This design comes from an exercise in tuning for small area, a short achievable clock period and few clock cycles on the open sky130 flow, not from production work. Only simulation tests tie the RTL to the original design; equivalence was not proved. Some runs may be left out. An edit can pass the tests and still lose a function that they never use.

**Run 1: routed metal per tile**

Drawn at 0.5 px/um. 37 x 37 tiles, from white (low) to dark blue (high), scaled to the fullest tile. Values are wire area over tile area, all layers added.
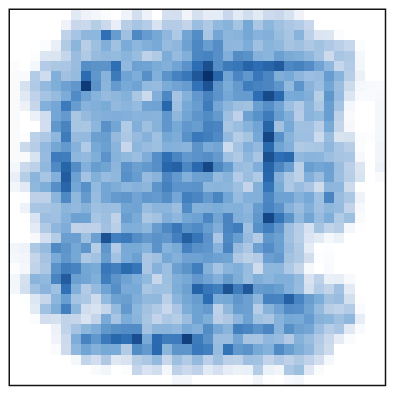
**Run 1: close-up of the layout**

Region (167, 542) to (207, 582) um. Cells in gray, sequential cells in the stronger gray; small squares are vias.
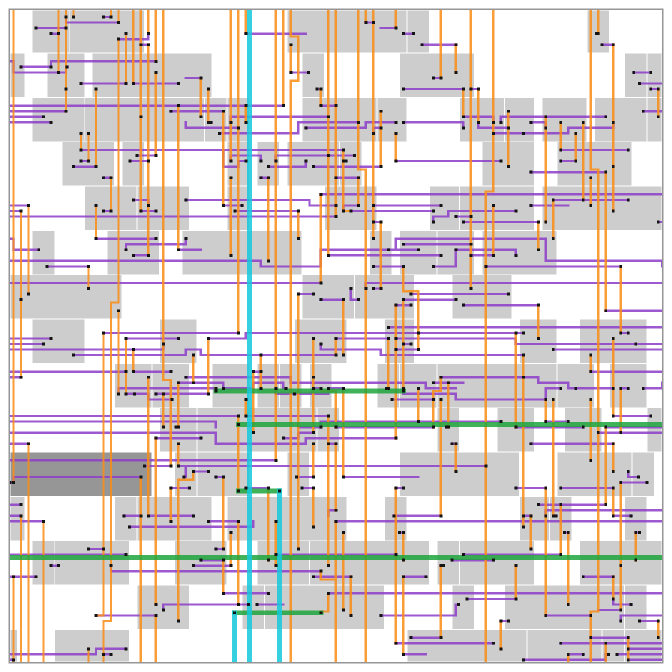
**Run 1: track usage over the die**

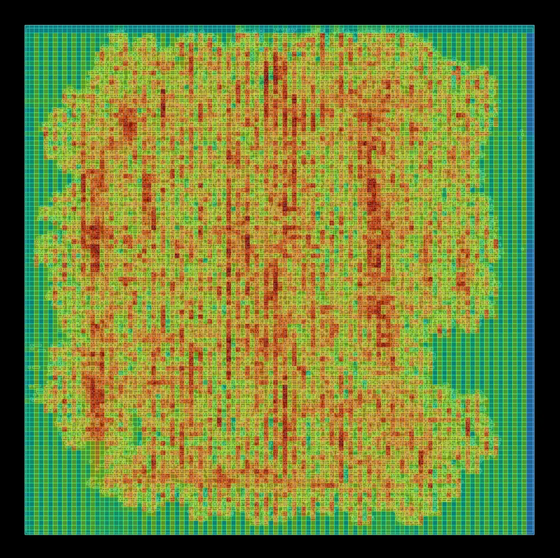
**Run 1: clock network drawn from the DEF**

Drawn at 1 px/um.
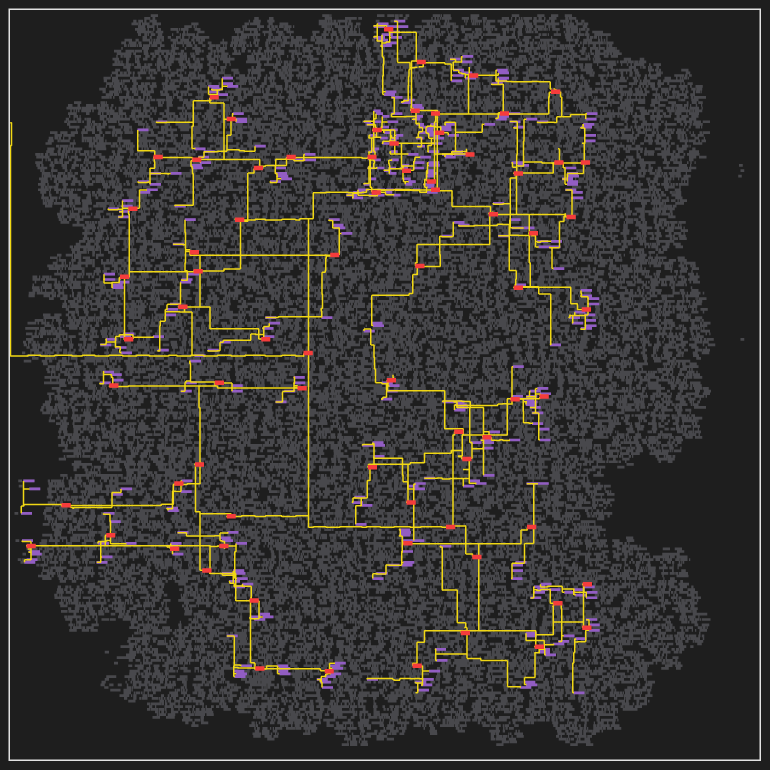
### flow/config.mk
export PLATFORM = sky130hd
export DESIGN_NAME = LASER
export DESIGN_NICKNAME = LASER
export VERILOG_FILES = /design/flow/design.v
export SDC_FILE = /design/flow/constraint.sdc
export NUM_CORES = 4
export LEC_CHECK = 0
export CAP_MARGIN = 20
export CORE_MARGIN = 2
export CORE_UTILIZATION = 45
export GPL_ROUTABILITY_DRIVEN = 0
export GPL_TIMING_DRIVEN = 0
export SLEW_MARGIN = 20
### flow/constraint.sdc
create_clock -name core_clock -period 22.0 [get_ports {CLK}]
set_input_delay 4.4000 -clock core_clock [delete_from_list [all_inputs] [get_ports {CLK}]]
set_output_delay 4.4000 -clock core_clock [all_outputs]
set_load 0.01 [all_outputs]
### flow/run.sh
#!/bin/bash
# synth_recipe.tcl (not shown) runs the flow's synth.tcl, then flattens the netlist and writes it again
# the make line also repeats each setting of config.mk as NAME=value (left out here)
make -C /OpenROAD-flow-scripts/flow DESIGN_CONFIG=/design/flow/config.mk WORK_HOME=/design/flow/orfs CLKGATE_MAP_FILE= SYNTH_SCRIPT=/design/flow/synth_recipe.tcl finish
### flow/design.v
module LASER (
    input CLK,
    input RST,
    input [3:0] X,
    input [3:0] Y,
    output reg [3:0] C1X,
    output reg [3:0] C1Y,
    output reg [3:0] C2X,
    output reg [3:0] C2Y,
    output reg DONE
);
    parameter READ = 'b0000_0001;
    parameter C0_LOOP = 'b0000_0010;
    parameter C1_LOOP = 'b0000_0100;
    parameter C0C1_LOOP = 'b0000_1000;
    parameter C1C0_LOOP = 'b0001_0000;
    parameter CHECK = 'b0010_0000;
    reg [5:0] read_cnt;
    reg [7:0] CurrState;
    reg [7:0] NextState;
    reg [7:0] PrevState;
    reg [3:0] x_pos[0:39];
    reg [3:0] y_pos[0:39];
    reg [3:0] C0_x;
    reg [3:0] C0_y;
    reg [3:0] C1_x;
    reg [3:0] C1_y;
    wire C0_LOOP_DONE;
    wire C1_LOOP_DONE;
    integer i;
    wire [5:0] C0_points;
    wire [5:0] C1_points;
    wire [5:0] Re_points;
    reg [5:0] Coverage;
    wire [39:0] IN0;
    wire [39:0] IN1;
    wire [39:0] IN_R;
    reg [5:0] max_Coverage;
    reg [3:0] C0_max_x_pos;
    reg [3:0] C0_max_y_pos;
    reg [3:0] C1_max_x_pos;
    reg [3:0] C1_max_y_pos;
    wire [7:0] C0_x_diff[0:39];
    wire [7:0] C0_y_diff[0:39];
    wire [8:0] C0_dis[0:39];
    wire [7:0] C1_x_diff[0:39];
    wire [7:0] C1_y_diff[0:39];
    wire [8:0] C1_dis[0:39];
    reg [3:0] C0_last_x;
    reg [3:0] C0_last_y;
    reg [3:0] C1_last_x;
    reg [3:0] C1_last_y;
    reg [3:0] last_x, last_y;
    always @(posedge CLK) begin
        if (RST) CurrState <= RST;
        else CurrState <= NextState;
    end
    always @(posedge CLK) PrevState <= CurrState;
    wire C0C1_DONE;
    wire C1C0_DONE;
    assign C0C1_DONE = (C0_last_x == C0_max_x_pos) && (C0_max_y_pos == C0_last_y) &&(C0_x==15)&&(C0_y==15);
    assign C1C0_DONE = (C1_last_x == C1_max_x_pos) && (C1_max_y_pos == C1_last_y) &&(C1_x==15)&&(C1_y==15);
    always @(*) begin
        case (CurrState)
            READ: begin
                if (read_cnt == 40) NextState <= C0_LOOP;
                else NextState <= READ;
            end
            C0_LOOP: begin
                if (C0_LOOP_DONE) NextState <= C1_LOOP;
                else NextState <= C0_LOOP;
            end
            C1_LOOP: begin
                if (C1_LOOP_DONE) NextState <= C0C1_LOOP;
                else NextState <= C1_LOOP;
            end
            C0C1_LOOP: begin
                if (C0C1_DONE) begin
                    NextState <= CHECK;
                end else begin
                    if (C0_LOOP_DONE) NextState <= C1C0_LOOP;
                    else NextState <= C0C1_LOOP;
                end
            end
            C1C0_LOOP: begin
                if (C1C0_DONE) begin
                    NextState <= CHECK;
                end else begin
                    if (C1_LOOP_DONE) NextState <= C0C1_LOOP;
                    else NextState <= C1C0_LOOP;
                end
            end
            CHECK: begin
                NextState <= READ;
            end
            default: NextState <= READ;
        endcase
    end
    always @(posedge CLK) begin
        if (RST | DONE) begin
            read_cnt <= 0;
        end else begin
            if (CurrState == CHECK) read_cnt <= 0;
            else begin
                if (read_cnt < 40) read_cnt <= read_cnt + 1;
            end
        end
    end
    assign C0_LOOP_DONE = (C0_x == 15) && (C0_y == 15);
    assign C1_LOOP_DONE = (C1_x == 15) && (C1_y == 15);
    always @(posedge CLK) begin
        case (CurrState)
            READ: begin
                DONE <= 0;
                C0_x <= 0;
                C0_y <= 0;
                C1_x <= 0;
                C1_y <= 0;
                C1X  <= 0;
                C1Y  <= 0;
                C2X  <= 0;
                C2Y  <= 0;
            end
            C0_LOOP: begin
                if (C0_x == 15) begin
                    C0_x <= 0;
                end else begin
                    C0_x <= C0_x + 1;
                end
                if ((C0_y == 15) && (C0_x == 15)) begin
                    C0_y <= 0;
                end else begin
                    if (C0_x == 15) C0_y <= C0_y + 1;
                end
            end
            C1_LOOP: begin
                C0_x <= C0_max_x_pos;
                C0_y <= C0_max_y_pos;
                if (C1_x == 15) begin
                    C1_x <= 0;
                end else begin
                    C1_x <= C1_x + 1;
                end
                if ((C1_y == 15) && (C1_x == 15)) begin
                    C1_y <= 0;
                end else begin
                    if (C1_x == 15) C1_y <= C1_y + 1;
                end
            end
            C0C1_LOOP: begin
                C1_x <= C1_max_x_pos;
                C1_y <= C1_max_y_pos;
                if (PrevState != C0C1_LOOP) begin
                    C0_x <= 0;
                    C0_y <= 0;
                end else begin
                    if (C0_x == 15) begin
                        C0_x <= 0;
                    end else begin
                        C0_x <= C0_x + 1;
                    end
                    if ((C0_y == 15) && (C0_x == 15)) begin
                        C0_y <= 0;
                    end else begin
                        if (C0_x == 15) C0_y <= C0_y + 1;
                    end
                end
            end
            C1C0_LOOP: begin
                C0_x <= C0_max_x_pos;
                C0_y <= C0_max_y_pos;
                if (PrevState != C1C0_LOOP) begin
                    C1_x <= 0;
                    C1_y <= 0;
                end else begin
                    if (C1_x == 15) begin
                        C1_x <= 0;
                    end else begin
                        C1_x <= C1_x + 1;
                    end
                    if ((C1_y == 15) && (C1_x == 15)) begin
                        C1_y <= 0;
                    end else begin
                        if (C1_x == 15) C1_y <= C1_y + 1;
                    end
                end
            end
            CHECK: begin
                DONE <= 1;
                C1X  <= C0_max_x_pos;
                C1Y  <= C0_max_y_pos;
                C2X  <= C1_max_x_pos;
                C2Y  <= C1_max_y_pos;
            end
            default: begin
                DONE <= 0;
                C0_x <= 0;
                C0_y <= 0;
                C1_x <= 0;
                C1_y <= 0;
                C1X  <= 0;
                C1Y  <= 0;
                C2X  <= 0;
                C2Y  <= 0;
            end
        endcase
    end
    integer k;
    always @(posedge CLK) begin
        if ((CurrState == READ) && (read_cnt < 40)) begin
            for (k = 0; k < 39; k = k + 1) begin
                x_pos[k] <= x_pos[k+1];
                y_pos[k] <= y_pos[k+1];
            end
            x_pos[39] <= X;
            y_pos[39] <= Y;
        end
    end
    genvar idx;
    generate
        for (idx = 0; idx < 40; idx = idx + 1) begin : distance
            assign C0_x_diff[idx]= (x_pos[idx]>C0_x) ? (x_pos[idx]-C0_x)*(x_pos[idx]-C0_x) :(C0_x-x_pos[idx])*(C0_x-x_pos[idx]);
            assign C0_y_diff[idx]= (y_pos[idx]>C0_y) ? (y_pos[idx]-C0_y)*(y_pos[idx]-C0_y) :(C0_y-y_pos[idx])*(C0_y-y_pos[idx]);
            assign C0_dis[idx] = C0_x_diff[idx] + C0_y_diff[idx];
            assign C1_x_diff[idx]= (x_pos[idx]>C1_x) ? (x_pos[idx]-C1_x)*(x_pos[idx]-C1_x) :(C1_x-x_pos[idx])*(C1_x-x_pos[idx]);
            assign C1_y_diff[idx]= (y_pos[idx]>C1_y) ? (y_pos[idx]-C1_y)*(y_pos[idx]-C1_y) :(C1_y-y_pos[idx])*(C1_y-y_pos[idx]);
            assign C1_dis[idx] = C1_x_diff[idx] + C1_y_diff[idx];
            assign IN0[idx] = (C0_dis[idx] <= 16);
            assign IN1[idx] = (C1_dis[idx] <= 16);
            assign IN_R[idx] = IN0[idx] && IN1[idx];
        end
    endgenerate
    assign Re_points =IN_R[0]+IN_R[1]+IN_R[2]+IN_R[3]+IN_R[4]+IN_R[5]+IN_R[6]+IN_R[7]+IN_R[8]+IN_R[9]+IN_R[10]+IN_R[11]+IN_R[12]+IN_R[13]+IN_R[14]+IN_R[15]+IN_R[16]+IN_R[17]+IN_R[18]+IN_R[19]+IN_R[20]+IN_R[21]+IN_R[22]+IN_R[23]+IN_R[24]+IN_R[25]+IN_R[26]+IN_R[27]+IN_R[28]+IN_R[29]+IN_R[30]+IN_R[31]+IN_R[32]+IN_R[33]+IN_R[34]+IN_R[35]+IN_R[36]+IN_R[37]+IN_R[38]+IN_R[39];
    assign C0_points =IN0[0]+IN0[1]+IN0[2]+IN0[3]+IN0[4]+IN0[5]+IN0[6]+IN0[7]+IN0[8]+IN0[9]+IN0[10]+IN0[11]+IN0[12]+IN0[13]+IN0[14]+IN0[15]+IN0[16]+IN0[17]+IN0[18]+IN0[19]+IN0[20]+IN0[21]+IN0[22]+IN0[23]+IN0[24]+IN0[25]+IN0[26]+IN0[27]+IN0[28]+IN0[29]+IN0[30]+IN0[31]+IN0[32]+IN0[33]+IN0[34]+IN0[35]+IN0[36]+IN0[37]+IN0[38]+IN0[39];
    assign C1_points =IN1[0]+IN1[1]+IN1[2]+IN1[3]+IN1[4]+IN1[5]+IN1[6]+IN1[7]+IN1[8]+IN1[9]+IN1[10]+IN1[11]+IN1[12]+IN1[13]+IN1[14]+IN1[15]+IN1[16]+IN1[17]+IN1[18]+IN1[19]+IN1[20]+IN1[21]+IN1[22]+IN1[23]+IN1[24]+IN1[25]+IN1[26]+IN1[27]+IN1[28]+IN1[29]+IN1[30]+IN1[31]+IN1[32]+IN1[33]+IN1[34]+IN1[35]+IN1[36]+IN1[37]+IN1[38]+IN1[39];
    always @(posedge CLK) begin
        if (RST || DONE) begin
            Coverage <= 0;
            Coverage <= 0;
            max_Coverage <= 0;
            C0_max_x_pos <= 0;
            C0_max_y_pos <= 0;
            C1_max_x_pos <= 0;
            C1_max_y_pos <= 0;
            last_x <= 0;
            last_y <= 0;
            C0_last_x <= 0;
            C0_last_y <= 0;
            C1_last_x <= 0;
            C1_last_y <= 0;
        end else begin
            case (CurrState)
                C0_LOOP, C0C1_LOOP: begin
                    last_x <= C0_x;
                    last_y <= C0_y;
                end
                C1_LOOP, C1C0_LOOP: begin
                    last_x <= C1_x;
                    last_y <= C1_y;
                end
            endcase
            Coverage <= C1_points + C0_points - Re_points;
            if ((CurrState != READ) && (Coverage > max_Coverage)) begin
                max_Coverage <= Coverage;
                case (CurrState)
                    C0_LOOP, C0C1_LOOP: begin
                        C0_max_x_pos <= last_x;
                        C0_max_y_pos <= last_y;
                        C0_last_x <= last_x;
                        C0_last_y <= last_y;
                    end
                    C1_LOOP, C1C0_LOOP: begin
                        C1_max_x_pos <= last_x;
                        C1_max_y_pos <= last_y;
                        C1_last_x <= last_x;
                        C1_last_y <= last_y;
                    end
                endcase
            end
        end
    end
endmodule
==> metrics.md, run 1 <==
| Metric | Value |
|---|---|
| Outcome | timing/DRC/antenna clean |
| Post-CTS Hold Buffers | 0 |
| Syn Nets | 36000 |
| Resized Gates After CTS | 0 |
| Post-synth top area share | 0.297 |
| Seq/Total Area, Yosys | 0.0467 |
| Setup TNS | 0 ns |
| Vias in the first global route | 188000 |
| Worst relative slew slack | 0.304 |
| Unrepaired setup endpoints after global routing | false |
| Final hold violation count | 0 |
| Root buffer cell | clkbuf_16 |
| DRC | 0 |
| First-pass GRT wire length | approximately 1000000 um |
| Crit path time final | 15.50 ns |
| Top-count cell post-synth | inv_1 |
| Initial Util | 0.452 |
| Synth Register Bits | 407 |
| Antenna viol nets, final | 0 |
| Crit-path most repeated cell | fa_1 |
| Most frequent cells in the layout | 6471 x inv_1, 4032 x ha_1, 3707 x fa_1 |
| CTS tree | built |
| Clock skew | 0.0855 ns |
| Num CTS Buffers | between 70 and 80 |
| Layout area overhead | 6.47% |
| Most common cell after layout, fill and taps aside | inv_1 |
| Slowest stage cell, crit path | fa_1 |
| Critical Path AT | 16.14 ns |
| Post-DP HPWL | 519000 um |
| Yosys warns | 3 |
| Mean Syn Cell Area | approximately 8.9 um2 |
| Fmax | 64.5 MHz |
| H-tree depth | 3 |
| Hold Path Class | reg2reg |
| Layout cells sized above 1 | 0.0409 |
| Max Cap Violations | 0 |
| Core Rows | 273 |
| Critical path required time | approximately 23 ns |
| Synth area leaders | fa_1 30%, ha_1 20%, inv_1 9.7%, xnor2_1 7.5%, edfxtp_1 4.2% |
| Post-synthesis cell count | between 20000 and 30000 |
| Via Count | around 180k |
| Die W | approximately 750 um |
| Routed Wire Length | just over 600000 um |
| Setup violators final | 0 |
| Post-synth EDFFs | about 350 |
| Worst-Skew Late Latency | 0.86 ns |
| Die area | 0.562 mm2 |
| Asr flop ratio synth | 0 |
| Final slew viol count | 0 |
| Crit. End Element | flip-flop |
| Final worst path period share | 0.705 |
| Port bufs | 26 |
| Iter 0 DRT Violations | 8882 |
| Initial antenna violation count | 30 |
| GR Overflow Total | 0 |
| CP max FO | 30 |
| Cell area after synthesis | 0.250 mm2 |
| Clock buffer depth | 4 |
| Largest net degree at the start of global routing | 47 |
| Die height | 750 um |
| Sink Count | 407 |
| Vias per cell | roughly 5.0 |
| Synth top cells by count | 6487 x inv_1, 4032 x ha_1, 3707 x fa_1 |
| Worst setup SP type | flip-flop |
| Core area | 0.553 mm2 |
| Actual slew at the worst max-slew pin | 1.04 ns |
| Nets | 36300 |
| Post-CTS setup repair buffer count | 0 |
| Synth unique cells | 72 |
| Setup CP Type | reg2reg |
| Slowest stage delay, CP | 0.80 ns |
| Top cell type by total area after synthesis | fa_1 |
| Worst-path clk slew | approximately 0.070 ns |
| Overall Global Routing Usage | 0.221 |
| Primary FF master, synth | edfxtp_1 |
| Io pins | 27 |
| Initial DRT Pass Iterations | 5 |
Testbench counts for the RTL of run 1, summed over its fixed seeds: cycles 103,928.
## Picture notes: 'routed metal per tile'
30% of the tiles are over half the peak. The emptiest ninth of the die: south-east. The fullest tile reaches 0.47.

## Picture notes: 'close-up of the layout'
Key: orange = M2; purple = M1; cyan = M4; green = M3
Sequential cells in the window: 1. Netlist names of flops here include y_pos (1). Most frequent: inv_1 (24), fa_1 (15), xnor2_1 (13). 101 logic cells have their middle in the window.

## Picture notes: 'track usage over the die'
M2 GR Usage: 0.375
Most Used Layer, Global Route: met2
drt wl/cell: 17.0 um

## Picture notes: 'clock network drawn from the DEF'
Key: yellow = clock wires [length 12500 um]; red = clock-net drivers [count 74]; purple = flip-flops [count 407]
There are 75 routed clock nets.

[run 1: path summary, 6_finish.rpt]
| path | from | to | slack (ns) | depth (start not counted) |
|---|---|---|---|---|
| worst min register to register | CurrState[3]$_SDFF_PP0_ | PrevState[3]$_DFF_P_ | 0.37 | 0 |
| worst max register to register | C1_y[1]$_DFFE_PN_ | Coverage[5]$_SDFF_PP0_ | 6.50 | 52 |
| worst max-delay path | C1_y[1]$_DFFE_PN_ | Coverage[5]$_SDFF_PP0_ | 6.50 | 52 |
| worst min-delay path | CurrState[3]$_SDFF_PP0_ | PrevState[3]$_DFF_P_ | 0.37 | 0 |
[run 1: worst max-delay path: cells and delay by family (launching register included)]
family                     cells  cell delay, ns
adders and majority gates     16            7.74
buffers and inverters         18            2.42
and+or+nand+nor                6            1.69
AOI/OAI and AO/OA              7            1.18
xor gates and xnor gates       4            0.93
DFF                            1            0.75
muxes                          1            0.22
[run 1: cell families (layout without fill, tap and decap cells)]
family,after synthesis,in the layout,share of synthesized area
mux,648,648,0.0271
flops,407,407,0.0467
simple gates,6243,6243,0.130
fa+ha+maj,7739,7739,0.498
other cells,0,6,0
buf+inv,6837,7226,0.103
compound gates,3288,3288,0.0866
xor+xnor,3095,3095,0.108
[run 1: sequential cells by signal (all words and copies together), names as in the netlist, 6 cells and up]
name          cells
Coverage          6
CurrState         6
PrevState         6
max_Coverage      6
read_cnt          6
x_pos           160
y_pos           160
[run 1: per-stage QoR]
stage	area [um2]	setup slack, ns	utilization	cells	hold slack (ns)
floorplan	250000	4.33	-	28300	0.351
global placement	260000	-16.42	0.469	35600	0.353
detailed placement	264000	6.56	0.477	35800	0.359
CTS	266000	6.45	0.481	35900	0.368
global route	266000	5.96	0.481	35900	0.382
finish	266000	6.50	0.481	35900	0.367
[run 1: cell type report]
cell class                      instances  area [um2]
Clock buffer                           94        1990
Fill cell                           53000      287000
Clock inverter                         33         335
Sequential cell                       407       11700
Antenna cell                            6        15.0
Tap cell                             7287        9120
Buffer                                301        1280
Timing Repair Buffer                  262        4450
Multi-Input combinational cell      21000      213000
Inverter                             6536       24700
[run 1: per-layer routing]
layer,global-route usage,wire [um],vias to the layer above
met5,0,0,-
met1,0.306,280000,88400
met3,0.0201,25900,508
li1,-,-,89100
met4,0.0511,16900,0
met2,0.375,287000,2495
==> run 2: a larger rewrite; changed files in full <==
==> flow/design.v <==
module LASER (
    input CLK,
    input RST,
    input [3:0] X,
    input [3:0] Y,
    output reg [3:0] C1X,
    output reg [3:0] C1Y,
    output reg [3:0] C2X,
    output reg [3:0] C2Y,
    output reg DONE
);
    localparam P  = 16;               
    localparam NG = 256 / P;         
    localparam GW = 4;
    reg        loading;
    reg [5:0]  lcnt;
    reg        fc;                   
    reg        ev;                   
    reg        dr;                   
    reg [1:0]  sweep;
    reg [GW-1:0] g;
    reg          s1v;
    reg [GW-1:0] s1g;
    reg [5:0]    cnt [0:P-1];
    reg [5:0]    best;
    reg [3:0] px [0:39];
    reg [3:0] py [0:39];
    reg       fm [0:39];
    wire [3:0] fx = (sweep == 2'd1) ? 4'd0 : (sweep == 2'd2) ? C1X : C2X;
    wire [3:0] fy = (sweep == 2'd1) ? 4'd0 : (sweep == 2'd2) ? C1Y : C2Y;
    wire [7:0] gbase = {g, 4'd0};
    wire [3:0] cy = fc ? fy : g;
    wire [39:0] fnew;
    wire [15:0] hit [0:39];
    genvar i, j;
    generate
        for (i = 0; i < 40; i = i + 1) begin : pt
            lpt u (.px(px[i]), .py(py[i]), .fm(fm[i]), .cy(cy), .fx(fx), .hit(hit[i]), .fnew(fnew[i]));
        end
    endgenerate
    integer k;
    always @(posedge CLK) begin
        for (k = 0; k < 39; k = k + 1) begin
            px[k] <= px[k+1];
            py[k] <= py[k+1];
            fm[k] <= fc ? fnew[k+1] : fm[k+1];
        end
        px[39] <= loading ? X : px[0];
        py[39] <= loading ? Y : py[0];
        fm[39] <= fc ? fnew[0] : fm[0];
    end
    generate
        for (j = 0; j < P; j = j + 1) begin : pc
            wire [39:0] col;
            for (i = 0; i < 40; i = i + 1) begin : cb
                assign col[i] = hit[i][j];
            end
            wire [5:0] s;
            lpc u (.v(col), .s(s));
            always @(posedge CLK) cnt[j] <= s;
        end
    endgenerate
    wire [7:0] s1base = s1g * P;
    wire       lastg  = (s1g == NG - 1);
    reg        tv [0:2*P-2];
    reg [5:0]  tc [0:2*P-2];
    reg [7:0]  tp [0:2*P-2];
    integer n;
    always @(*) begin
        for (n = 0; n < P; n = n + 1) begin
            tc[P-1+n] = cnt[n];
            tp[P-1+n] = s1base + n;
            tv[P-1+n] = !((sweep == 2'd2) && (s1base + n == 0)) && !(s1base + n == 255);
        end
        for (n = P - 2; n >= 0; n = n - 1) begin
            if (tv[2*n+2] && (!tv[2*n+1] || tc[2*n+2] > tc[2*n+1])) begin
                tv[n] = 1'b1; tc[n] = tc[2*n+2]; tp[n] = tp[2*n+2];
            end else begin
                tv[n] = tv[2*n+1]; tc[n] = tc[2*n+1]; tp[n] = tp[2*n+1];
            end
        end
    end
    wire [5:0] c255 = cnt[P-1];
    wire wupd = s1v && tv[0] && (tc[0] > best);
    wire supd = s1v && lastg && (sweep != 2'd3) && (c255 > best) && (!tv[0] || c255 > tc[0]);
    always @(posedge CLK) begin
        if (RST) begin
            loading <= 1'b1;
            lcnt <= 6'd0;
            fc <= 1'b0; ev <= 1'b0; dr <= 1'b0; s1v <= 1'b0;
            DONE <= 1'b0;
        end else if (DONE) begin
            loading <= 1'b1;
            lcnt <= 6'd0;
            DONE <= 1'b0;
        end else begin
            if (loading) begin
                lcnt <= lcnt + 6'd1;
                if (lcnt == 6'd39) begin
                    loading <= 1'b0;
                    fc <= 1'b1;
                    sweep <= 2'd1;
                end
            end
            if (fc) begin
                fc <= 1'b0;
                ev <= 1'b1;
                g <= 0;
            end
            if (ev) begin
                g <= g + 1'b1;
                if (g == NG - 1) begin
                    ev <= 1'b0;
                    dr <= 1'b1;
                end
            end
            s1v <= ev;
            s1g <= g;
            if (dr) begin
                dr <= 1'b0;
                if (sweep == 2'd3) DONE <= 1'b1;
                else begin
                    sweep <= sweep + 2'd1;
                    fc <= 1'b1;
                end
            end
        end
    end
    always @(posedge CLK) begin
        if (fc && sweep == 2'd1) begin
            best <= 6'd0;
            C1X <= 4'd0; C1Y <= 4'd0; C2X <= 4'd0; C2Y <= 4'd0;
        end else begin
            if (wupd) begin
                best <= tc[0];
                if (sweep == 2'd2) begin C2X <= tp[0][3:0]; C2Y <= tp[0][7:4]; end
                else begin C1X <= tp[0][3:0]; C1Y <= tp[0][7:4]; end
            end
            if (supd) begin
                best <= c255;
                if (sweep == 2'd1) begin C2X <= 4'd15; C2Y <= 4'd15; end
                else begin C1X <= 4'd15; C1Y <= 4'd15; end
            end
        end
    end
endmodule
module lpc(input [39:0] v, output reg [5:0] s);
    integer m;
    always @(*) begin
        s = 6'd0;
        for (m = 0; m < 40; m = m + 1) s = s + v[m];
    end
endmodule
module lpt(input [3:0] px, input [3:0] py, input fm, input [3:0] cy, input [3:0] fx, output [15:0] hit, output fnew);
    genvar j;
    wire [4:0] d = {1'b0, py} - {1'b0, cy};
    reg v;
    reg [2:0] r;
    always @(*) begin
        v = 1'b1;
        case (d)
            5'd0: r = 3'd4;
            5'd1, 5'd2, 5'd31, 5'd30: r = 3'd3;
            5'd3, 5'd29: r = 3'd2;
            5'd4, 5'd28: r = 3'd0;
            default: begin r = 3'd0; v = 1'b0; end
        endcase
    end
    wire [4:0] hs = {1'b0, px} + {2'b00, r};
    wire [4:0] ls = {1'b0, px} - {2'b00, r};
    wire [3:0] hi = hs[4] ? 4'd15 : hs[3:0];
    wire [3:0] lo = ls[4] ? 4'd0 : ls[3:0];
    wire [15:0] th, tl;
    therm t0 (.x(hi), .t(th));
    therm t1 (.x(lo), .t(tl));
    wire [16:0] tl1 = {1'b0, tl};
    for (j = 0; j < 16; j = j + 1) begin : sl
        assign hit[j] = fm | (v & th[j] & ~tl1[j + 1]);
    end
    assign fnew = v & (fx <= hi) & (fx >= lo);
endmodule
module therm(input [3:0] x, output [15:0] t);
    genvar j;
    wire [1:0] a = x[3:2];
    wire [1:0] b = x[1:0];
    wire [3:0] bge = {b[1] & b[0], b[1], b[1] | b[0], 1'b1};
    wire [3:0] agt = {1'b0, a[1] & a[0], a[1], a[1] | a[0]};
    wire [3:0] aeq = {a[1] & a[0], a[1] & ~a[0], ~a[1] & a[0], ~a[1] & ~a[0]};
    for (j = 0; j < 16; j = j + 1) begin : tb
        assign t[j] = agt[j / 4] | (aeq[j / 4] & bge[j % 4]);
    end
endmodule
**Run 2: clock network drawn from the DEF**

Drawn at 1 px/um.
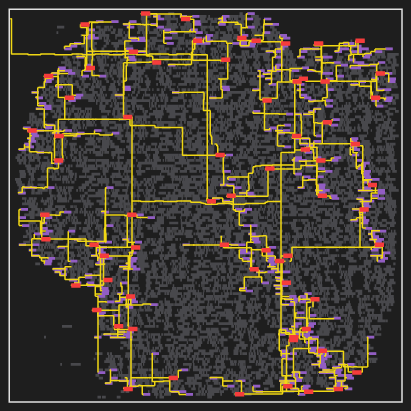
Key: yellow = clock wires [length 8980 um]; purple = flip-flops [count 500]; red = clock-net drivers [count 68]
There are 69 routed clock nets. Position of the flops: all over the die.

==> metrics.md, run 2 <==
| Metric | Value |
|---|---|
| Synth top cells by count | 1154 x inv_1, 1106 x ha_1, 877 x a21oi_1 (was 6487 x inv_1, 4032 x ha_1, 3707 x fa_1) |
| Nets | 9931 (was 36300) |
| Clock buffer depth | 3 (was 4) |
| Crit-path most repeated cell | fa_1 (unchanged) |
| Vias per cell | 5.80 (was 5.02) |
| Num CTS Buffers | 68 (was 74) |
| Core Rows | 142 (was 273) |
| Critical path required time | 22.60 ns (was 22.64 ns) |
| Max Cap Violations | 0 (unchanged) |
| Crit. End Element | flip-flop (unchanged) |
| Asr flop ratio synth | 0 (unchanged) |
| Setup TNS | 0 ns (unchanged) |
| Worst relative slew slack | 0.183 (was 0.304) |
| Initial DRT Pass Iterations | 6 (was 5) |
| Simple-gate share of the synthesized area | 0.136 (was 0.130) |
| Unrepaired setup endpoints after global routing | false (unchanged) |
| Post-CTS Hold Buffers | 0 (unchanged) |
| Sink Count | 500 (was 407) |
| Clock skew | 0.0471 ns (was 0.0855 ns) |
| Final slew viol count | 0 (unchanged) |
| Largest family of logic cells by synthesized area | adder cells (unchanged) |
| Post-CTS setup repair buffer count | 0 (unchanged) |
| Slowest stage delay, CP | 0.68 ns (was 0.80 ns) |
| Actual slew at the worst max-slew pin | 1.23 ns (was 1.04 ns) |
| Hold Path Class | reg2reg (unchanged) |
| Final hold violation count | 0 (unchanged) |
| Synth unique cells | 93 (was 72) |
| Top-count cell post-synth | inv_1 (unchanged) |
| Complex-gate fraction of the synthesized area | 0.209 (was 0.0866) |
| Most frequent cells in the layout | 1154 x inv_1, 1106 x ha_1, 873 x a21oi_1 (was 6471 x inv_1, 4032 x ha_1, 3707 x fa_1) |
| Critical Path AT | 13.58 ns (was 16.14 ns) |
| Initial antenna violation count | 14 (was 30) |
| Most common cell after layout, fill and taps aside | inv_1 (unchanged) |
| Worst setup SP type | flip-flop (unchanged) |
| Post-synth EDFFs | 10 (was 353) |
| Drt wl/cell | 23.6 um (was 17.0 um) |
| Vias in the first global route | 57100 (was 188000) |
| Port bufs | 26 (unchanged) |
| Antenna viol nets, final | 0 (unchanged) |
| Pre-CTS WS | 9.00 ns (was 6.56 ns) |
| Io pins | 27 (unchanged) |
| Initial Util | 0.452 (about the same) |
| Synth area leaders | ha_1 21%, fa_1 17%, dfxtp_1 15%, a21oi_1 6.5%, inv_1 6.4% (was fa_1 30%, ha_1 20%, inv_1 9.7%, xnor2_1 7.5%, edfxtp_1 4.2%) |
| Synth Register Bits | 500 (was 407) |
| Synth Area in Adders | 0.382 (was 0.498) |
| Dpl cells | 10100 (was 35800) |
| Overall Global Routing Usage | 0.312 (was 0.221) |
| Iter 0 DRT Violations | 6097 (was 8882) |
| Cell area after synthesis | 0.0674 mm2 (was 0.250 mm2) |
| Layout cells sized above 1 | 0.0475 (was 0.0409) |
| Largest net degree at the start of global routing | 37 (was 47) |
| Placed cell areas | 0.0712 mm2 (was 0.264 mm2) |
| Primary FF master, synth | dfxtp_1 (was edfxtp_1) |
| Die area | 0.153 mm2 (was 0.562 mm2) |
| Mux contribution to synthesized area | 0.0142 (was 0.0271) |
| Root buffer cell | clkbuf_16 (unchanged) |
| Worst setup margin | 9.03 ns (was 6.50 ns) |
| Resized Gates After CTS | 0 (unchanged) |
| Post-DP HPWL | 205000 um (was 519000 um) |
| Mean Syn Cell Area | 8.32 um2 (was 8.85 um2) |
| CP max FO | 10 (was 30) |
| DRC | 0 (unchanged) |
| Outcome | timing/DRC/antenna clean (unchanged) |
| WHS | 0.351 ns (was 0.367 ns) |
| Post-synthesis cell count | 8103 (was 28300) |
| Post-synth top area share | 0.205 (was 0.297) |
| Setup CP Type | reg2reg (unchanged) |
| Finished Cell Area | 0.0736 mm2 (was 0.266 mm2) |
| Cell Count, Final, Fillers Out | 10200 (was 35900) |
| # fillers | 14300 (was 53000) |
| Worst-Skew Late Latency | 0.70 ns (was 0.86 ns) |
| Worst-path clk slew | 0.07 ns (about the same) |
| Final worst path period share | 0.590 (was 0.705) |
| Syn Nets | 9795 (was 36000) |
| Die W | 391 um (was 750 um) |
| Die height | 391 um (was 750 um) |
| GR Overflow Total | 0 (unchanged) |
| Setup violators final | 0 (unchanged) |
Testbench counts for the RTL of run 2, summed over its fixed seeds: cycles 12,152.
**Run 2: close-up of the layout**

Region (78, 273) to (118, 313) um. Cells in gray, sequential cells in the stronger gray; small squares are vias.
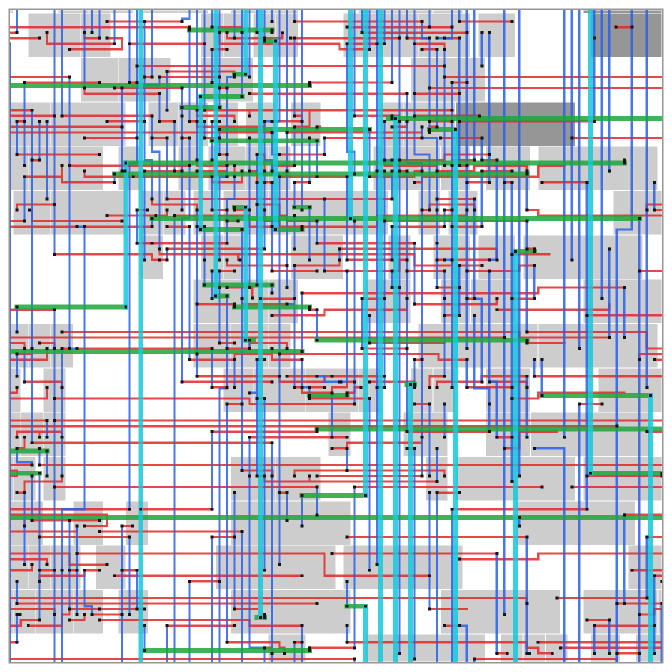

run 2: final cells by class:
cell class	instances	area, um2	share of cell area
Antenna cell	2	5.00	0.0000680
Buffer	196	766	0.0104
Clock buffer	79	1830	0.0249
Clock inverter	45	539	0.00733
Inverter	1155	4340	0.0589
Multi-Input combinational cell	6252	52400	0.711
Sequential cell	500	10100	0.137
Tap cell	1944	2430	0.0330
Timing Repair Buffer	66	1220	0.0166
run 2: logic make-up after synthesis:
kind of cell / count (synthesis)
xor gates and xnor gates: 264
muxes: 93
adders and majority gates: 1722
AOI/OAI and AO/OA: 2235
buffers and inverters: 1351
and+or+nand+nor: 1938
DFF: 500
run 2: worst paths after layout:
kind	startpoint	depth (start not counted)	end	slack [ns]
worst min register to register	px[31][2]$_DFF_P_	0	px[30][2]$_DFF_P_	0.35
worst min-delay path	px[31][2]$_DFF_P_	0	px[30][2]$_DFF_P_	0.35
worst max-delay path	flip-flop	41	cnt[3][4]$_DFF_P_	9.03
worst max register to register	flip-flop	41	cnt[3][4]$_DFF_P_	9.03
run 2: layer usage:
metal	vias to the layer above	global-route usage	wire length (um)
li1	27900	-	-
met2	2637	0.476	102000
met3	604	0.0688	22200
met5	-	0.00159	23
met1	28200	0.400	100000
met4	4	0.194	17200
run 2: worst max-delay path: cells and delay by family, from the launching register on:
kind	cells	cell delay (ns)
AO/OA/AOI/OAI	8	2.04
XOR/XNOR	3	0.49
adder cells (fa/ha/maj)	12	5.75
buffers and inverters	12	2.66
flip-flops	1	0.47
multiplexers	1	0.33
AND/OR/NAND/NOR	5	1.00
--- run 3 (changed files replaced; the others as in run 2) ---
==> flow/design.v <==
module LASER (
    input CLK,
    input RST,
    input [3:0] X,
    input [3:0] Y,
    output reg [3:0] C1X,
    output reg [3:0] C1Y,
    output reg [3:0] C2X,
    output reg [3:0] C2Y,
    output reg DONE
);
    reg        loading;
    reg [5:0]  lcnt;
    reg        fc;           
    reg        ev;           
    reg        dr;           
    reg        dr2;          
    reg [1:0]  sweep;
    reg [3:0]  g;
    reg [3:0]  off;
    reg        s1v;
    reg [3:0]  s1g;
    reg [5:0]  cnt [0:15];
    reg [5:0]  best;
    reg [3:0] px [0:39];
    reg [4:0] yr [0:39];
    reg       fm [0:39];
    wire [3:0] fx = (sweep == 2'd1) ? 4'd0 : (sweep == 2'd2) ? C1X : C2X;
    wire [3:0] fy = (sweep == 2'd2) ? C1Y : C2Y;
    wire [3:0] nrow = ev ? ((g == 4'd15) ? 4'd15 : g + 4'd1) :
                      dr2 ? fy :
                      (dr ? off : 4'd0);
    wire [4:0] delta = {1'b0, nrow} - {1'b0, off};
    wire [39:0] fnew;
    wire [15:0] hit [0:39];
    genvar i, j;
    generate
        for (i = 0; i < 40; i = i + 1) begin : pt
            lpt u (.px(px[i]), .d(yr[i]), .fm(fm[i]), .fx(fx), .hit(hit[i]), .fnew(fnew[i]));
        end
    endgenerate
    integer k;
    always @(posedge CLK) begin
        for (k = 0; k < 39; k = k + 1) begin
            px[k] <= px[k+1];
            yr[k] <= yr[k+1] - delta;
            fm[k] <= fc ? fnew[k+1] : fm[k+1];
        end
        px[39] <= loading ? X : px[0];
        yr[39] <= loading ? {1'b0, Y} : yr[0] - delta;
        fm[39] <= fc ? fnew[0] : fm[0];
    end
    generate
        for (j = 0; j < 16; j = j + 1) begin : pc
            wire [39:0] col;
            for (i = 0; i < 40; i = i + 1) begin : cb
                assign col[i] = hit[i][j];
            end
            wire [5:0] s;
            lpc u (.v(col), .s(s));
            always @(posedge CLK) cnt[j] <= s;
        end
    endgenerate
    reg        tv [0:30];
    reg [5:0]  tc [0:30];
    reg [3:0]  tp [0:30];
    integer n;
    always @(*) begin
        for (n = 0; n < 16; n = n + 1) begin
            tc[15+n] = cnt[n];
            tp[15+n] = n;
            tv[15+n] = !((sweep == 2'd2) && (s1g == 4'd0) && (n == 0)) && !((s1g == 4'd15) && (n == 15));
        end
        for (n = 14; n >= 0; n = n - 1) begin
            if (tv[2*n+2] && (!tv[2*n+1] || tc[2*n+2] > tc[2*n+1])) begin
                tv[n] = 1'b1; tc[n] = tc[2*n+2]; tp[n] = tp[2*n+2];
            end else begin
                tv[n] = tv[2*n+1]; tc[n] = tc[2*n+1]; tp[n] = tp[2*n+1];
            end
        end
    end
    wire [5:0] c255 = cnt[15];
    wire wupd = s1v && tv[0] && (tc[0] > best);
    wire supd = s1v && (s1g == 4'd15) && (sweep != 2'd3) && (c255 > best) && (!tv[0] || c255 > tc[0]);
    always @(posedge CLK) begin
        if (RST) begin
            loading <= 1'b1;
            lcnt <= 6'd0;
            fc <= 1'b0; ev <= 1'b0; dr <= 1'b0; dr2 <= 1'b0; s1v <= 1'b0;
            off <= 4'd0;
            DONE <= 1'b0;
        end else if (DONE) begin
            loading <= 1'b1;
            lcnt <= 6'd0;
            off <= 4'd0;
            DONE <= 1'b0;
        end else begin
            off <= nrow;
            if (loading) begin
                lcnt <= lcnt + 6'd1;
                if (lcnt == 6'd39) begin
                    loading <= 1'b0;
                    fc <= 1'b1;
                    sweep <= 2'd1;
                end
            end
            if (fc) begin
                fc <= 1'b0;
                ev <= 1'b1;
                g <= 4'd0;
            end
            if (ev) begin
                g <= g + 4'd1;
                if (g == 4'd15) begin
                    ev <= 1'b0;
                    dr <= 1'b1;
                end
            end
            s1v <= ev;
            s1g <= g;
            if (dr) begin
                dr <= 1'b0;
                if (sweep == 2'd3) DONE <= 1'b1;
                else begin
                    sweep <= sweep + 2'd1;
                    dr2 <= 1'b1;
                end
            end
            if (dr2) begin
                dr2 <= 1'b0;
                fc <= 1'b1;
            end
        end
    end
    always @(posedge CLK) begin
        if (fc && sweep == 2'd1) begin
            best <= 6'd0;
            C1X <= 4'd0; C1Y <= 4'd0; C2X <= 4'd0; C2Y <= 4'd0;
        end else begin
            if (wupd) begin
                best <= tc[0];
                if (sweep == 2'd2) begin C2X <= tp[0]; C2Y <= s1g; end
                else begin C1X <= tp[0]; C1Y <= s1g; end
            end
            if (supd) begin
                best <= c255;
                if (sweep == 2'd1) begin C2X <= 4'd15; C2Y <= 4'd15; end
                else begin C1X <= 4'd15; C1Y <= 4'd15; end
            end
        end
    end
endmodule
module lpt(input [3:0] px, input [4:0] d, input fm, input [3:0] fx, output [15:0] hit, output fnew);
    genvar j;
    reg v;
    reg [2:0] r;
    always @(*) begin
        v = 1'b1;
        case (d)
            5'd0: r = 3'd4;
            5'd1, 5'd2, 5'd31, 5'd30: r = 3'd3;
            5'd3, 5'd29: r = 3'd2;
            5'd4, 5'd28: r = 3'd0;
            default: begin r = 3'd0; v = 1'b0; end
        endcase
    end
    wire [4:0] hs = {1'b0, px} + {2'b00, r};
    wire [4:0] ls = {1'b0, px} - {2'b00, r};
    wire [3:0] hi = hs[4] ? 4'd15 : hs[3:0];
    wire [3:0] lo = ls[4] ? 4'd0 : ls[3:0];
    wire [15:0] th, tl;
    therm t0 (.x(hi), .t(th));
    therm t1 (.x(lo), .t(tl));
    wire [16:0] tl1 = {1'b0, tl};
    for (j = 0; j < 16; j = j + 1) begin : sl
        assign hit[j] = fm | (v & th[j] & ~tl1[j + 1]);
    end
    assign fnew = v & (fx <= hi) & (fx >= lo);
endmodule
module therm(input [3:0] x, output [15:0] t);
    genvar j;
    wire [1:0] a = x[3:2];
    wire [1:0] b = x[1:0];
    wire [3:0] bge = {b[1] & b[0], b[1], b[1] | b[0], 1'b1};
    wire [3:0] agt = {1'b0, a[1] & a[0], a[1], a[1] | a[0]};
    wire [3:0] aeq = {a[1] & a[0], a[1] & ~a[0], ~a[1] & a[0], ~a[1] & ~a[0]};
    for (j = 0; j < 16; j = j + 1) begin : tb
        assign t[j] = agt[j / 4] | (aeq[j / 4] & bge[j % 4]);
    end
endmodule
module lpc(input [39:0] v, output [5:0] s);
    wire w1 = v[0] ^ v[1] ^ v[2];
    wire w2 = (v[0] & v[1]) | (v[0] & v[2]) | (v[1] & v[2]);
    wire w3 = v[3] ^ v[4] ^ v[5];
    wire w4 = (v[3] & v[4]) | (v[3] & v[5]) | (v[4] & v[5]);
    wire w5 = v[6] ^ v[7] ^ v[8];
    wire w6 = (v[6] & v[7]) | (v[6] & v[8]) | (v[7] & v[8]);
    wire w7 = v[9] ^ v[10] ^ v[11];
    wire w8 = (v[9] & v[10]) | (v[9] & v[11]) | (v[10] & v[11]);
    wire w9 = v[12] ^ v[13] ^ v[14];
    wire w10 = (v[12] & v[13]) | (v[12] & v[14]) | (v[13] & v[14]);
    wire w11 = v[15] ^ v[16] ^ v[17];
    wire w12 = (v[15] & v[16]) | (v[15] & v[17]) | (v[16] & v[17]);
    wire w13 = v[18] ^ v[19] ^ v[20];
    wire w14 = (v[18] & v[19]) | (v[18] & v[20]) | (v[19] & v[20]);
    wire w15 = v[21] ^ v[22] ^ v[23];
    wire w16 = (v[21] & v[22]) | (v[21] & v[23]) | (v[22] & v[23]);
    wire w17 = v[24] ^ v[25] ^ v[26];
    wire w18 = (v[24] & v[25]) | (v[24] & v[26]) | (v[25] & v[26]);
    wire w19 = v[27] ^ v[28] ^ v[29];
    wire w20 = (v[27] & v[28]) | (v[27] & v[29]) | (v[28] & v[29]);
    wire w21 = v[30] ^ v[31] ^ v[32];
    wire w22 = (v[30] & v[31]) | (v[30] & v[32]) | (v[31] & v[32]);
    wire w23 = v[33] ^ v[34] ^ v[35];
    wire w24 = (v[33] & v[34]) | (v[33] & v[35]) | (v[34] & v[35]);
    wire w25 = v[36] ^ v[37] ^ v[38];
    wire w26 = (v[36] & v[37]) | (v[36] & v[38]) | (v[37] & v[38]);
    wire w27 = w1 ^ w3 ^ w5;
    wire w28 = (w1 & w3) | (w1 & w5) | (w3 & w5);
    wire w29 = w7 ^ w9 ^ w11;
    wire w30 = (w7 & w9) | (w7 & w11) | (w9 & w11);
    wire w31 = w13 ^ w15 ^ w17;
    wire w32 = (w13 & w15) | (w13 & w17) | (w15 & w17);
    wire w33 = w19 ^ w21 ^ w23;
    wire w34 = (w19 & w21) | (w19 & w23) | (w21 & w23);
    wire w35 = w2 ^ w4 ^ w6;
    wire w36 = (w2 & w4) | (w2 & w6) | (w4 & w6);
    wire w37 = w8 ^ w10 ^ w12;
    wire w38 = (w8 & w10) | (w8 & w12) | (w10 & w12);
    wire w39 = w14 ^ w16 ^ w18;
    wire w40 = (w14 & w16) | (w14 & w18) | (w16 & w18);
    wire w41 = w20 ^ w22 ^ w24;
    wire w42 = (w20 & w22) | (w20 & w24) | (w22 & w24);
    wire w43 = w27 ^ w29 ^ w31;
    wire w44 = (w27 & w29) | (w27 & w31) | (w29 & w31);
    wire w45 = w33 ^ w25 ^ v[39];
    wire w46 = (w33 & w25) | (w33 & v[39]) | (w25 & v[39]);
    wire w47 = w28 ^ w30 ^ w32;
    wire w48 = (w28 & w30) | (w28 & w32) | (w30 & w32);
    wire w49 = w34 ^ w35 ^ w37;
    wire w50 = (w34 & w35) | (w34 & w37) | (w35 & w37);
    wire w51 = w39 ^ w41 ^ w26;
    wire w52 = (w39 & w41) | (w39 & w26) | (w41 & w26);
    wire w53 = w36 ^ w38 ^ w40;
    wire w54 = (w36 & w38) | (w36 & w40) | (w38 & w40);
    wire w55 = w44 ^ w46 ^ w47;
    wire w56 = (w44 & w46) | (w44 & w47) | (w46 & w47);
    wire w57 = w48 ^ w50 ^ w52;
    wire w58 = (w48 & w50) | (w48 & w52) | (w50 & w52);
    wire w59 = w55 ^ w49 ^ w51;
    wire w60 = (w55 & w49) | (w55 & w51) | (w49 & w51);
    wire w61 = w56 ^ w57 ^ w53;
    wire w62 = (w56 & w57) | (w56 & w53) | (w57 & w53);
    wire w63 = w60 ^ w61 ^ w42;
    wire w64 = (w60 & w61) | (w60 & w42) | (w61 & w42);
    wire w65 = w62 ^ w58 ^ w54;
    wire w66 = (w62 & w58) | (w62 & w54) | (w58 & w54);
    wire [5:0] ra = {1'b0, w66, w64, w63, w59, w43};
    wire [5:0] rb = {1'b0, 1'b0, w65, 1'b0, 1'b0, w45};
    assign s = ra + rb;
endmodule
==> metrics.md, run 3 <==
| Metric | Value |
|---|---|
| Fmax | 88.2 MHz (was 77.1 MHz) |
| Core Rows | 146 (was 142) |
| Initial Util | 0.452 (about the same) |
| Post-DP HPWL | 192000 um (was 205000 um) |
| Sink Count | 701 (was 500) |
| Port bufs | 26 (unchanged) |
| Iter 0 DRT Violations | 5845 (was 6097) |
| Outcome | timing/DRC/antenna clean (unchanged) |
| Drt wl/cell | 21.0 um (was 23.6 um) |
| Setup violators final | 0 (unchanged) |
| Primary FF master, synth | dfxtp_1 (unchanged) |
| Yosys warns | 16 (was 17) |
| Post-CTS Hold Buffers | 0 (unchanged) |
| Layout cells sized above 1 | 0.0325 (was 0.0475) |
| CP max FO | 10 (unchanged) |
| Setup CP Type | reg2reg (unchanged) |
| R2r setup slk | 10.66 ns (was 9.03 ns) |
| Placed cell areas | 0.0751 mm2 (was 0.0712 mm2) |
| Worst flop-to-flop path startpoint | cnt[10][1]$_DFF_P_ |
| Synth top cells by count | 1416 x inv_1, 942 x ha_1, 878 x nand2_1 (was 1154 x inv_1, 1106 x ha_1, 877 x a21oi_1) |
| Initial DRT Pass Iterations | 9 (was 6) |
| Worst-Skew Late Latency | 0.73 ns (was 0.70 ns) |
| Critical Path AT | 12.00 ns (was 13.58 ns) |
| Slowest stage delay, CP | 0.72 ns (was 0.68 ns) |
| Post-synth EDFFs | 10 (unchanged) |
| Slowest stage cell, crit path | o221ai_1 (was fa_1) |
| Seq/Total Area, Yosys | 0.198 (was 0.150) |
| Worst setup SP type | flip-flop (unchanged) |
| Top cell type by total area after synthesis | dfxtp_1 (was ha_1) |
| Resized Gates After CTS | 0 (unchanged) |
| Most common cell after layout, fill and taps aside | inv_1 (unchanged) |
| Initial antenna violation count | 7 (was 14) |
| Via Count | 60400 (was 59400) |
| Post-synth top area share | 0.194 (was 0.205) |
| Max reg flops | 200 |
| Routed Wire Length | 228000 um (was 241000 um) |
| Hold depth | 0 (unchanged) |
| Pre-CTS WS | 10.98 ns (was 9.00 ns) |
| Actual slew at the worst max-slew pin | 1.22 ns (was 1.23 ns) |
| Max Cap Violations | 0 (unchanged) |
| Crit-path most repeated cell | o21a_1 (was fa_1) |
| Final slew viol count | 0 (unchanged) |
| Die area | 0.162 mm2 (was 0.153 mm2) |
| Mean Syn Cell Area | 8.32 um2 (about the same) |
| Io pins | 27 (unchanged) |
| Antenna viol nets, final | 0 (unchanged) |
| Crit. End Element | flip-flop (unchanged) |
| Worst-path clk slew | 0.07 ns (about the same) |
| Overall Global Routing Usage | 0.280 (was 0.312) |
| Synth unique cells | 95 (was 93) |
| Most frequent cells in the layout | 1414 x inv_1, 942 x ha_1, 878 x nand2_1 (was 1154 x inv_1, 1106 x ha_1, 873 x a21oi_1) |
| Syn Nets | 10200 (was 9795) |
| Final hold violation count | 0 (unchanged) |
Testbench counts for the RTL of run 3, summed over its fixed seeds: cycles 12,408.
run 3: area by class of cell:
type | count | area [um2]
fill | 15000 | 80100
multi-input combinational | 6301 | 51400
sequential | 701 | 14100
inverter | 1417 | 5330
tap | 2072 | 2590
clock buffer | 112 | 2440
timing repair buffer | 56 | 980
buffer | 165 | 647
clock inverter | 44 | 427
antenna | 1 | 2.50
run 3: logic make-up after synthesis:
group | Yosys count | synth area share
simple gates | 2354 | 0.151
compound gates | 1945 | 0.168
fa+ha+maj | 1593 | 0.347
buf+inv | 1582 | 0.0834
flops | 701 | 0.198
xor+xnor | 316 | 0.0389
mux | 93 | 0.0136
run 3: metrics by stage:
step                      hold WS (ns)  cells  utilization
after floorplan                  0.329   8584            -
after global placement           0.363  10700        0.470
after detailed placement         0.355  10700        0.475
after CTS                        0.373  10900        0.493
after global routing             0.374  10900        0.493
final                            0.369  10900        0.493
run 3: critical path: cells and delay by family, from the launching register on:
kind | cells | cell delay (ns)
AOI/OAI and AO/OA | 28 | 6.14
adders and majority gates | 4 | 1.22
and+or+nand+nor | 5 | 0.84
buffers and inverters | 7 | 1.47
muxes | 3 | 1.27
DFF | 1 | 0.35
run 3: worst max path at each step:
stage / startpoint / to / depth (start not counted)
5_1_grt: cnt[10][1]$_DFF_P_ / best[5]$_SDFFE_PP0P_ / 47
3_5_place_dp: cnt[10][1]$_DFF_P_ / best[0]$_SDFFE_PP0P_ / 47
4_1_cts: cnt[10][1]$_DFF_P_ / best[0]$_SDFFE_PP0P_ / 47
6_report: cnt[10][1]$_DFF_P_ / best[5]$_SDFFE_PP0P_ / 47
3_3_place_gp: flip-flop / pt[9].u.r[0]$_DFF_P_ / 17
2_1_floorplan: cnt[10][1]$_DFF_P_ / C2X[2]$_SDFF_PP0_ / 47
run 3: per-layer routing:
layer | up-vias | GRT usage | share of wire
met4 | 8 | 0.115 | 0.045
met1 | 28900 | 0.377 | 0.44
met2 | 2286 | 0.440 | 0.44
li1 | 28800 | - | -
met3 | 444 | 0.0540 | 0.079
met5 | - | 0 | 0.00022
**Run 3: track usage over the die**

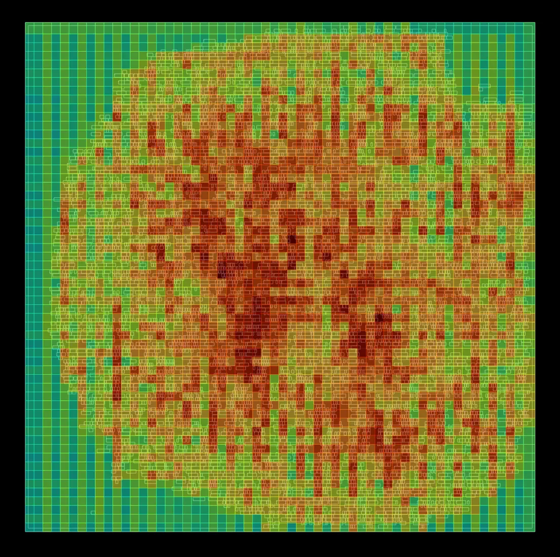
met1 Use GR: 0.377
M3 GR Usage: 0.0540

**Run 3: worst path highlighted**

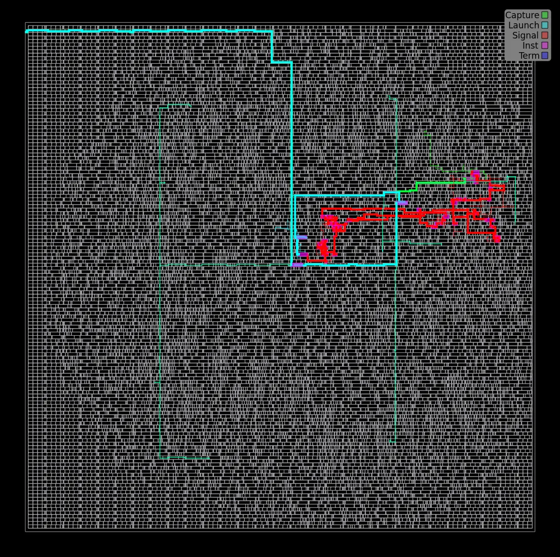
Final Core Density: 0.493
worst setup margin: 10.66 ns

--- run 4 (diff from run 3) ---
--- a/flow/design.v
+++ b/flow/design.v
@@ -32,11 +32,12 @@
                       (dr ? off : 4'd0);
     wire [4:0] delta = {1'b0, nrow} - {1'b0, off};
     wire [39:0] fnew;
+    wire [15:0] fxoh = 16'd1 << fx;
     wire [15:0] hit [0:39];
     genvar i, j;
     generate
         for (i = 0; i < 40; i = i + 1) begin : pt
-            lpt u (.px(px[i]), .d(yr[i]), .fm(fm[i]), .fx(fx), .hit(hit[i]), .fnew(fnew[i]));
+            lpt u (.px(px[i]), .d(yr[i]), .fm(fm[i]), .fxoh(fxoh), .hit(hit[i]), .fnew(fnew[i]));
         end
     endgenerate
     integer k;
@@ -61,32 +62,64 @@
             always @(posedge CLK) cnt[j] <= s;
         end
     endgenerate
-    reg        tv [0:30];
-    reg [5:0]  tc [0:30];
-    reg [3:0]  tp [0:30];
-    integer n;
-    always @(*) begin
-        for (n = 0; n < 16; n = n + 1) begin
-            tc[15+n] = cnt[n];
-            tp[15+n] = n;
-            tv[15+n] = !((sweep == 2'd2) && (s1g == 4'd0) && (n == 0)) && !((s1g == 4'd15) && (n == 15));
-        end
-        for (n = 14; n >= 0; n = n - 1) begin
-            if (tv[2*n+2] && (!tv[2*n+1] || tc[2*n+2] > tc[2*n+1])) begin
-                tv[n] = 1'b1; tc[n] = tc[2*n+2]; tp[n] = tp[2*n+2];
-            end else begin
-                tv[n] = tv[2*n+1]; tc[n] = tc[2*n+1]; tp[n] = tp[2*n+1];
-            end
-        end
-    end
-    wire [5:0] c255 = cnt[15];
-    wire wupd = s1v && tv[0] && (tc[0] > best);
-    wire supd = s1v && (s1g == 4'd15) && (sweep != 2'd3) && (c255 > best) && (!tv[0] || c255 > tc[0]);
+    function gt6(input [5:0] a, input [5:0] b);
+        reg [5:0] e, g;
+        begin
+            e = ~(a ^ b);
+            g = a & ~b;
+            gt6 = g[5] | (e[5] & g[4]) | (e[5] & e[4] & g[3]) | (e[5] & e[4] & e[3] & g[2]) |
+                  (e[5] & e[4] & e[3] & e[2] & g[1]) | (e[5] & e[4] & e[3] & e[2] & e[1] & g[0]);
+        end
+    endfunction
+    wire [15:0] cv;
+    genvar q;
+    generate
+        for (q = 0; q < 16; q = q + 1) begin : cvb
+            assign cv[q] = !((q == 0) && (sweep == 2'd2) && (s1g == 4'd0)) && !((q == 15) && (s1g == 4'd15));
+        end
+    endgenerate
+    function [3:0] first4(input [23:0] c, input [3:0] v);
+        reg [5:0] c0, c1, c2, c3;
+        reg g10, g20, g30, g21, g31, g32;
+        begin
+            c0 = c[5:0]; c1 = c[11:6]; c2 = c[17:12]; c3 = c[23:18];
+            g10 = gt6(c1, c0); g20 = gt6(c2, c0); g30 = gt6(c3, c0);
+            g21 = gt6(c2, c1); g31 = gt6(c3, c1); g32 = gt6(c3, c2);
+            first4[0] = v[0] & (~v[1] | ~g10) & (~v[2] | ~g20) & (~v[3] | ~g30);
+            first4[1] = v[1] & (~v[0] | g10) & (~v[2] | ~g21) & (~v[3] | ~g31);
+            first4[2] = v[2] & (~v[0] | g20) & (~v[1] | g21) & (~v[3] | ~g32);
+            first4[3] = v[3] & (~v[0] | g30) & (~v[1] | g31) & (~v[2] | g32);
+        end
+    endfunction
+    wire [3:0]  l1s [0:3];
+    wire [23:0] l2c;
+    wire [3:0]  l2v;
+    wire [7:0]  l2p;
+    generate
+        for (q = 0; q < 4; q = q + 1) begin : l1
+            assign l1s[q] = first4({cnt[4*q+3], cnt[4*q+2], cnt[4*q+1], cnt[4*q]}, cv[4*q+3:4*q]);
+            assign l2v[q] = |l1s[q];
+            assign l2c[6*q+5:6*q] = ({6{l1s[q][0]}} & cnt[4*q]) | ({6{l1s[q][1]}} & cnt[4*q+1]) |
+                                    ({6{l1s[q][2]}} & cnt[4*q+2]) | ({6{l1s[q][3]}} & cnt[4*q+3]);
+            assign l2p[2*q+1:2*q] = {l1s[q][3] | l1s[q][2], l1s[q][3] | l1s[q][1]};
+        end
+    endgenerate
+    wire [3:0] l2s = first4(l2c, l2v);
+    wire [3:0] wpos = {l2s[3] | l2s[2], l2s[3] | l2s[1],
+                       |(l2s & {l2p[7], l2p[5], l2p[3], l2p[1]}),
+                       |(l2s & {l2p[6], l2p[4], l2p[2], l2p[0]})};
+    wire [5:0] wcnt = ({6{l2s[0]}} & l2c[5:0]) | ({6{l2s[1]}} & l2c[11:6]) |
+                      ({6{l2s[2]}} & l2c[17:12]) | ({6{l2s[3]}} & l2c[23:18]);
+    wire wupd = s1v && (|l2v) && gt6(wcnt, best);
+    reg  [5:0] c255;
+    reg        s2v;
+    always @(posedge CLK) if (s1v && s1g == 4'd15) c255 <= cnt[15];
+    wire supd = s2v && gt6(c255, best);
     always @(posedge CLK) begin
         if (RST) begin
             loading <= 1'b1;
             lcnt <= 6'd0;
-            fc <= 1'b0; ev <= 1'b0; dr <= 1'b0; dr2 <= 1'b0; s1v <= 1'b0;
+            fc <= 1'b0; ev <= 1'b0; dr <= 1'b0; dr2 <= 1'b0; s1v <= 1'b0; s2v <= 1'b0;
             off <= 4'd0;
             DONE <= 1'b0;
         end else if (DONE) begin
@@ -117,6 +150,7 @@
                 end
             end
             s1v <= ev;
+            s2v <= dr && (sweep != 2'd3);
             s1g <= g;
             if (dr) begin
                 dr <= 1'b0;
@@ -138,32 +172,26 @@
             C1X <= 4'd0; C1Y <= 4'd0; C2X <= 4'd0; C2Y <= 4'd0;
         end else begin
             if (wupd) begin
-                best <= tc[0];
-                if (sweep == 2'd2) begin C2X <= tp[0]; C2Y <= s1g; end
-                else begin C1X <= tp[0]; C1Y <= s1g; end
+                best <= wcnt;
+                if (sweep == 2'd2) begin C2X <= wpos; C2Y <= s1g; end
+                else begin C1X <= wpos; C1Y <= s1g; end
             end
             if (supd) begin
                 best <= c255;
-                if (sweep == 2'd1) begin C2X <= 4'd15; C2Y <= 4'd15; end
+                if (sweep == 2'd2) begin C2X <= 4'd15; C2Y <= 4'd15; end
                 else begin C1X <= 4'd15; C1Y <= 4'd15; end
             end
         end
     end
 endmodule
-module lpt(input [3:0] px, input [4:0] d, input fm, input [3:0] fx, output [15:0] hit, output fnew);
+module lpt(input [3:0] px, input [4:0] d, input fm, input [15:0] fxoh, output [15:0] hit, output fnew);
     genvar j;
-    reg v;
-    reg [2:0] r;
-    always @(*) begin
-        v = 1'b1;
-        case (d)
-            5'd0: r = 3'd4;
-            5'd1, 5'd2, 5'd31, 5'd30: r = 3'd3;
-            5'd3, 5'd29: r = 3'd2;
-            5'd4, 5'd28: r = 3'd0;
-            default: begin r = 3'd0; v = 1'b0; end
-        endcase
-    end
+    wire a0 = (d == 5'd0);
+    wire a1 = (d == 5'd1) | (d == 5'd2) | (d == 5'd31) | (d == 5'd30);
+    wire a2 = (d == 5'd3) | (d == 5'd29);
+    wire a3 = (d == 5'd4) | (d == 5'd28);
+    wire v = a0 | a1 | a2 | a3;
+    wire [2:0] r = {a0, a1 | a2, a1};
     wire [4:0] hs = {1'b0, px} + {2'b00, r};
     wire [4:0] ls = {1'b0, px} - {2'b00, r};
     wire [3:0] hi = hs[4] ? 4'd15 : hs[3:0];
@@ -172,10 +200,12 @@
     therm t0 (.x(hi), .t(th));
     therm t1 (.x(lo), .t(tl));
     wire [16:0] tl1 = {1'b0, tl};
+    wire [15:0] win;
     for (j = 0; j < 16; j = j + 1) begin : sl
-        assign hit[j] = fm | (v & th[j] & ~tl1[j + 1]);
-    end
-    assign fnew = v & (fx <= hi) & (fx >= lo);
+        assign win[j] = v & th[j] & ~tl1[j + 1];
+        assign hit[j] = fm | win[j];
+    end
+    assign fnew = |(win & fxoh);
 endmodule
 module therm(input [3:0] x, output [15:0] t);
     genvar j;
==> metrics.md, run 4 <==
| Metric | Value |
|---|---|
| Asr flop ratio synth | 0 (unchanged) |
| Iter 0 DRT Violations | 9220 (was 5845) |
| Initial Util | 0.452 (about the same) |
| Hold wc startpoint | px[8][3]$_DFF_P_ (was px[16][3]$_DFF_P_) |
| Mux contribution to synthesized area | 0.00378 (was 0.0136) |
| Synth unique cells | 98 (was 95) |
| Buffers, non-clock | 255 (was 221) |
| Min-Delay Endpoint | px[7][3]$_DFF_P_ (was px[15][3]$_DFF_P_) |
| CTS tree | built (unchanged) |
| Hold depth | 0 (unchanged) |
| Max Cap Violations | 0 (unchanged) |
| Seq_cells | 552 (was 701) |
| Largest register by flop count | yr (unchanged) |
| Largest family of logic cells by synthesized area | adder cells (unchanged) |
| Sink Count | 552 (was 701) |
| Top-count cell post-synth | inv_1 (unchanged) |
| Top cell type by total area after synthesis | fa_1 (was dfxtp_1) |
| Post-CTS setup repair buffer count | 0 (unchanged) |
| Resized Gates After CTS | 0 (unchanged) |
| Fmax | 130 MHz (was 88.2 MHz) |
| Clock skew | 0.0550 ns (was 0.0512 ns) |
| Worst setup SP type | flip-flop (unchanged) |
| Io pins | 27 (unchanged) |
| Post-CTS Hold Buffers | 0 (unchanged) |
| Cell area after synthesis | 0.0665 mm2 (was 0.0714 mm2) |
| Num CTS Buffers | 71 (was 84) |
| Post-synthesis cell count | 8203 (was 8584) |
| Yosys warns | 9 (was 16) |
| Worst relative slew slack | 0.0513 (was 0.185) |
| Worst flop-to-flop path startpoint | yr[18][1]$_DFF_P_ (was cnt[10][1]$_DFF_P_) |
| Core area | 0.147 mm2 (was 0.158 mm2) |
| Die area | 0.151 mm2 (was 0.162 mm2) |
| Simple-gate share of the synthesized area | 0.201 (was 0.151) |
| Primary FF master, synth | dfxtp_1 (unchanged) |
| Multi-input logic portion of the cell area | 0.702 (was 0.659) |
| Layout area overhead | 9.18% (was 9.15%) |
| WHS | 0.343 ns (was 0.369 ns) |
| Crit. End Element | flip-flop (unchanged) |
| Final Core Density | 0.493 (about the same) |
| # fillers | 14200 (was 15000) |
| Final hold violation count | 0 (unchanged) |
| Placed cell areas | 0.0700 mm2 (was 0.0751 mm2) |
| H-tree depth | 3 (unchanged) |
| Most frequent cells in the layout | 993 x inv_1, 867 x nor2_1, 648 x fa_1 (was 1414 x inv_1, 942 x ha_1, 878 x nand2_1) |
| Seq/total area | 0.154 (was 0.181) |
| Core Rows | 141 (was 146) |
| Clock buffer count | 92 (was 112) |
| Outcome | timing/DRC/antenna clean (unchanged) |
| Synth area leaders | fa_1 20%, dfxtp_1 16%, ha_1 12%, inv_1 5.6%, nor2_1 4.9% (was dfxtp_1 19%, fa_1 18%, ha_1 17%, inv_1 7.4%, a21oi_1 4.6%) |
| Syn Nets | 9478 (was 10200) |
| Post-DP HPWL | 221000 um (was 192000 um) |
| Finished Cell Area | 0.0726 mm2 (was 0.0779 mm2) |
| Comb_multi_in | 6455 (was 6301) |
| Post-Synth XOR/XNOR Area | 0.0447 (was 0.0389) |
| Mean Syn Cell Area | 8.11 um2 (was 8.32 um2) |
Testbench counts for the RTL of run 4, summed over its fixed seeds: cycles 12,408.
run 4: changes by cell type in the layout (fill, tap and decap cells not counted), sizes merged, moves of 59 or more:
| cell | previous run | this run |
|---|---|---|
| inv | 1427 | 1000 |
| nor2 | 540 | 876 |
| ha | 942 | 616 |
| nand2 | 879 | 641 |
| dfxtp | 691 | 536 |
| or2 | 39 | 159 |
| nor3 | 126 | 241 |
| o21bai | 16 | 102 |
| a21oi | 661 | 578 |
| o21ai | 452 | 382 |
| o31ai | 80 | 10 |
| a22o | 2 | 71 |
| nand3 | 223 | 158 |
| nor2b | 187 | 128 |
run 4: worst max-delay path: stages, from the launching register on:
cell	delay [ns]
dfxtp_1	0.49
xor2_1	0.12
a22o_1	0.30
ha_1	0.25
fa_1	0.43
nand2b_1	0.18
o41ai_1	0.84
nor2_1	0.30
o21ai_0	0.16
nor2_1	0.10
or2_2	0.31
fa_1	0.57
inv_1	0.07
fa_1	0.53
inv_1	0.05
fa_1	0.44
fa_1	0.54
fa_1	0.46
fa_1	0.50
ha_1	0.38
a31oi_1	0.12
xnor2_1	0.42
run 4: through the flow:
step                worst slack (ns)  instances
CTS                            14.58      10300
floorplan                      15.55       8203
detailed placement             14.58      10200
global route                   14.15      10300
global placement               12.30      10200
finish                         14.31      10400
run 4: metal layers:
layer / part of all wire / vias up / global-route usage / routed length [um]
met5: 0.0012 / - / 0.00606 / 327
met4: 0.092 / 22 / 0.255 / 25600
met3: 0.14 / 1311 / 0.160 / 37800
met2: 0.40 / 4377 / 0.509 / 110000
met1: 0.37 / 30200 / 0.430 / 104000
li1: - / 28500 / - / -
run 4: worst max path at each step:
stage               cells past startpoint              start  slack, ns                 end
CTS                                    24   yr[9][4]$_DFF_P_      14.58   cnt[1][5]$_DFF_P_
global route                           21   yr[7][1]$_DFF_P_      14.15  cnt[11][4]$_DFF_P_
global placement                       16          flip-flop      12.30   yr[10][4]$_DFF_P_
finish                                 21  yr[18][1]$_DFF_P_      14.31   cnt[5][4]$_DFF_P_
detailed placement                     24   yr[9][4]$_DFF_P_      14.58   cnt[1][5]$_DFF_P_
floorplan                              22   yr[0][4]$_DFF_P_      15.55  cnt[14][4]$_DFF_P_
**Run 4: pin map**

Drawn at 1 px/um. Pins as bars across the die edge, other pins in gray.
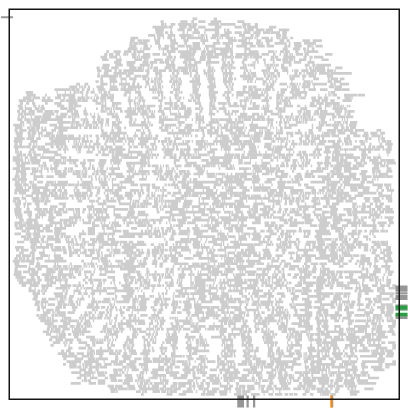
Key: green = C2Y [pins 4, direction output, edge east]; orange = DONE [pins 1, direction output, edge south]
Die W: 388 um
die height: 388 um
port bufs: 26

**Run 4: routed metal per tile**

Drawn at 1 px/um. 39 x 39 tiles, from white (low) to dark blue (high), scaled to the fullest tile. Values are wire area over tile area, all layers added.
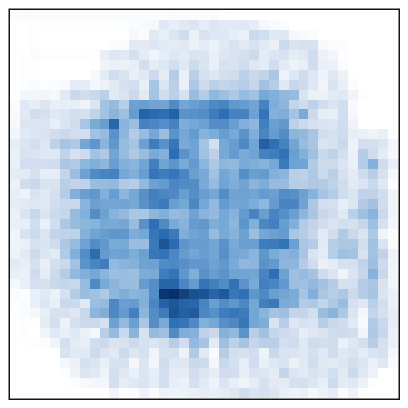
drt wl/cell: 26.8 um
Overall Global Routing Usage: 0.359
Routed Wire Length: 277000 um
Via Count: 64300

--- run 5 (diff from run 4) ---
--- a/flow/design.v
+++ b/flow/design.v
@@ -11,45 +11,58 @@
 );
     reg        loading;
     reg [5:0]  lcnt;
+    reg        pre;          
     reg        fc;           
     reg        ev;           
     reg        dr;           
     reg        dr2;          
     reg [1:0]  sweep;
     reg [3:0]  g;
-    reg [3:0]  off;
     reg        s1v;
     reg [3:0]  s1g;
     reg [5:0]  cnt [0:15];
     reg [5:0]  best;
     reg [3:0] px [0:39];
-    reg [4:0] yr [0:39];
+    reg [3:0] py [0:39];
+    reg [3:0] rh [0:39];
+    reg [3:0] rl [0:39];
     reg       fm [0:39];
     wire [3:0] fx = (sweep == 2'd1) ? 4'd0 : (sweep == 2'd2) ? C1X : C2X;
     wire [3:0] fy = (sweep == 2'd2) ? C1Y : C2Y;
     wire [3:0] nrow = ev ? ((g == 4'd15) ? 4'd15 : g + 4'd1) :
-                      dr2 ? fy :
-                      (dr ? off : 4'd0);
-    wire [4:0] delta = {1'b0, nrow} - {1'b0, off};
+                      dr2 ? fy : 4'd0;
     wire [39:0] fnew;
     wire [15:0] fxoh = 16'd1 << fx;
     wire [15:0] hit [0:39];
+    wire [3:0]  nh [0:39];
+    wire [3:0]  nl [0:39];
     genvar i, j;
     generate
         for (i = 0; i < 40; i = i + 1) begin : pt
-            lpt u (.px(px[i]), .d(yr[i]), .fm(fm[i]), .fxoh(fxoh), .hit(hit[i]), .fnew(fnew[i]));
+            lpt u (.hi(rh[i]), .lo(rl[i]), .fxoh(fxoh), .hit(hit[i]), .fnew(fnew[i]));
+            lpre w (.px(px[(i + 1) % 40]), .py(py[(i + 1) % 40]), .cy(nrow), .hi(nh[i]), .lo(nl[i]));
+        end
+    endgenerate
+    wire [39:0] fmn;
+    wire        fen = fc | ev;       
+    generate
+        for (i = 0; i < 40; i = i + 1) begin : fmb
+            assign fmn[i] = fc ? fnew[(i + 1) % 40] : fm[(i + 1) % 40];
         end
     endgenerate
     integer k;
     always @(posedge CLK) begin
         for (k = 0; k < 39; k = k + 1) begin
             px[k] <= px[k+1];
-            yr[k] <= yr[k+1] - delta;
-            fm[k] <= fc ? fnew[k+1] : fm[k+1];
+            py[k] <= py[k+1];
         end
         px[39] <= loading ? X : px[0];
-        yr[39] <= loading ? {1'b0, Y} : yr[0] - delta;
-        fm[39] <= fc ? fnew[0] : fm[0];
+        py[39] <= loading ? Y : py[0];
+        for (k = 0; k < 40; k = k + 1) fm[k] <= fmn[k];
+        for (k = 0; k < 40; k = k + 1) begin
+            rh[k] <= (fen && fmn[k]) ? 4'd15 : nh[k];
+            rl[k] <= (fen && fmn[k]) ? 4'd0 : nl[k];
+        end
     end
     generate
         for (j = 0; j < 16; j = j + 1) begin : pc
@@ -72,10 +85,12 @@
         end
     endfunction
     wire [15:0] cv;
+    wire [15:0] cgb;         
     genvar q;
     generate
         for (q = 0; q < 16; q = q + 1) begin : cvb
             assign cv[q] = !((q == 0) && (sweep == 2'd2) && (s1g == 4'd0)) && !((q == 15) && (s1g == 4'd15));
+            assign cgb[q] = gt6(cnt[q], best);
         end
     endgenerate
     function [3:0] first4(input [23:0] c, input [3:0] v);
@@ -95,6 +110,7 @@
     wire [23:0] l2c;
     wire [3:0]  l2v;
     wire [7:0]  l2p;
+    wire [3:0]  l2g;
     generate
         for (q = 0; q < 4; q = q + 1) begin : l1
             assign l1s[q] = first4({cnt[4*q+3], cnt[4*q+2], cnt[4*q+1], cnt[4*q]}, cv[4*q+3:4*q]);
@@ -102,6 +118,7 @@
             assign l2c[6*q+5:6*q] = ({6{l1s[q][0]}} & cnt[4*q]) | ({6{l1s[q][1]}} & cnt[4*q+1]) |
                                     ({6{l1s[q][2]}} & cnt[4*q+2]) | ({6{l1s[q][3]}} & cnt[4*q+3]);
             assign l2p[2*q+1:2*q] = {l1s[q][3] | l1s[q][2], l1s[q][3] | l1s[q][1]};
+            assign l2g[q] = |(l1s[q] & cgb[4*q+3:4*q]);
         end
     endgenerate
     wire [3:0] l2s = first4(l2c, l2v);
@@ -110,7 +127,7 @@
                        |(l2s & {l2p[6], l2p[4], l2p[2], l2p[0]})};
     wire [5:0] wcnt = ({6{l2s[0]}} & l2c[5:0]) | ({6{l2s[1]}} & l2c[11:6]) |
                       ({6{l2s[2]}} & l2c[17:12]) | ({6{l2s[3]}} & l2c[23:18]);
-    wire wupd = s1v && (|l2v) && gt6(wcnt, best);
+    wire wupd = s1v && |(l2s & l2g);
     reg  [5:0] c255;
     reg        s2v;
     always @(posedge CLK) if (s1v && s1g == 4'd15) c255 <= cnt[15];
@@ -119,24 +136,25 @@
         if (RST) begin
             loading <= 1'b1;
             lcnt <= 6'd0;
-            fc <= 1'b0; ev <= 1'b0; dr <= 1'b0; dr2 <= 1'b0; s1v <= 1'b0; s2v <= 1'b0;
-            off <= 4'd0;
+            pre <= 1'b0; fc <= 1'b0; ev <= 1'b0; dr <= 1'b0; dr2 <= 1'b0; s1v <= 1'b0; s2v <= 1'b0;
             DONE <= 1'b0;
         end else if (DONE) begin
             loading <= 1'b1;
             lcnt <= 6'd0;
-            off <= 4'd0;
             DONE <= 1'b0;
         end else begin
-            off <= nrow;
             if (loading) begin
                 lcnt <= lcnt + 6'd1;
                 if (lcnt == 6'd39) begin
                     loading <= 1'b0;
-                    fc <= 1'b1;
+                    pre <= 1'b1;
                     sweep <= 2'd1;
                 end
             end
+            if (pre) begin
+                pre <= 1'b0;
+                fc <= 1'b1;
+            end
             if (fc) begin
                 fc <= 1'b0;
                 ev <= 1'b1;
@@ -184,8 +202,8 @@
         end
     end
 endmodule
-module lpt(input [3:0] px, input [4:0] d, input fm, input [15:0] fxoh, output [15:0] hit, output fnew);
-    genvar j;
+module lpre(input [3:0] px, input [3:0] py, input [3:0] cy, output [3:0] hi, output [3:0] lo);
+    wire [4:0] d = {1'b0, py} - {1'b0, cy};
     wire a0 = (d == 5'd0);
     wire a1 = (d == 5'd1) | (d == 5'd2) | (d == 5'd31) | (d == 5'd30);
     wire a2 = (d == 5'd3) | (d == 5'd29);
@@ -194,17 +212,20 @@
     wire [2:0] r = {a0, a1 | a2, a1};
     wire [4:0] hs = {1'b0, px} + {2'b00, r};
     wire [4:0] ls = {1'b0, px} - {2'b00, r};
-    wire [3:0] hi = hs[4] ? 4'd15 : hs[3:0];
-    wire [3:0] lo = ls[4] ? 4'd0 : ls[3:0];
+    assign hi = !v ? 4'd0 : hs[4] ? 4'd15 : hs[3:0];
+    assign lo = !v ? 4'd15 : ls[4] ? 4'd0 : ls[3:0];
+endmodule
+module lpt(input [3:0] hi, input [3:0] lo, input [15:0] fxoh, output [15:0] hit, output fnew);
+    genvar j;
     wire [15:0] th, tl;
     therm t0 (.x(hi), .t(th));
     therm t1 (.x(lo), .t(tl));
     wire [16:0] tl1 = {1'b0, tl};
     wire [15:0] win;
     for (j = 0; j < 16; j = j + 1) begin : sl
-        assign win[j] = v & th[j] & ~tl1[j + 1];
-        assign hit[j] = fm | win[j];
+        assign win[j] = th[j] & ~tl1[j + 1];
     end
+    assign hit = win;
     assign fnew = |(win & fxoh);
 endmodule
 module therm(input [3:0] x, output [15:0] t);
--- a/flow/config.mk
+++ b/flow/config.mk
@@ -7,7 +7,7 @@
 export LEC_CHECK = 0
 export CAP_MARGIN = 20
 export CORE_MARGIN = 2
-export CORE_UTILIZATION = 45
-export GPL_ROUTABILITY_DRIVEN = 0
+export CORE_UTILIZATION = 30
+export GPL_ROUTABILITY_DRIVEN = 1
 export GPL_TIMING_DRIVEN = 0
 export SLEW_MARGIN = 20
**Run 5: routed metal per tile**

25 x 25 tiles, from white (low) to dark blue (high), scaled to the fullest tile. Values are wire area over tile area, all layers added.
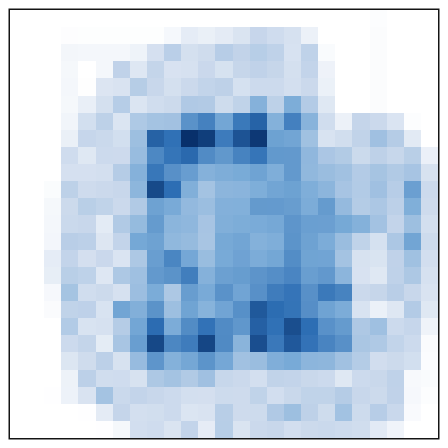
The fullest tile reaches 0.79. 23% of the tiles are nearly empty. 19% of the tiles are over half the peak. The mean over all tiles is 0.22. The emptiest ninth of the die: north-west. The densest ninth of the die: center.
Via Count: 64500
Overall Global Routing Usage: 0.254

**Run 5: clock network drawn from the DEF**

Drawn at 1 px/um.
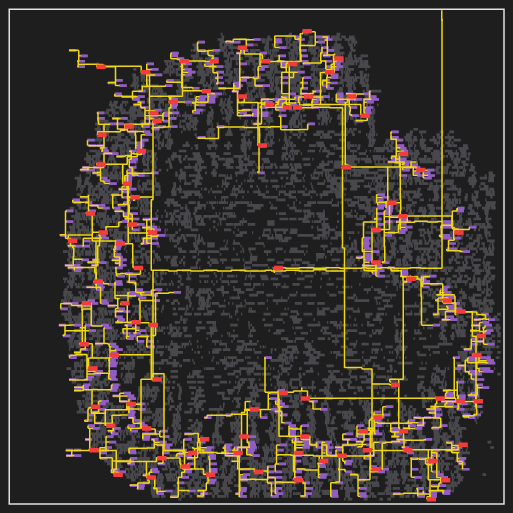
Key: red = clock-net drivers [count 95]; yellow = clock wires [length 12600 um]; purple = flip-flops [count 829]
Position of the flops: all over the die.

==> metrics.md, run 5 <==
| Metric | Value |
|---|---|
| WHS | 0.351 ns (was 0.343 ns) |
| Slowest stage delay, CP | 0.67 ns (was 0.84 ns) |
| Most frequent cells in the layout | 1029 x inv_1, 813 x dfxtp_1, 746 x a21oi_1 (was 993 x inv_1, 867 x nor2_1, 648 x fa_1) |
| Drt wl/cell | 27.0 um (was 26.8 um) |
| CTS tree | built (unchanged) |
| Mean Syn Cell Area | 8.69 um2 (was 8.11 um2) |
| Post-DP HPWL | 267000 um (was 221000 um) |
| CP max FO | 34 (was 6) |
| Critical Path AT | 7.58 ns (was 8.24 ns) |
| Worst-Skew Late Latency | 0.81 ns (was 0.75 ns) |
| Largest net degree at the start of global routing | 35 (was 41) |
| R2r setup slk | 15.04 ns (was 14.31 ns) |
| Worst setup SP type | flip-flop (unchanged) |
| Actual slew at the worst max-slew pin | 1.36 ns (was 1.42 ns) |
| Synth Register Bits | 829 (was 552) |
| Max Cap Violations | 0 (unchanged) |
| Vias in the first global route | 62500 (was 59900) |
| R2R Path End | rh[14][3]$_SDFF_PP1_ (was cnt[5][4]$_DFF_P_) |
| Most common cell after layout, fill and taps aside | inv_1 (unchanged) |
| Hold Path Class | reg2reg (unchanged) |
| Io pins | 27 (unchanged) |
| Initial antenna violation count | 21 (was 23) |
| Min-Delay Endpoint | py[37][0]$_DFF_P_ (was px[7][3]$_DFF_P_) |
| Layout area overhead | 13.0% (was 9.18%) |
| Mux contribution to synthesized area | 0.00470 (was 0.00378) |
| Synth Area in Adders | 0.301 (was 0.312) |
| Die W | 493 um (was 388 um) |
| CP top delay family | buffers and inverters (was adder cells) |
| Worst relative slew slack | 0.0957 (was 0.0513) |
| First-pass GRT wire length | 446000 um (was 397000 um) |
| Nets | 9792 (was 9605) |
| GR Overflow Total | 0 (unchanged) |
| Simple-gate share of the synthesized area | 0.135 (was 0.201) |
| Hold depth | 0 (unchanged) |
| Buf+Inv Stages, Crit Path | 9 (was 2) |
| Reg2reg path depth | 24 (was 21) |
| Die area | 0.243 mm2 (was 0.151 mm2) |
| DRC | 0 (unchanged) |
| Slowest stage cell, crit path | o21ai_4 (was o41ai_1) |
| Post-CTS Hold Buffers | 0 (unchanged) |
| Outcome | timing/DRC/antenna clean (unchanged) |
| Core area | 0.238 mm2 (was 0.147 mm2) |
| Seq/Total Area, Yosys | 0.233 (was 0.169) |
| Synth unique cells | 86 (was 98) |
| Routed Wire Length | 316000 um (was 277000 um) |
| Primary FF master, synth | dfxtp_1 (unchanged) |
| Antenna viol nets, final | 0 (unchanged) |
| Worst-path clk slew | 0.06 ns (about the same) |
| Fmax | 144 MHz (was 130 MHz) |
| Final slew viol count | 0 (unchanged) |
| Port bufs | 25 (was 26) |
| Initial Util | 0.302 (was 0.452) |
| Post-Synth XOR/XNOR Area | 0.0233 (was 0.0447) |
| Setup CP Type | reg2reg (unchanged) |
| Crit. End Element | flip-flop (unchanged) |
| Asr flop ratio synth | 0 (unchanged) |
| H-tree depth | 3 (unchanged) |
| Num CTS Buffers | 95 (was 71) |
| Cell area after synthesis | 0.0718 mm2 (was 0.0665 mm2) |
| Post-synthesis cell count | 8266 (was 8203) |
| Top cell type by total area after synthesis | dfxtp_1 (was fa_1) |
| Setup violators final | 0 (unchanged) |
| Crit path time final | 6.96 ns (was 7.69 ns) |
| Setup TNS | 0 ns (unchanged) |
| Post-CTS setup repair buffer count | 0 (unchanged) |
| Crit-path most repeated cell | a21oi_1 (was fa_1) |
Testbench counts for the RTL of run 5, summed over its fixed seeds: cycles 12,536.
[run 5: cell types whose count changed after synthesis, moves of 111 or more]
| cell | change |
|---|---|
| a21oi_1 | +171 |
| a22oi_1 | +185 |
| clkbuf_1 | +158 |
| dfxtp_1 | +277 |
| nand2_1 | -156 |
| nor2_1 | -282 |
| nor3_1 | -113 |
| or2_2 | -111 |
[run 5: how the worst max path moves through the flow]
stage | startpoint | endpoint | slack (ns)
global placement | flip-flop | rh[15][3]$_SDFF_PP1_ | 3.18
finish | flip-flop | rh[14][3]$_SDFF_PP1_ | 15.04
CTS | flip-flop | rh[13][3]$_SDFF_PP1_ | 15.09
detailed placement | flip-flop | rh[13][3]$_SDFF_PP1_ | 15.14
global route | flip-flop | rh[15][3]$_SDFF_PP1_ | 14.60
floorplan | flip-flop | rh[18][3]$_SDFF_PP1_ | 13.52
[run 5: cell type report]
cell class | count | area (um2) | share of cell area
multi-input cells | 6063 | 50000 | 0.617
clock buffers | 120 | 2640 | 0.0325
inverters | 1030 | 3870 | 0.0477
diodes | 17 | 42.5 | 0.000524
plain buffers | 344 | 1380 | 0.0170
repair buffers | 83 | 1570 | 0.0193
flip-flops and latches | 829 | 16800 | 0.206
well taps | 3167 | 3960 | 0.0488
clock inverters | 57 | 888 | 0.0109
[run 5: metal layers]
| metal | track usage | wire length [um] | share of wire | vias to the layer above |
|---|---|---|---|---|
| li1 | - | - | - | 29300 |
| met1 | 0.335 | 136000 | 0.43 | 31800 |
| met2 | 0.393 | 137000 | 0.43 | 2778 |
| met3 | 0.0518 | 24900 | 0.079 | 632 |
| met4 | 0.125 | 17800 | 0.056 | 14 |
| met5 | 0 | 225 | 0.00071 | - |
[run 5: through the flow]
step	setup slack (ns)	area [um2]
2_1_floorplan	13.52	71800
3_3_place_gp	3.18	76000
3_5_place_dp	15.14	77500
4_1_cts	15.09	81100
5_1_grt	14.60	81100
6_report	15.04	81200
--- run 6 (diff from run 5) ---
--- a/flow/design.v
+++ b/flow/design.v
@@ -20,6 +20,7 @@
     reg [3:0]  g;
     reg        s1v;
     reg [3:0]  s1g;
+    reg        s1z, s1l;     
     reg [5:0]  cnt [0:15];
     reg [5:0]  best;
     reg [3:0] px [0:39];
@@ -27,12 +28,13 @@
     reg [3:0] rh [0:39];
     reg [3:0] rl [0:39];
     reg       fm [0:39];
-    wire [3:0] fx = (sweep == 2'd1) ? 4'd0 : (sweep == 2'd2) ? C1X : C2X;
+    wire [3:0] fx = (sweep == 2'd2) ? C1X : C2X;
     wire [3:0] fy = (sweep == 2'd2) ? C1Y : C2Y;
-    wire [3:0] nrow = ev ? ((g == 4'd15) ? 4'd15 : g + 4'd1) :
-                      dr2 ? fy : 4'd0;
+    reg  [3:0] nr;
+    wire [3:0] nrow = dr2 ? fy : nr;
     wire [39:0] fnew;
-    wire [15:0] fxoh = 16'd1 << fx;
+    reg  [15:0] fxoh;        
+    always @(posedge CLK) fxoh <= 16'd1 << fx;
     wire [15:0] hit [0:39];
     wire [3:0]  nh [0:39];
     wire [3:0]  nl [0:39];
@@ -44,10 +46,10 @@
         end
     endgenerate
     wire [39:0] fmn;
-    wire        fen = fc | ev;       
+    wire        fen = pre | fc | ev;       
     generate
         for (i = 0; i < 40; i = i + 1) begin : fmb
-            assign fmn[i] = fc ? fnew[(i + 1) % 40] : fm[(i + 1) % 40];
+            assign fmn[i] = fc ? fnew[(i + 1) % 40] : pre ? (nl[i] == 4'd0) : fm[(i + 1) % 40];
         end
     endgenerate
     integer k;
@@ -89,7 +91,7 @@
     genvar q;
     generate
         for (q = 0; q < 16; q = q + 1) begin : cvb
-            assign cv[q] = !((q == 0) && (sweep == 2'd2) && (s1g == 4'd0)) && !((q == 15) && (s1g == 4'd15));
+            assign cv[q] = !((q == 0) && s1z) && !((q == 15) && s1l);
             assign cgb[q] = gt6(cnt[q], best);
         end
     endgenerate
@@ -153,8 +155,10 @@
             end
             if (pre) begin
                 pre <= 1'b0;
-                fc <= 1'b1;
+                ev <= 1'b1;
+                g <= 4'd0;
             end
+            nr <= (pre | fc | ev) ? nr + 4'd1 : 4'd0;
             if (fc) begin
                 fc <= 1'b0;
                 ev <= 1'b1;
@@ -170,6 +174,8 @@
             s1v <= ev;
             s2v <= dr && (sweep != 2'd3);
             s1g <= g;
+            s1z <= (sweep == 2'd2) && (g == 4'd0);
+            s1l <= (g == 4'd15);
             if (dr) begin
                 dr <= 1'b0;
                 if (sweep == 2'd3) DONE <= 1'b1;
@@ -185,7 +191,7 @@
         end
     end
     always @(posedge CLK) begin
-        if (fc && sweep == 2'd1) begin
+        if (pre) begin
             best <= 6'd0;
             C1X <= 4'd0; C1Y <= 4'd0; C2X <= 4'd0; C2Y <= 4'd0;
         end else begin
**Run 6: routed metal per tile**

25 x 25 tiles, from white (low) to dark blue (high), scaled to the fullest tile. Values are wire area over tile area, all layers added.
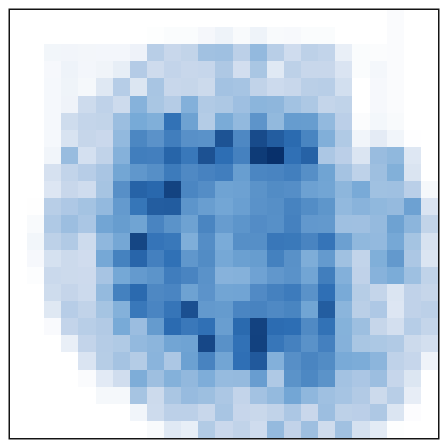
Via Count: 66100
drt wl/cell: 27.6 um
Routed Wire Length: 329000 um
Overall Global Routing Usage: 0.257

==> metrics.md, run 6 <==
| Metric | Value |
|---|---|
| Outcome | timing/DRC/antenna clean (unchanged) |
| Die W | 500 um (was 493 um) |
| Layout cells sized above 1 | 0.0590 (was 0.0455) |
| CTS tree | built (unchanged) |
| Vias per cell | 5.54 (was 5.50) |
| Syn Nets | 9769 (was 9612) |
| Critical path required time | 22.64 ns (was 22.63 ns) |
| Yosys warns | 13 (unchanged) |
| Placed cell areas | 0.0795 mm2 (was 0.0775 mm2) |
| Post-CTS setup repair buffer count | 0 (unchanged) |
| Final Core Density | 0.339 (was 0.341) |
| Num CTS Buffers | 101 (was 95) |
| GR Overflow Total | 0 (unchanged) |
| Post-synthesis cell count | 8421 (was 8266) |
| Most frequent cells in the layout | 1031 x inv_1, 828 x dfxtp_1, 690 x ha_1 (was 1029 x inv_1, 813 x dfxtp_1, 746 x a21oi_1) |
| Seq/total area | 0.207 (was 0.206) |
| Critical Path AT | 8.04 ns (was 7.58 ns) |
| Initial DRT Pass Iterations | 9 (was 10) |
| Post-synth EDFFs | 22 (was 16) |
| Iter 0 DRT Violations | 7353 (was 6937) |
| Synth area leaders | dfxtp_1 22%, fa_1 18%, ha_1 12%, inv_1 5.2%, a21oi_1 4.7% (was dfxtp_1 23%, fa_1 18%, ha_1 12%, inv_1 5.4%, a21oi_1 5.2%) |
| Multi-input logic area | 0.0514 mm2 (was 0.0500 mm2) |
| Hold Path Class | reg2reg (unchanged) |
| Vias in the first global route | 63800 (was 62500) |
| Max Cap Violations | 0 (unchanged) |
| CP max FO | 13 (was 34) |
| WHS | 0.335 ns (was 0.351 ns) |
| R2r setup slk | 14.60 ns (was 15.04 ns) |
| Sequential Area | 0.0173 mm2 (was 0.0168 mm2) |
| Largest class | multi-input gates (unchanged) |
| Die height | 500 um (was 493 um) |
| Signal buf overhead | 0.0346 (was 0.0364) |
| Setup TNS | 0 ns (unchanged) |
| Root buffer cell | clkbuf_16 (unchanged) |
| Slowest stage delay, CP | 0.57 ns (was 0.67 ns) |
| First-pass GRT wire length | 463000 um (was 446000 um) |
| Crit. End Element | flip-flop (unchanged) |
| Synth unique cells | 97 (was 86) |
| Seq/Total Area, Yosys | 0.234 (was 0.233) |
| Nets | 9951 (was 9792) |
| Comb_multi_in | 6183 (was 6063) |
| Slowest stage cell, crit path | a21oi_4 (was o21ai_4) |
| Post-CTS Hold Buffers | 0 (unchanged) |
| Hold wc startpoint | py[7][0]$_DFF_P_ (was py[38][0]$_DFF_P_) |
| Sink Count | 851 (was 829) |
| Core Rows | 182 (was 179) |
| H-tree depth | 3 (unchanged) |
| Port bufs | 25 (unchanged) |
| Buf+Inv Stages, Crit Path | 7 (was 9) |
| Top cell type by total area after synthesis | dfxtp_1 (unchanged) |
| Primary FF master, synth | dfxtp_1 (unchanged) |
| Reg2reg path depth | 26 (was 24) |
| Initial antenna violation count | 17 (was 21) |
| Antenna viol nets, final | 0 (unchanged) |
| N_taps | 3220 (was 3167) |
| Min-Delay Endpoint | py[6][0]$_DFF_P_ (was py[37][0]$_DFF_P_) |
| Non-CTS inverters | 1038 (was 1030) |
| Final worst path period share | 0.336 (was 0.316) |
| Asr flop ratio synth | 0 (unchanged) |
| Io pins | 27 (unchanged) |
| Hold depth | 0 (unchanged) |
| Actual slew at the worst max-slew pin | 1.35 ns (was 1.36 ns) |
| Worst-Skew Late Latency | 0.81 ns (about the same) |
| CP top delay family | compound AO/OA/AOI/OAI gates (was buffers and inverters) |
| Initial Util | 0.301 (was 0.302) |
| Resized Gates After CTS | 0 (unchanged) |
| Worst relative slew slack | 0.0972 (was 0.0957) |
| Layout area overhead | 12.8% (was 13.0%) |
| Largest net degree at the start of global routing | 19 (was 35) |
| Multi-input logic portion of the cell area | 0.618 (was 0.617) |
| Fmax | 135 MHz (was 144 MHz) |
| Crit path time final | 7.40 ns (was 6.96 ns) |
| # fillers | 24900 (was 24300) |
| Final hold violation count | 0 (unchanged) |
| Clock buffer depth | 3 (unchanged) |
| Worst setup SP type | flip-flop (unchanged) |
| Most common cell after layout, fill and taps aside | inv_1 (unchanged) |
| R2R Path End | rl[8][1]$_SDFF_PP0_ (was rh[14][3]$_SDFF_PP1_) |
| Setup CP Type | reg2reg (unchanged) |
| Clock buffer count | 131 (was 120) |
| Synth Register Bits | 851 (was 829) |
| Setup violators final | 0 (unchanged) |
| Post-DP HPWL | 274000 um (was 267000 um) |
| Buffers, non-clock | 428 (was 427) |
| Seq_cells | 851 (was 829) |
| Top-count cell post-synth | inv_1 (unchanged) |
| ClkCell Share | 0.0444 (was 0.0435) |
| Core area | 0.245 mm2 (was 0.238 mm2) |
| Cell area after synthesis | 0.0738 mm2 (was 0.0718 mm2) |
| Die area | 0.250 mm2 (was 0.243 mm2) |
Testbench counts for the RTL of run 6, summed over its fixed seeds: cycles 12,408.
**Run 6: track usage over the die**

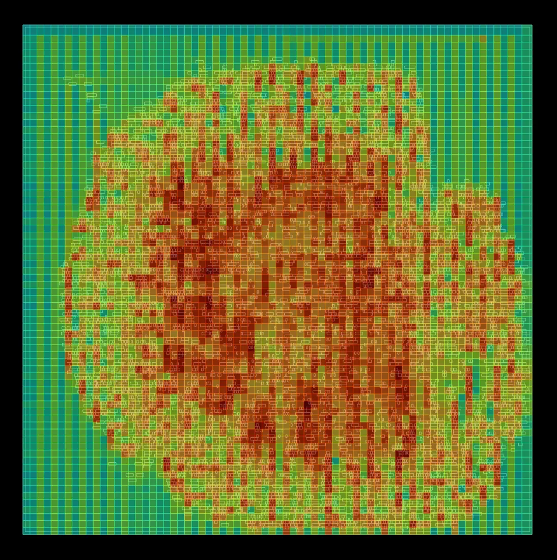
met1 Use GR: 0.347
M3 GR Usage: 0.0483
M2 GR Usage: 0.399

[run 6: worst max path at each step]
stage | start | end | cells after the start
floorplan | dr2$_SDFFE_PP0N_ | rl[10][0]$_SDFF_PP0_ | 19
global placement | dr2$_SDFFE_PP0N_ | rl[8][0]$_SDFF_PP0_ | 19
detailed placement | flip-flop | rl[8][0]$_SDFF_PP0_ | 27
CTS | flip-flop | rl[8][0]$_SDFF_PP0_ | 26
global route | flip-flop | rl[8][0]$_SDFF_PP0_ | 26
finish | flip-flop | rl[8][1]$_SDFF_PP0_ | 26
[run 6: logic make-up (layout without fill, tap and decap cells)]
logic type | Yosys count | after routing | synth area share
adder cells (fa/ha/maj) | 1338 | 1338 | 0.293
flip-flops | 851 | 851 | 0.234
XOR/XNOR | 183 | 183 | 0.0217
multiplexers | 31 | 31 | 0.00431
AO/OA/AOI/OAI | 2626 | 2626 | 0.242
buffers and inverters | 1387 | 1656 | 0.0706
other | 0 | 8 | 0
AND/OR/NAND/NOR | 2005 | 2005 | 0.135
[run 6: metal layers]
| metal | routed length (um) | vias to the layer above | global-route usage |
|---|---|---|---|
| met5 | 55 | - | 0 |
| met4 | 15700 | 8 | 0.109 |
| li1 | - | 30200 | - |
| met2 | 143000 | 2729 | 0.399 |
| met3 | 26100 | 503 | 0.0483 |
| met1 | 144000 | 32700 | 0.347 |
[run 6: stage by stage]
stage                     std cells  setup slack, ns
after floorplan                8421            11.20
after CTS                     11900            14.57
after global routing          11900            14.05
after global placement        11700             2.72
after detailed placement      11700            14.65
final                         11900            14.60
[run 6: worst register-to-register path, cell delays in order, from the launching register on]
cell and delay [ns]:
edfxtp_1 0.43, inv_1 0.09, ha_1 0.14, clkbuf_1 0.35, clkbuf_1 0.51, mux2i_1 0.26, a21oi_4 0.57, buf_16 0.26
buf_16 0.23, ha_1 0.21, inv_1 0.06, fa_1 0.50, nor3_1 0.21, a21oi_1 0.06, a211oi_1 0.38, a21o_1 0.19
a22o_1 0.17, ha_1 0.18, inv_1 0.06, fa_1 0.44, nand3_1 0.09, o21ai_0 0.08, a222oi_1 0.56, a221o_1 0.43
o31ai_2 0.26, nor2_1 0.43, a21oi_1 0.09
--- run 7 (diff from run 6) ---
==> flow/flow/run.sh (new file) <==
#!/bin/bash
# Layout flow: the standard flow (standard.sh, unchanged synthesis and
# steps) with two changes to how the layout is made:
#  - the port buffers are buf_4 cells instead of the smallest buffer, so the
#    fixed input and output delays leave more of the period to the design;
#  - timing repair aims at a setup slack margin, so that the resizer also
#    works on paths that meet the 22 ns clock easily; the clock period and
#    the constraints are the design's.
# make's full output goes to standard.log; each ORFS step keeps its own log
# under orfs/logs.
set -euo pipefail
bash standard.sh \
  "BUFFER_PORTS_ARGS=-buffer_cell sky130_fd_sc_hd__buf_4" \
  SETUP_SLACK_MARGIN=16.3 \
  finish > standard.log 2>&1
==> flow/standard.sh (new file) <==
#!/bin/bash
# synth_recipe.tcl (not shown) runs the flow's synth.tcl, then flattens the netlist and writes it again
# the make line also repeats each setting of config.mk as NAME=value (left out here)
make -C /OpenROAD-flow-scripts/flow DESIGN_CONFIG=/design/flow/config.mk WORK_HOME=/design/flow/orfs CLKGATE_MAP_FILE= SYNTH_SCRIPT=/design/flow/synth_recipe.tcl "${@:-finish}"
removed: flow/run.sh
**Run 7: worst path highlighted**

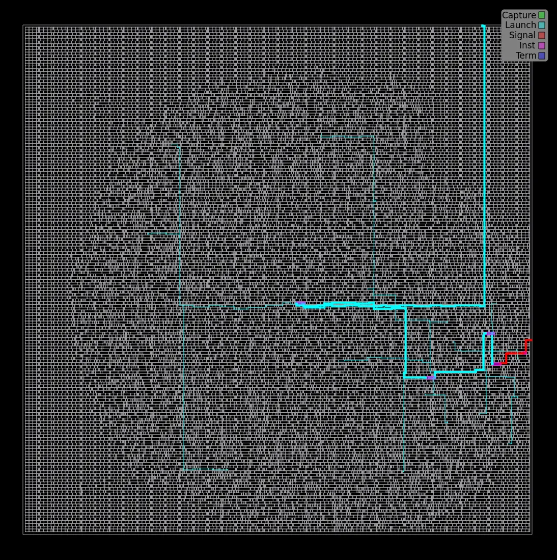
Final Core Density: 0.355
Cell Count, Final, Fillers Out: 12100
Setup TNS: 0 ns
crit path time final: 5.71 ns
worst setup margin: 16.29 ns

==> metrics.md, run 7 <==
| Metric | Value |
|---|---|
| Via Count | 68100 (was 66100) |
| Mean Syn Cell Area | 8.76 um2 (unchanged) |
| Die W | 500 um (unchanged) |
| Initial antenna violation count | 28 (was 17) |
| Primary FF master, synth | dfxtp_1 (unchanged) |
| CP top delay family | flip-flops (was compound AO/OA/AOI/OAI gates) |
| Most common cell after layout, fill and taps aside | inv_1 (unchanged) |
| GR Overflow Total | 0 (unchanged) |
| Post-CTS Hold Buffers | 0 (unchanged) |
| Top cell type by total area after synthesis | dfxtp_1 (unchanged) |
| Setup CP Type | reg2out (was reg2reg) |
| Synth top cells by count | 1031 x inv_1, 829 x dfxtp_1, 690 x a21oi_1, 690 x ha_1, 648 x fa_1 (unchanged) |
| Largest net degree at the start of global routing | 18 (was 19) |
| Outcome | timing/DRC/antenna clean (unchanged) |
| Post-DP HPWL | 264000 um (was 274000 um) |
| Vias per cell | 5.63 (was 5.54) |
| Slowest stage cell, crit path | dfxtp_4 (was a21oi_4) |
| Layout cells sized above 1 | 0.133 (was 0.0590) |
| CP max FO | 2 (was 13) |
| Antenna viol nets, final | 0 (unchanged) |
| Layout area overhead | 18.1% (was 12.8%) |
| Setup violators final | 0 (unchanged) |
| Die area | 0.250 mm2 (unchanged) |
| Clock skew | 0.0746 ns (was 0.0398 ns) |
| CP Cell Sequence | buf_6 |
| H-tree depth | 3 (unchanged) |
| Max Cap Violations | 0 (unchanged) |
| Hold Path Class | reg2reg (unchanged) |
| Io pins | 27 (unchanged) |
| Buf+Inv Stages, Crit Path | 1 (was 7) |
| Port bufs | 25 (unchanged) |
| Most frequent cells in the layout | 1021 x inv_1, 812 x dfxtp_1, 653 x ha_1 (was 1031 x inv_1, 828 x dfxtp_1, 690 x ha_1) |
| Post-synth EDFFs | 22 (unchanged) |
| Overall Global Routing Usage | 0.253 (was 0.257) |
| Fmax | 175 MHz (was 135 MHz) |
| Sink Count | 851 (unchanged) |
| Multi-input logic area | 0.0539 mm2 (was 0.0514 mm2) |
| Initial Util | 0.301 (unchanged) |
| Syn Nets | 9769 (unchanged) |
| Iter 0 DRT Violations | 7944 (was 7353) |
| Clock buffer depth | 3 (unchanged) |
| Worst setup SP type | flip-flop (unchanged) |
| Cell area after synthesis | 0.0738 mm2 (unchanged) |
| Core Rows | 182 (unchanged) |
| Critical Path AT | 1.31 ns (was 8.04 ns) |
| Top-count cell post-synth | inv_1 (unchanged) |
| Final hold violation count | 0 (unchanged) |
| Worst-path clk slew | 0.07 ns (was 0.06 ns) |
**Run 7: track usage over the die**

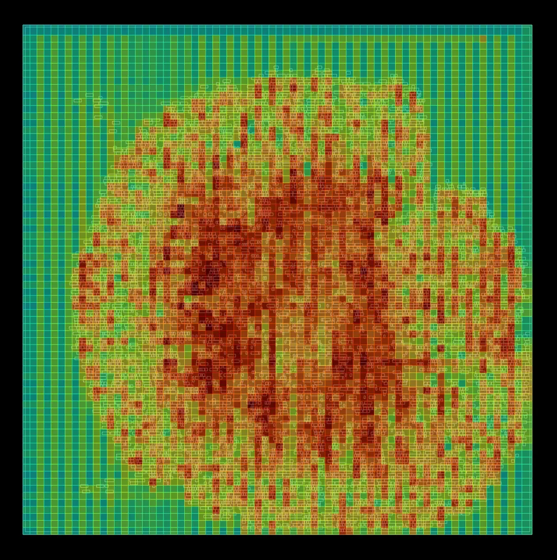
met1 Use GR: 0.331
M2 GR Usage: 0.385
drt wl/cell: 27.3 um

-- run 7: final cells by class --
class / instances / share of cell area
clock buffers: 129 / 0.0323
multi-input cells: 6183 / 0.618
clock inverters: 58 / 0.00925
plain buffers: 349 / 0.0168
well taps: 3220 / 0.0462
diodes: 14 / 0.000402
flip-flops and latches: 851 / 0.199
inverters: 1038 / 0.0447
repair buffers: 248 / 0.0334
-- run 7: what timing repair did --
action,in CTS,in global routing
setup buffers,71,104
endpoints found under the setup margin,398,364
pin swaps,38,157
gates cloned,4,4
resized for setup,224,468
-- run 7: per-stage QoR --
stage          setup WS (ns)  area (um2)  instances  hold WS [ns]
6_report               16.29       87100      12100         0.321
5_1_grt                16.12       87100      12100         0.341
4_1_cts                16.26       84300      12000         0.322
3_5_place_dp           14.65       79100      11700         0.335
3_3_place_gp           13.35       78000      11700         0.338
2_1_floorplan          16.29       73800       8421         0.329
-- run 7: kinds of logic (layout without fill, tap and decap cells) --
logic type	after synthesis	count (layout)	share of synthesized area
flops	851	851	0.234
buf+inv	1387	1822	0.0706
compound gates	2626	2626	0.242
simple gates	2005	2005	0.135
mux	31	31	0.00431
fa+ha+maj	1338	1338	0.293
other cells	0	14	0
xor+xnor	183	183	0.0217
-- run 7: final timing paths --
check	depth (start not counted)	slack (ns)	from	endpoint
max	1	16.29	C2X[2]$_SDFF_PP0_	C2X[2]
min	0	0.32	py[8][0]$_DFF_P_	py[7][0]$_DFF_P_
max reg2reg	30	16.29	flip-flop	rl[17][1]$_SDFF_PP0_
min reg2reg	0	0.32	py[8][0]$_DFF_P_	py[7][0]$_DFF_P_
-- run 7: layer usage --
metal  global-route usage  part of all wire  vias up
met4                0.130             0.061        6
met1                0.331              0.42    33600
met3               0.0607             0.094      747
met5                    0           0.00012        -
met2                0.385              0.43     3307
li1                     -                 -    30500
--- run 8 (diff from run 7) ---
--- a/flow/design.v
+++ b/flow/design.v
@@ -31,7 +31,8 @@
     wire [3:0] fx = (sweep == 2'd2) ? C1X : C2X;
     wire [3:0] fy = (sweep == 2'd2) ? C1Y : C2Y;
     reg  [3:0] nr;
-    wire [3:0] nrow = dr2 ? fy : nr;
+    reg        rs1, rs2, rsn;    
+    wire [3:0] nrow = ({4{rs1}} & C1Y) | ({4{rs2}} & C2Y) | ({4{rsn}} & nr);
     wire [39:0] fnew;
     reg  [15:0] fxoh;        
     always @(posedge CLK) fxoh <= 16'd1 << fx;
@@ -139,6 +140,7 @@
             loading <= 1'b1;
             lcnt <= 6'd0;
             pre <= 1'b0; fc <= 1'b0; ev <= 1'b0; dr <= 1'b0; dr2 <= 1'b0; s1v <= 1'b0; s2v <= 1'b0;
+            rs1 <= 1'b0; rs2 <= 1'b0; rsn <= 1'b1;
             DONE <= 1'b0;
         end else if (DONE) begin
             loading <= 1'b1;
@@ -159,6 +161,9 @@
                 g <= 4'd0;
             end
             nr <= (pre | fc | ev) ? nr + 4'd1 : 4'd0;
+            rs1 <= dr && (sweep == 2'd1);
+            rs2 <= dr && (sweep == 2'd2);
+            rsn <= !(dr && (sweep != 2'd3));
             if (fc) begin
                 fc <= 1'b0;
                 ev <= 1'b1;
==> metrics.md, run 8 <==
| Metric | Value |
|---|---|
| H-tree depth | 3 (unchanged) |
| Resized Gates After CTS | 286 (was 224) |
| Io pins | 27 (unchanged) |
| Core Rows | 182 (unchanged) |
| Outcome | timing/DRC/antenna clean (unchanged) |
| Die W | 501 um (was 500 um) |
| Vias per cell | 5.55 (was 5.63) |
| Finished Cell Area | 0.0879 mm2 (was 0.0871 mm2) |
| Worst setup margin | 16.20 ns (was 16.29 ns) |
| Setup TNS | 0 ns (unchanged) |
| Nets | 10200 (was 10100) |
| Crit. End Element | flip-flop (was output pin) |
| CP max FO | 6 (was 2) |
| # fillers | 24800 (was 24700) |
| Fmax | 172 MHz (was 175 MHz) |
| Synth area leaders | dfxtp_1 23%, fa_1 18%, ha_1 12%, inv_1 5.3%, a21oi_1 4.2% (was dfxtp_1 22%, fa_1 18%, ha_1 12%, inv_1 5.2%, a21oi_1 4.7%) |
| Slowest stage delay, CP | 0.40 ns (was 0.36 ns) |
| Pre-CTS WS | 14.14 ns (was 14.65 ns) |
| Placed cell areas | 0.0804 mm2 (was 0.0791 mm2) |
| Initial DRT Pass Iterations | 8 (was 10) |
| Syn Nets | 9844 (was 9769) |
| Max Cap Violations | 0 (unchanged) |
| Clock buffer depth | 3 (unchanged) |
| Worst-Skew Late Latency | 0.79 ns (was 0.84 ns) |
| Synth Register Bits | 854 (was 851) |
| Antenna viol nets, final | 0 (unchanged) |
| Sequential Area | 0.0174 mm2 (was 0.0173 mm2) |
| Hold Path Class | reg2reg (unchanged) |
| Most frequent cells in the layout | 1005 x inv_1, 816 x dfxtp_1, 636 x ha_1 (was 1021 x inv_1, 812 x dfxtp_1, 653 x ha_1) |
| Top cell type by total area after synthesis | dfxtp_1 (unchanged) |
| Num CTS Buffers | 104 (was 100) |
| Final hold violation count | 0 (unchanged) |
| Die area | 0.251 mm2 (was 0.250 mm2) |
| Critical Path AT | 6.46 ns (was 1.31 ns) |
| Die height | 501 um (was 500 um) |
| Clock skew | 0.0381 ns (was 0.0746 ns) |
| DRC | 0 (unchanged) |
| Worst relative slew slack | 0.129 (was 0.0896) |
| Mean Syn Cell Area | 8.71 um2 (was 8.76 um2) |
| First-pass GRT wire length | 487000 um (was 459000 um) |
| Unrepaired setup endpoints after global routing | true (unchanged) |
| Top-count cell post-synth | inv_1 (unchanged) |
| Actual slew at the worst max-slew pin | 1.31 ns (was 1.37 ns) |
| Synth top cells by count | 1041 x inv_1, 832 x dfxtp_1, 690 x ha_1 (was 1031 x inv_1, 829 x dfxtp_1, 690 x a21oi_1, 690 x ha_1, 648 x fa_1) |
| Slowest stage cell, crit path | dfxtp_1 (was dfxtp_4) |
| Vias in the first global route | 66200 (was 65100) |
| Layout cells sized above 1 | 0.146 (was 0.133) |
Testbench counts for the RTL of run 8, summed over its fixed seeds: cycles 12,408.
-- run 8: final timing paths --
| kind | from | endpoint | depth (start not counted) |
|---|---|---|---|
| setup / recovery | rsn$_SDFFE_PP1N_ | rl[15][2]$_SDFF_PP0_ | 35 |
| hold / removal | py[17][0]$_DFF_P_ | py[16][0]$_DFF_P_ | 0 |
| setup reg to reg | rsn$_SDFFE_PP1N_ | rl[15][2]$_SDFF_PP0_ | 35 |
| hold reg to reg | py[17][0]$_DFF_P_ | py[16][0]$_DFF_P_ | 0 |
-- run 8: metal layers --
metal	vias to the layer above	GRT usage	share of wire
li1	30800	-	-
met1	33800	0.361	0.44
met2	2457	0.436	0.45
met3	575	0.0539	0.070
met4	16	0.0998	0.046
met5	-	0	0.00027
-- run 8: critical path, delay by kind of cell, from the launching register on --
| kind | cells | cell delay [ns] |
|---|---|---|
| buffers and inverters | 18 | 2.23 |
| AOI/OAI and AO/OA | 10 | 1.76 |
| adders and majority gates | 3 | 0.86 |
| DFF | 1 | 0.40 |
| and+or+nand+nor | 4 | 0.39 |
-- run 8: cell families after synthesis --
group                      count (synthesis)  synth area share
adders and majority gates               1338             0.292
and+or+nand+nor                         2153             0.147
DFF                                      854             0.234
muxes                                     26           0.00360
xor gates and xnor gates                 142            0.0168
buffers and inverters                   1403            0.0715
AOI/OAI and AO/OA                       2580             0.235
-- run 8: cell type report --
| type | count | share of cell area |
|---|---|---|
| timing repair buffer | 274 | 0.0333 |
| antenna | 12 | 0.000342 |
| inverter | 1049 | 0.0450 |
| clock buffer | 142 | 0.0343 |
| clock inverter | 55 | 0.00702 |
| sequential | 854 | 0.197 |
| tap | 3220 | 0.0458 |
| multi-input combinational | 6239 | 0.620 |
| buffer | 354 | 0.0166 |
-- run 8: through the flow --
stage | utilization | instances
3_5_place_dp | 0.327 | 11800
5_1_grt | 0.358 | 12200
6_report | 0.358 | 12200
4_1_cts | 0.349 | 12100
2_1_floorplan | - | 8496
3_3_place_gp | 0.322 | 11700
**Run 8: routed metal per tile**

25 x 25 tiles, from white (low) to dark blue (high), scaled to the fullest tile. Values are wire area over tile area, all layers added.
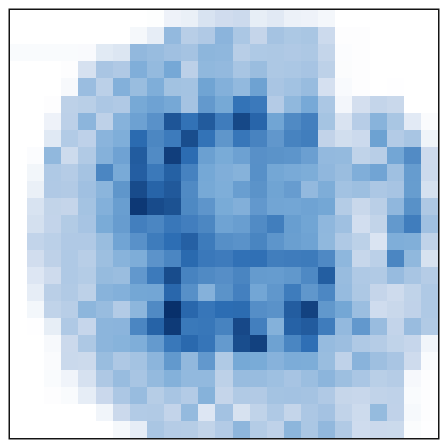
Overall Global Routing Usage: 0.272
Via Count: 67700
drt wl/cell: 28.8 um
Routed Wire Length: 351000 um

**Run 8: track usage over the die**

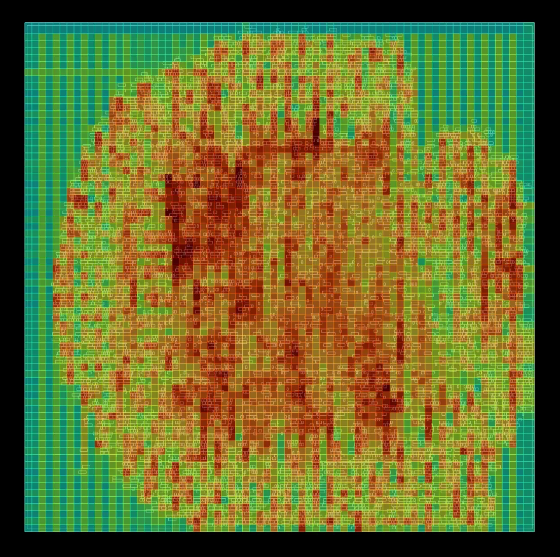
M3 GR Usage: 0.0539
met1 Use GR: 0.361
M2 GR Usage: 0.436
Final Core Density: 0.358

--- run 9 (diff from run 8) ---
--- a/flow/config.mk
+++ b/flow/config.mk
@@ -7,7 +7,7 @@
 export LEC_CHECK = 0
 export CAP_MARGIN = 20
 export CORE_MARGIN = 2
-export CORE_UTILIZATION = 30
+export CORE_UTILIZATION = 45
 export GPL_ROUTABILITY_DRIVEN = 1
 export GPL_TIMING_DRIVEN = 0
 export SLEW_MARGIN = 20
**Run 9: clock network drawn from the DEF**

Drawn at 1 px/um.
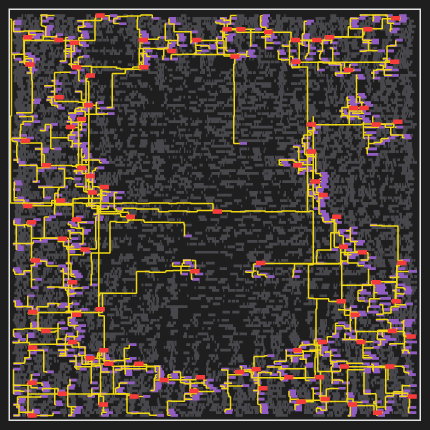
Key: yellow = clock wires [length 12200 um]; red = clock-net drivers [count 97]; purple = flip-flops [count 854]
Position of the flops: all over the die. There are 98 routed clock nets.

==> metrics.md, run 9 <==
| Metric | Value |
|---|---|
| Vias in the first global route | 63800 (was 66200) |
| Core area | 0.163 mm2 (was 0.246 mm2) |
| WHS | 0.352 ns (was 0.350 ns) |
| Top-count cell post-synth | inv_1 (unchanged) |
| Final slew viol count | 0 (unchanged) |
| Unrepaired setup endpoints after global routing | false (was true) |
| Antenna viol nets, final | 0 (unchanged) |
| CTS tree | built (unchanged) |
| Synth Register Bits | 854 (unchanged) |
| Critical Path AT | 6.36 ns (was 6.46 ns) |
| Most frequent cells in the layout | 1006 x inv_1, 816 x dfxtp_1, 651 x ha_1 (was 1005 x inv_1, 816 x dfxtp_1, 636 x ha_1) |
| Setup violators final | 0 (unchanged) |
| Outcome | timing/DRC/antenna clean (unchanged) |
| Primary FF master, synth | dfxtp_1 (unchanged) |
| Worst relative slew slack | 0.133 (was 0.129) |
| Overall Global Routing Usage | 0.381 (was 0.272) |
| Crit-path most repeated cell | fa_1 (was buf_6) |
| Mean Syn Cell Area | 8.71 um2 (unchanged) |
| Dpl cells | 10800 (was 11800) |
| Layout area overhead | 13.4% (was 18.8%) |
| Max Cap Violations | 0 (unchanged) |
| Num CTS Buffers | 97 (was 104) |
| Post-synth EDFFs | 22 (unchanged) |
| Worst-Skew Late Latency | 0.76 ns (was 0.79 ns) |
| Setup CP Type | reg2reg (unchanged) |
| Synth top cells by count | 1041 x inv_1, 832 x dfxtp_1, 690 x ha_1 (unchanged) |
| Seq/Total Area, Yosys | 0.234 (unchanged) |
| Final hold violation count | 0 (unchanged) |
| Slowest stage cell, crit path | a2111oi_1 (was dfxtp_1) |
| Crit path time final | 5.68 ns (was 5.80 ns) |
| Final Core Density | 0.515 (was 0.358) |
| Nets | 10100 (was 10200) |
| Yosys warns | 13 (unchanged) |
| Initial Util | 0.454 (was 0.301) |
| Actual slew at the worst max-slew pin | 1.30 ns (was 1.31 ns) |
| Slowest stage delay, CP | 1.00 ns (was 0.40 ns) |
| Drt wl/cell | 29.8 um (was 28.8 um) |
| Layout cells sized above 1 | 0.113 (was 0.146) |
| Port bufs | 26 (unchanged) |
| Clock buffer depth | 3 (unchanged) |
| Syn Nets | 9844 (unchanged) |
**Run 9: pin map**

Drawn at 1 px/um. Pins as bars across the die edge, other pins in gray.
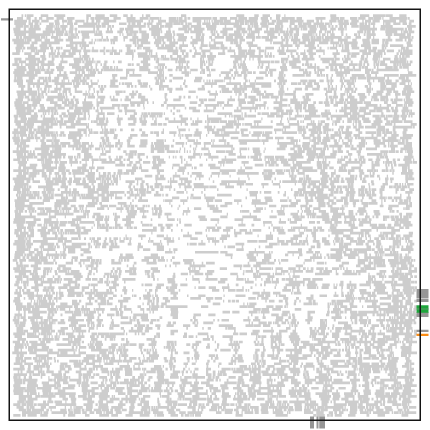
Key: green = C2Y [pins 4, direction output, edge east]; orange = DONE [pins 1, direction output, edge east]
All pins by edge: 18 east, 8 south, 1 west.
die height: 410 um
Die W: 410 um

run 9: path summary, 6_finish.rpt:
| check | to | cells past startpoint | startpoint | slack, ns |
|---|---|---|---|---|
| max | cnt[2][4]$_DFF_P_ | 14 | rh[18][1]$_SDFF_PP1_ | 16.32 |
| min | py[22][0]$_DFF_P_ | 0 | py[23][0]$_DFF_P_ | 0.35 |
| max reg2reg | cnt[2][4]$_DFF_P_ | 14 | rh[18][1]$_SDFF_PP1_ | 16.32 |
| min reg2reg | py[22][0]$_DFF_P_ | 0 | py[23][0]$_DFF_P_ | 0.35 |
run 9: cell families after synthesis:
| family | count (synthesis) | share of synthesized area |
|---|---|---|
| xor+xnor | 142 | 0.0168 |
| simple gates | 2153 | 0.147 |
| buf+inv | 1403 | 0.0715 |
| fa+ha+maj | 1338 | 0.292 |
| mux | 26 | 0.00360 |
| flops | 854 | 0.234 |
| compound gates | 2580 | 0.235 |
run 9: area by class of cell:
cell class,count,area [um2]
diodes,13,32.5
plain buffers,354,1450
clock buffers,123,2740
clock inverters,56,713
fillers,15300,79000
inverters,1049,3960
multi-input cells,6239,53300
flip-flops and latches,854,17400
well taps,2175,2720
repair buffers,158,1650
run 9: layer usage:
metal,track usage,vias to the layer above,routed length (um)
li1,-,30600,-
met2,0.550,3168,134000
met1,0.519,33400,142000
met3,0.0976,741,30400
met5,0.0181,-,579
met4,0.203,18,20900
run 9: timing repair:
item / CTS / global route
resized for setup: 116 / 218
pin swaps: 16 / 35
buffers inserted: 22 / 33
endpoints found under the setup margin: 312 / 312
cloned: 0 / 1
run 9: per-stage QoR:
step	setup TNS (ns)	area (um2)
after global placement	-10.35	77800
after floorplan	0	74900
after CTS	0	82800
after global routing	0	83900
final	0	83900
after detailed placement	0	78800
**Run 9: track usage over the die**

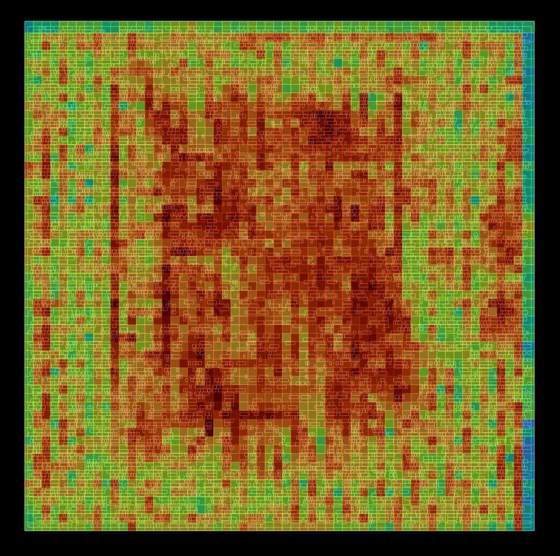

--- run 10 (diff from run 9) ---
--- a/flow/design.v
+++ b/flow/design.v
@@ -28,7 +28,7 @@
     reg [3:0] rh [0:39];
     reg [3:0] rl [0:39];
     reg       fm [0:39];
-    wire [3:0] fx = (sweep == 2'd2) ? C1X : C2X;
+    wire [3:0] fx = (dr ? (sweep == 2'd1) : (sweep == 2'd2)) ? C1X : C2X;
     wire [3:0] fy = (sweep == 2'd2) ? C1Y : C2Y;
     reg  [3:0] nr;
     reg        rs1, rs2, rsn;    
@@ -161,9 +161,9 @@
                 g <= 4'd0;
             end
             nr <= (pre | fc | ev) ? nr + 4'd1 : 4'd0;
-            rs1 <= dr && (sweep == 2'd1);
-            rs2 <= dr && (sweep == 2'd2);
-            rsn <= !(dr && (sweep != 2'd3));
+            rs1 <= ((ev && g == 4'd15) || (dr && wupd)) && (sweep == 2'd1);
+            rs2 <= ((ev && g == 4'd15) || (dr && wupd)) && (sweep == 2'd2);
+            rsn <= !(((ev && g == 4'd15) || (dr && wupd)) && (sweep != 2'd3));
             if (fc) begin
                 fc <= 1'b0;
                 ev <= 1'b1;
@@ -186,7 +186,8 @@
                 if (sweep == 2'd3) DONE <= 1'b1;
                 else begin
                     sweep <= sweep + 2'd1;
-                    dr2 <= 1'b1;
+                    if (wupd) dr2 <= 1'b1;
+                    else fc <= 1'b1;
                 end
             end
             if (dr2) begin
--- a/flow/config.mk
+++ b/flow/config.mk
@@ -7,7 +7,7 @@
 export LEC_CHECK = 0
 export CAP_MARGIN = 20
 export CORE_MARGIN = 2
-export CORE_UTILIZATION = 45
+export CORE_UTILIZATION = 55
 export GPL_ROUTABILITY_DRIVEN = 1
 export GPL_TIMING_DRIVEN = 0
 export SLEW_MARGIN = 20
**Run 10: track usage over the die**

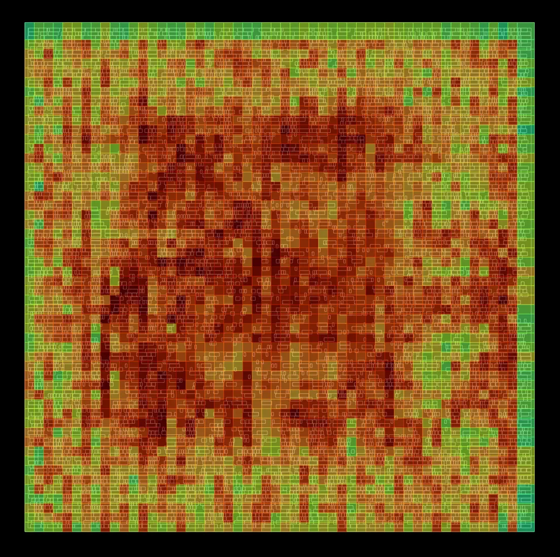
met1 Use GR: 0.565
M3 GR Usage: 0.164

**Run 10: worst path highlighted**

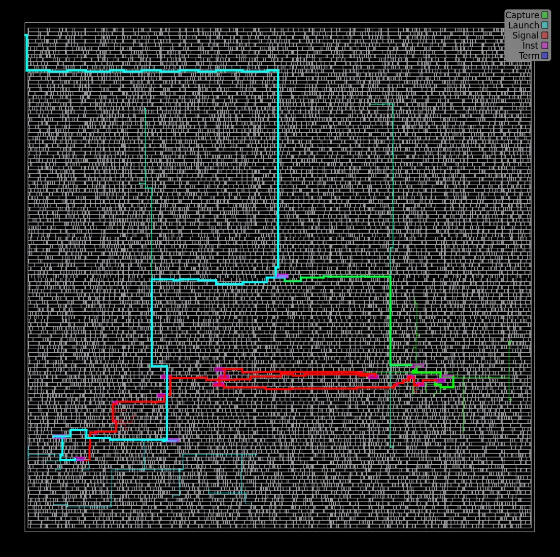
Cell Count, Final, Fillers Out: 10600
worst setup margin: 16.30 ns
Final Core Density: 0.626

==> metrics.md, run 10 <==
| Metric | Value |
|---|---|
| Outcome | timing/DRC/antenna clean (unchanged) |
| Top cell type by total area after synthesis | dfxtp_1 (unchanged) |
| Setup TNS | 0 ns (unchanged) |
| Initial DRT Pass Iterations | 11 (was 9) |
| Placed cell areas | 0.0786 mm2 (was 0.0788 mm2) |
| Io pins | 27 (unchanged) |
| Worst setup SP type | flip-flop (unchanged) |
| GR Overflow Total | 0 (unchanged) |
| Clock buffer depth | 3 (unchanged) |
| Post-synthesis cell count | 8469 (was 8496) |
| Post-CTS Hold Buffers | 0 (unchanged) |
| H-tree depth | 3 (unchanged) |
| Unrepaired setup endpoints after global routing | true (was false) |
| Routed Wire Length | 319000 um (was 328000 um) |
| Yosys warns | 13 (unchanged) |
| Largest net degree at the start of global routing | 31 (was 29) |
| Initial antenna violation count | 24 (was 21) |
| Layout cells sized above 1 | 0.115 (was 0.113) |
| CP max FO | 10 (unchanged) |
| Crit path time final | 5.70 ns (was 5.68 ns) |
| Cell area after synthesis | 0.0742 mm2 (was 0.0740 mm2) |
| Most common cell after layout, fill and taps aside | inv_1 (unchanged) |
| CP top delay family | adder cells (unchanged) |
| Sink Count | 854 (unchanged) |
| Critical path required time | 22.63 ns (was 22.67 ns) |
| Slowest stage delay, CP | 0.68 ns (was 1.00 ns) |
| Die W | 371 um (was 410 um) |
| Synth area leaders | dfxtp_1 22%, fa_1 17%, ha_1 12%, inv_1 5.6%, a21oi_1 4.2% (was dfxtp_1 23%, fa_1 18%, ha_1 12%, inv_1 5.3%, a21oi_1 4.2%) |
| Clock skew | 0.0400 ns (was 0.0533 ns) |
| Synth top cells by count | 1098 x inv_1, 832 x dfxtp_1, 691 x ha_1 (was 1041 x inv_1, 832 x dfxtp_1, 690 x ha_1) |
| CTS tree | built (unchanged) |
| Critical Path AT | 6.33 ns (was 6.36 ns) |
| Die area | 0.138 mm2 (was 0.168 mm2) |
| WHS | 0.351 ns (was 0.352 ns) |
| Crit. End Element | flip-flop (unchanged) |
| Overall Global Routing Usage | 0.452 (was 0.381) |
| Met2 WL post-DR | 131000 um (was 134000 um) |
| Resized Gates After CTS | 86 (was 116) |
| Mean Syn Cell Area | 8.76 um2 (was 8.71 um2) |
Testbench counts for the RTL of run 10, summed over its fixed seeds: cycles 12,152.
[run 10: cell types whose count changed in the layout (fill, tap and decap cells not counted), moves of 16 or more]
cell | before | now
a211o_1 | 37 | 56
a211oi_1 | 85 | 66
a21boi_0 | 60 | 76
a221oi_1 | 50 | 71
a221oi_2 | 16 | 36
a22o_1 | 24 | 43
a31oi_1 | 131 | 103
inv_1 | 1006 | 1061
nand2_1 | 529 | 448
nor2_1 | 443 | 460
nor2b_1 | 186 | 139
nor3_1 | 134 | 118
nor4_1 | 43 | 26
[run 10: final cells by class]
| type | instances | share of cell area |
|---|---|---|
| repair inverters | 1 | 0.000105 |
| well taps | 1768 | 0.0264 |
| clock buffers | 132 | 0.0328 |
| repair buffers | 166 | 0.0206 |
| inverters | 1104 | 0.0497 |
| diodes | 18 | 0.000538 |
| flip-flops and latches | 854 | 0.207 |
| clock inverters | 41 | 0.00718 |
| multi-input cells | 6157 | 0.638 |
| plain buffers | 354 | 0.0175 |
[run 10: worst register-to-register path, stage by stage (launching register included)]
cell and delay, ns:
dfxtp_1 0.33, clkbuf_1 0.33, nand2_1 0.20, a311oi_1 0.56, fa_1 0.56, fa_1 0.68, fa_1 0.45, inv_1 0.19
fa_1 0.48, fa_1 0.46, fa_1 0.60, inv_1 0.13, ha_1 0.27, a31oi_1 0.21, xnor2_1 0.14
[run 10: worst paths after layout]
path | start | end | depth (start not counted)
setup / recovery | rh[33][2]$_SDFF_PP1_ | cnt[13][4]$_DFF_P_ | 14
hold / removal | py[17][0]$_DFF_P_ | py[16][0]$_DFF_P_ | 0
hold reg to reg | py[17][0]$_DFF_P_ | py[16][0]$_DFF_P_ | 0
setup reg to reg | rh[33][2]$_SDFF_PP1_ | cnt[13][4]$_DFF_P_ | 14
[run 10: logic make-up after synthesis]
| kind of cell | count (synthesis) | synth area share |
|---|---|---|
| compound gates | 2616 | 0.243 |
| xor+xnor | 136 | 0.0161 |
| fa+ha+maj | 1339 | 0.291 |
| buf+inv | 1458 | 0.0741 |
| flops | 854 | 0.233 |
| mux | 13 | 0.00184 |
| simple gates | 2053 | 0.140 |
[run 10: metal layers]
metal  GRT usage  up-vias
met3       0.164     1022
met1       0.565    34000
li1            -    30600
met5      0.0196        -
met2       0.650     4241
met4       0.299       22

==> static timing again, ports no longer ideal <==
The flow's constraints put no driver on any port. The routed layouts listed below were extracted and timed again, unchanged, in two steps. Step 1 (the two cells are an assumption about what drives the block):
set clk [get_ports {CLK}]
set_driving_cell -lib_cell sky130_fd_sc_hd__clkbuf_16 $clk
set_driving_cell -lib_cell sky130_fd_sc_hd__buf_2 [delete_from_list [all_inputs] $clk]
Step 2 adds t to the input delays and takes it off the output delays; t is the mean of the earliest and latest rising clock arrival at the registers after step 1. Input paths then give back, and output paths get back, about the clock's delay inside the block. Slacks: no drivers / after step 1 / after step 2; pairs: no drivers / after step 1.
| run | t (ns) | setup WS [ns] | worst setup path after step 2 | cell pins on the clock port's net |
|---|---|---|---|---|
| run 1 | 0.910 | 6.500 / 6.500 / 6.500 | register to register | 1 |
| run 2 | 0.761 | 9.026 / 9.026 / 9.026 | register to register | 1 |
| run 3 | 0.790 | 10.661 / 10.661 / 10.661 | register to register | 1 |
| run 4 | 0.796 | 14.306 / 14.306 / 14.306 | register to register | 1 |
| run 5 | 0.875 | 15.043 / 15.043 / 15.043 | register to register | 1 |
| run 6 | 0.881 | 14.599 / 14.599 / 14.599 | register to register | 1 |
| run 7 | 0.901 | 16.293 / 16.189 / 15.976 | input to register | 1 |
| run 8 | 0.865 | 16.196 / 16.196 / 16.136 | input to register | 1 |
| run 9 | 0.818 | 16.317 / 16.271 / 16.179 | input to register | 1 |
| run 10 | 0.807 | 16.301 / 16.235 / 16.046 | input to register | 1 |
After both steps every run listed still meets setup and hold. The setup slack of run 7, which loses most, moves by -0.104 ns with the drivers and by -0.317 ns with both steps.
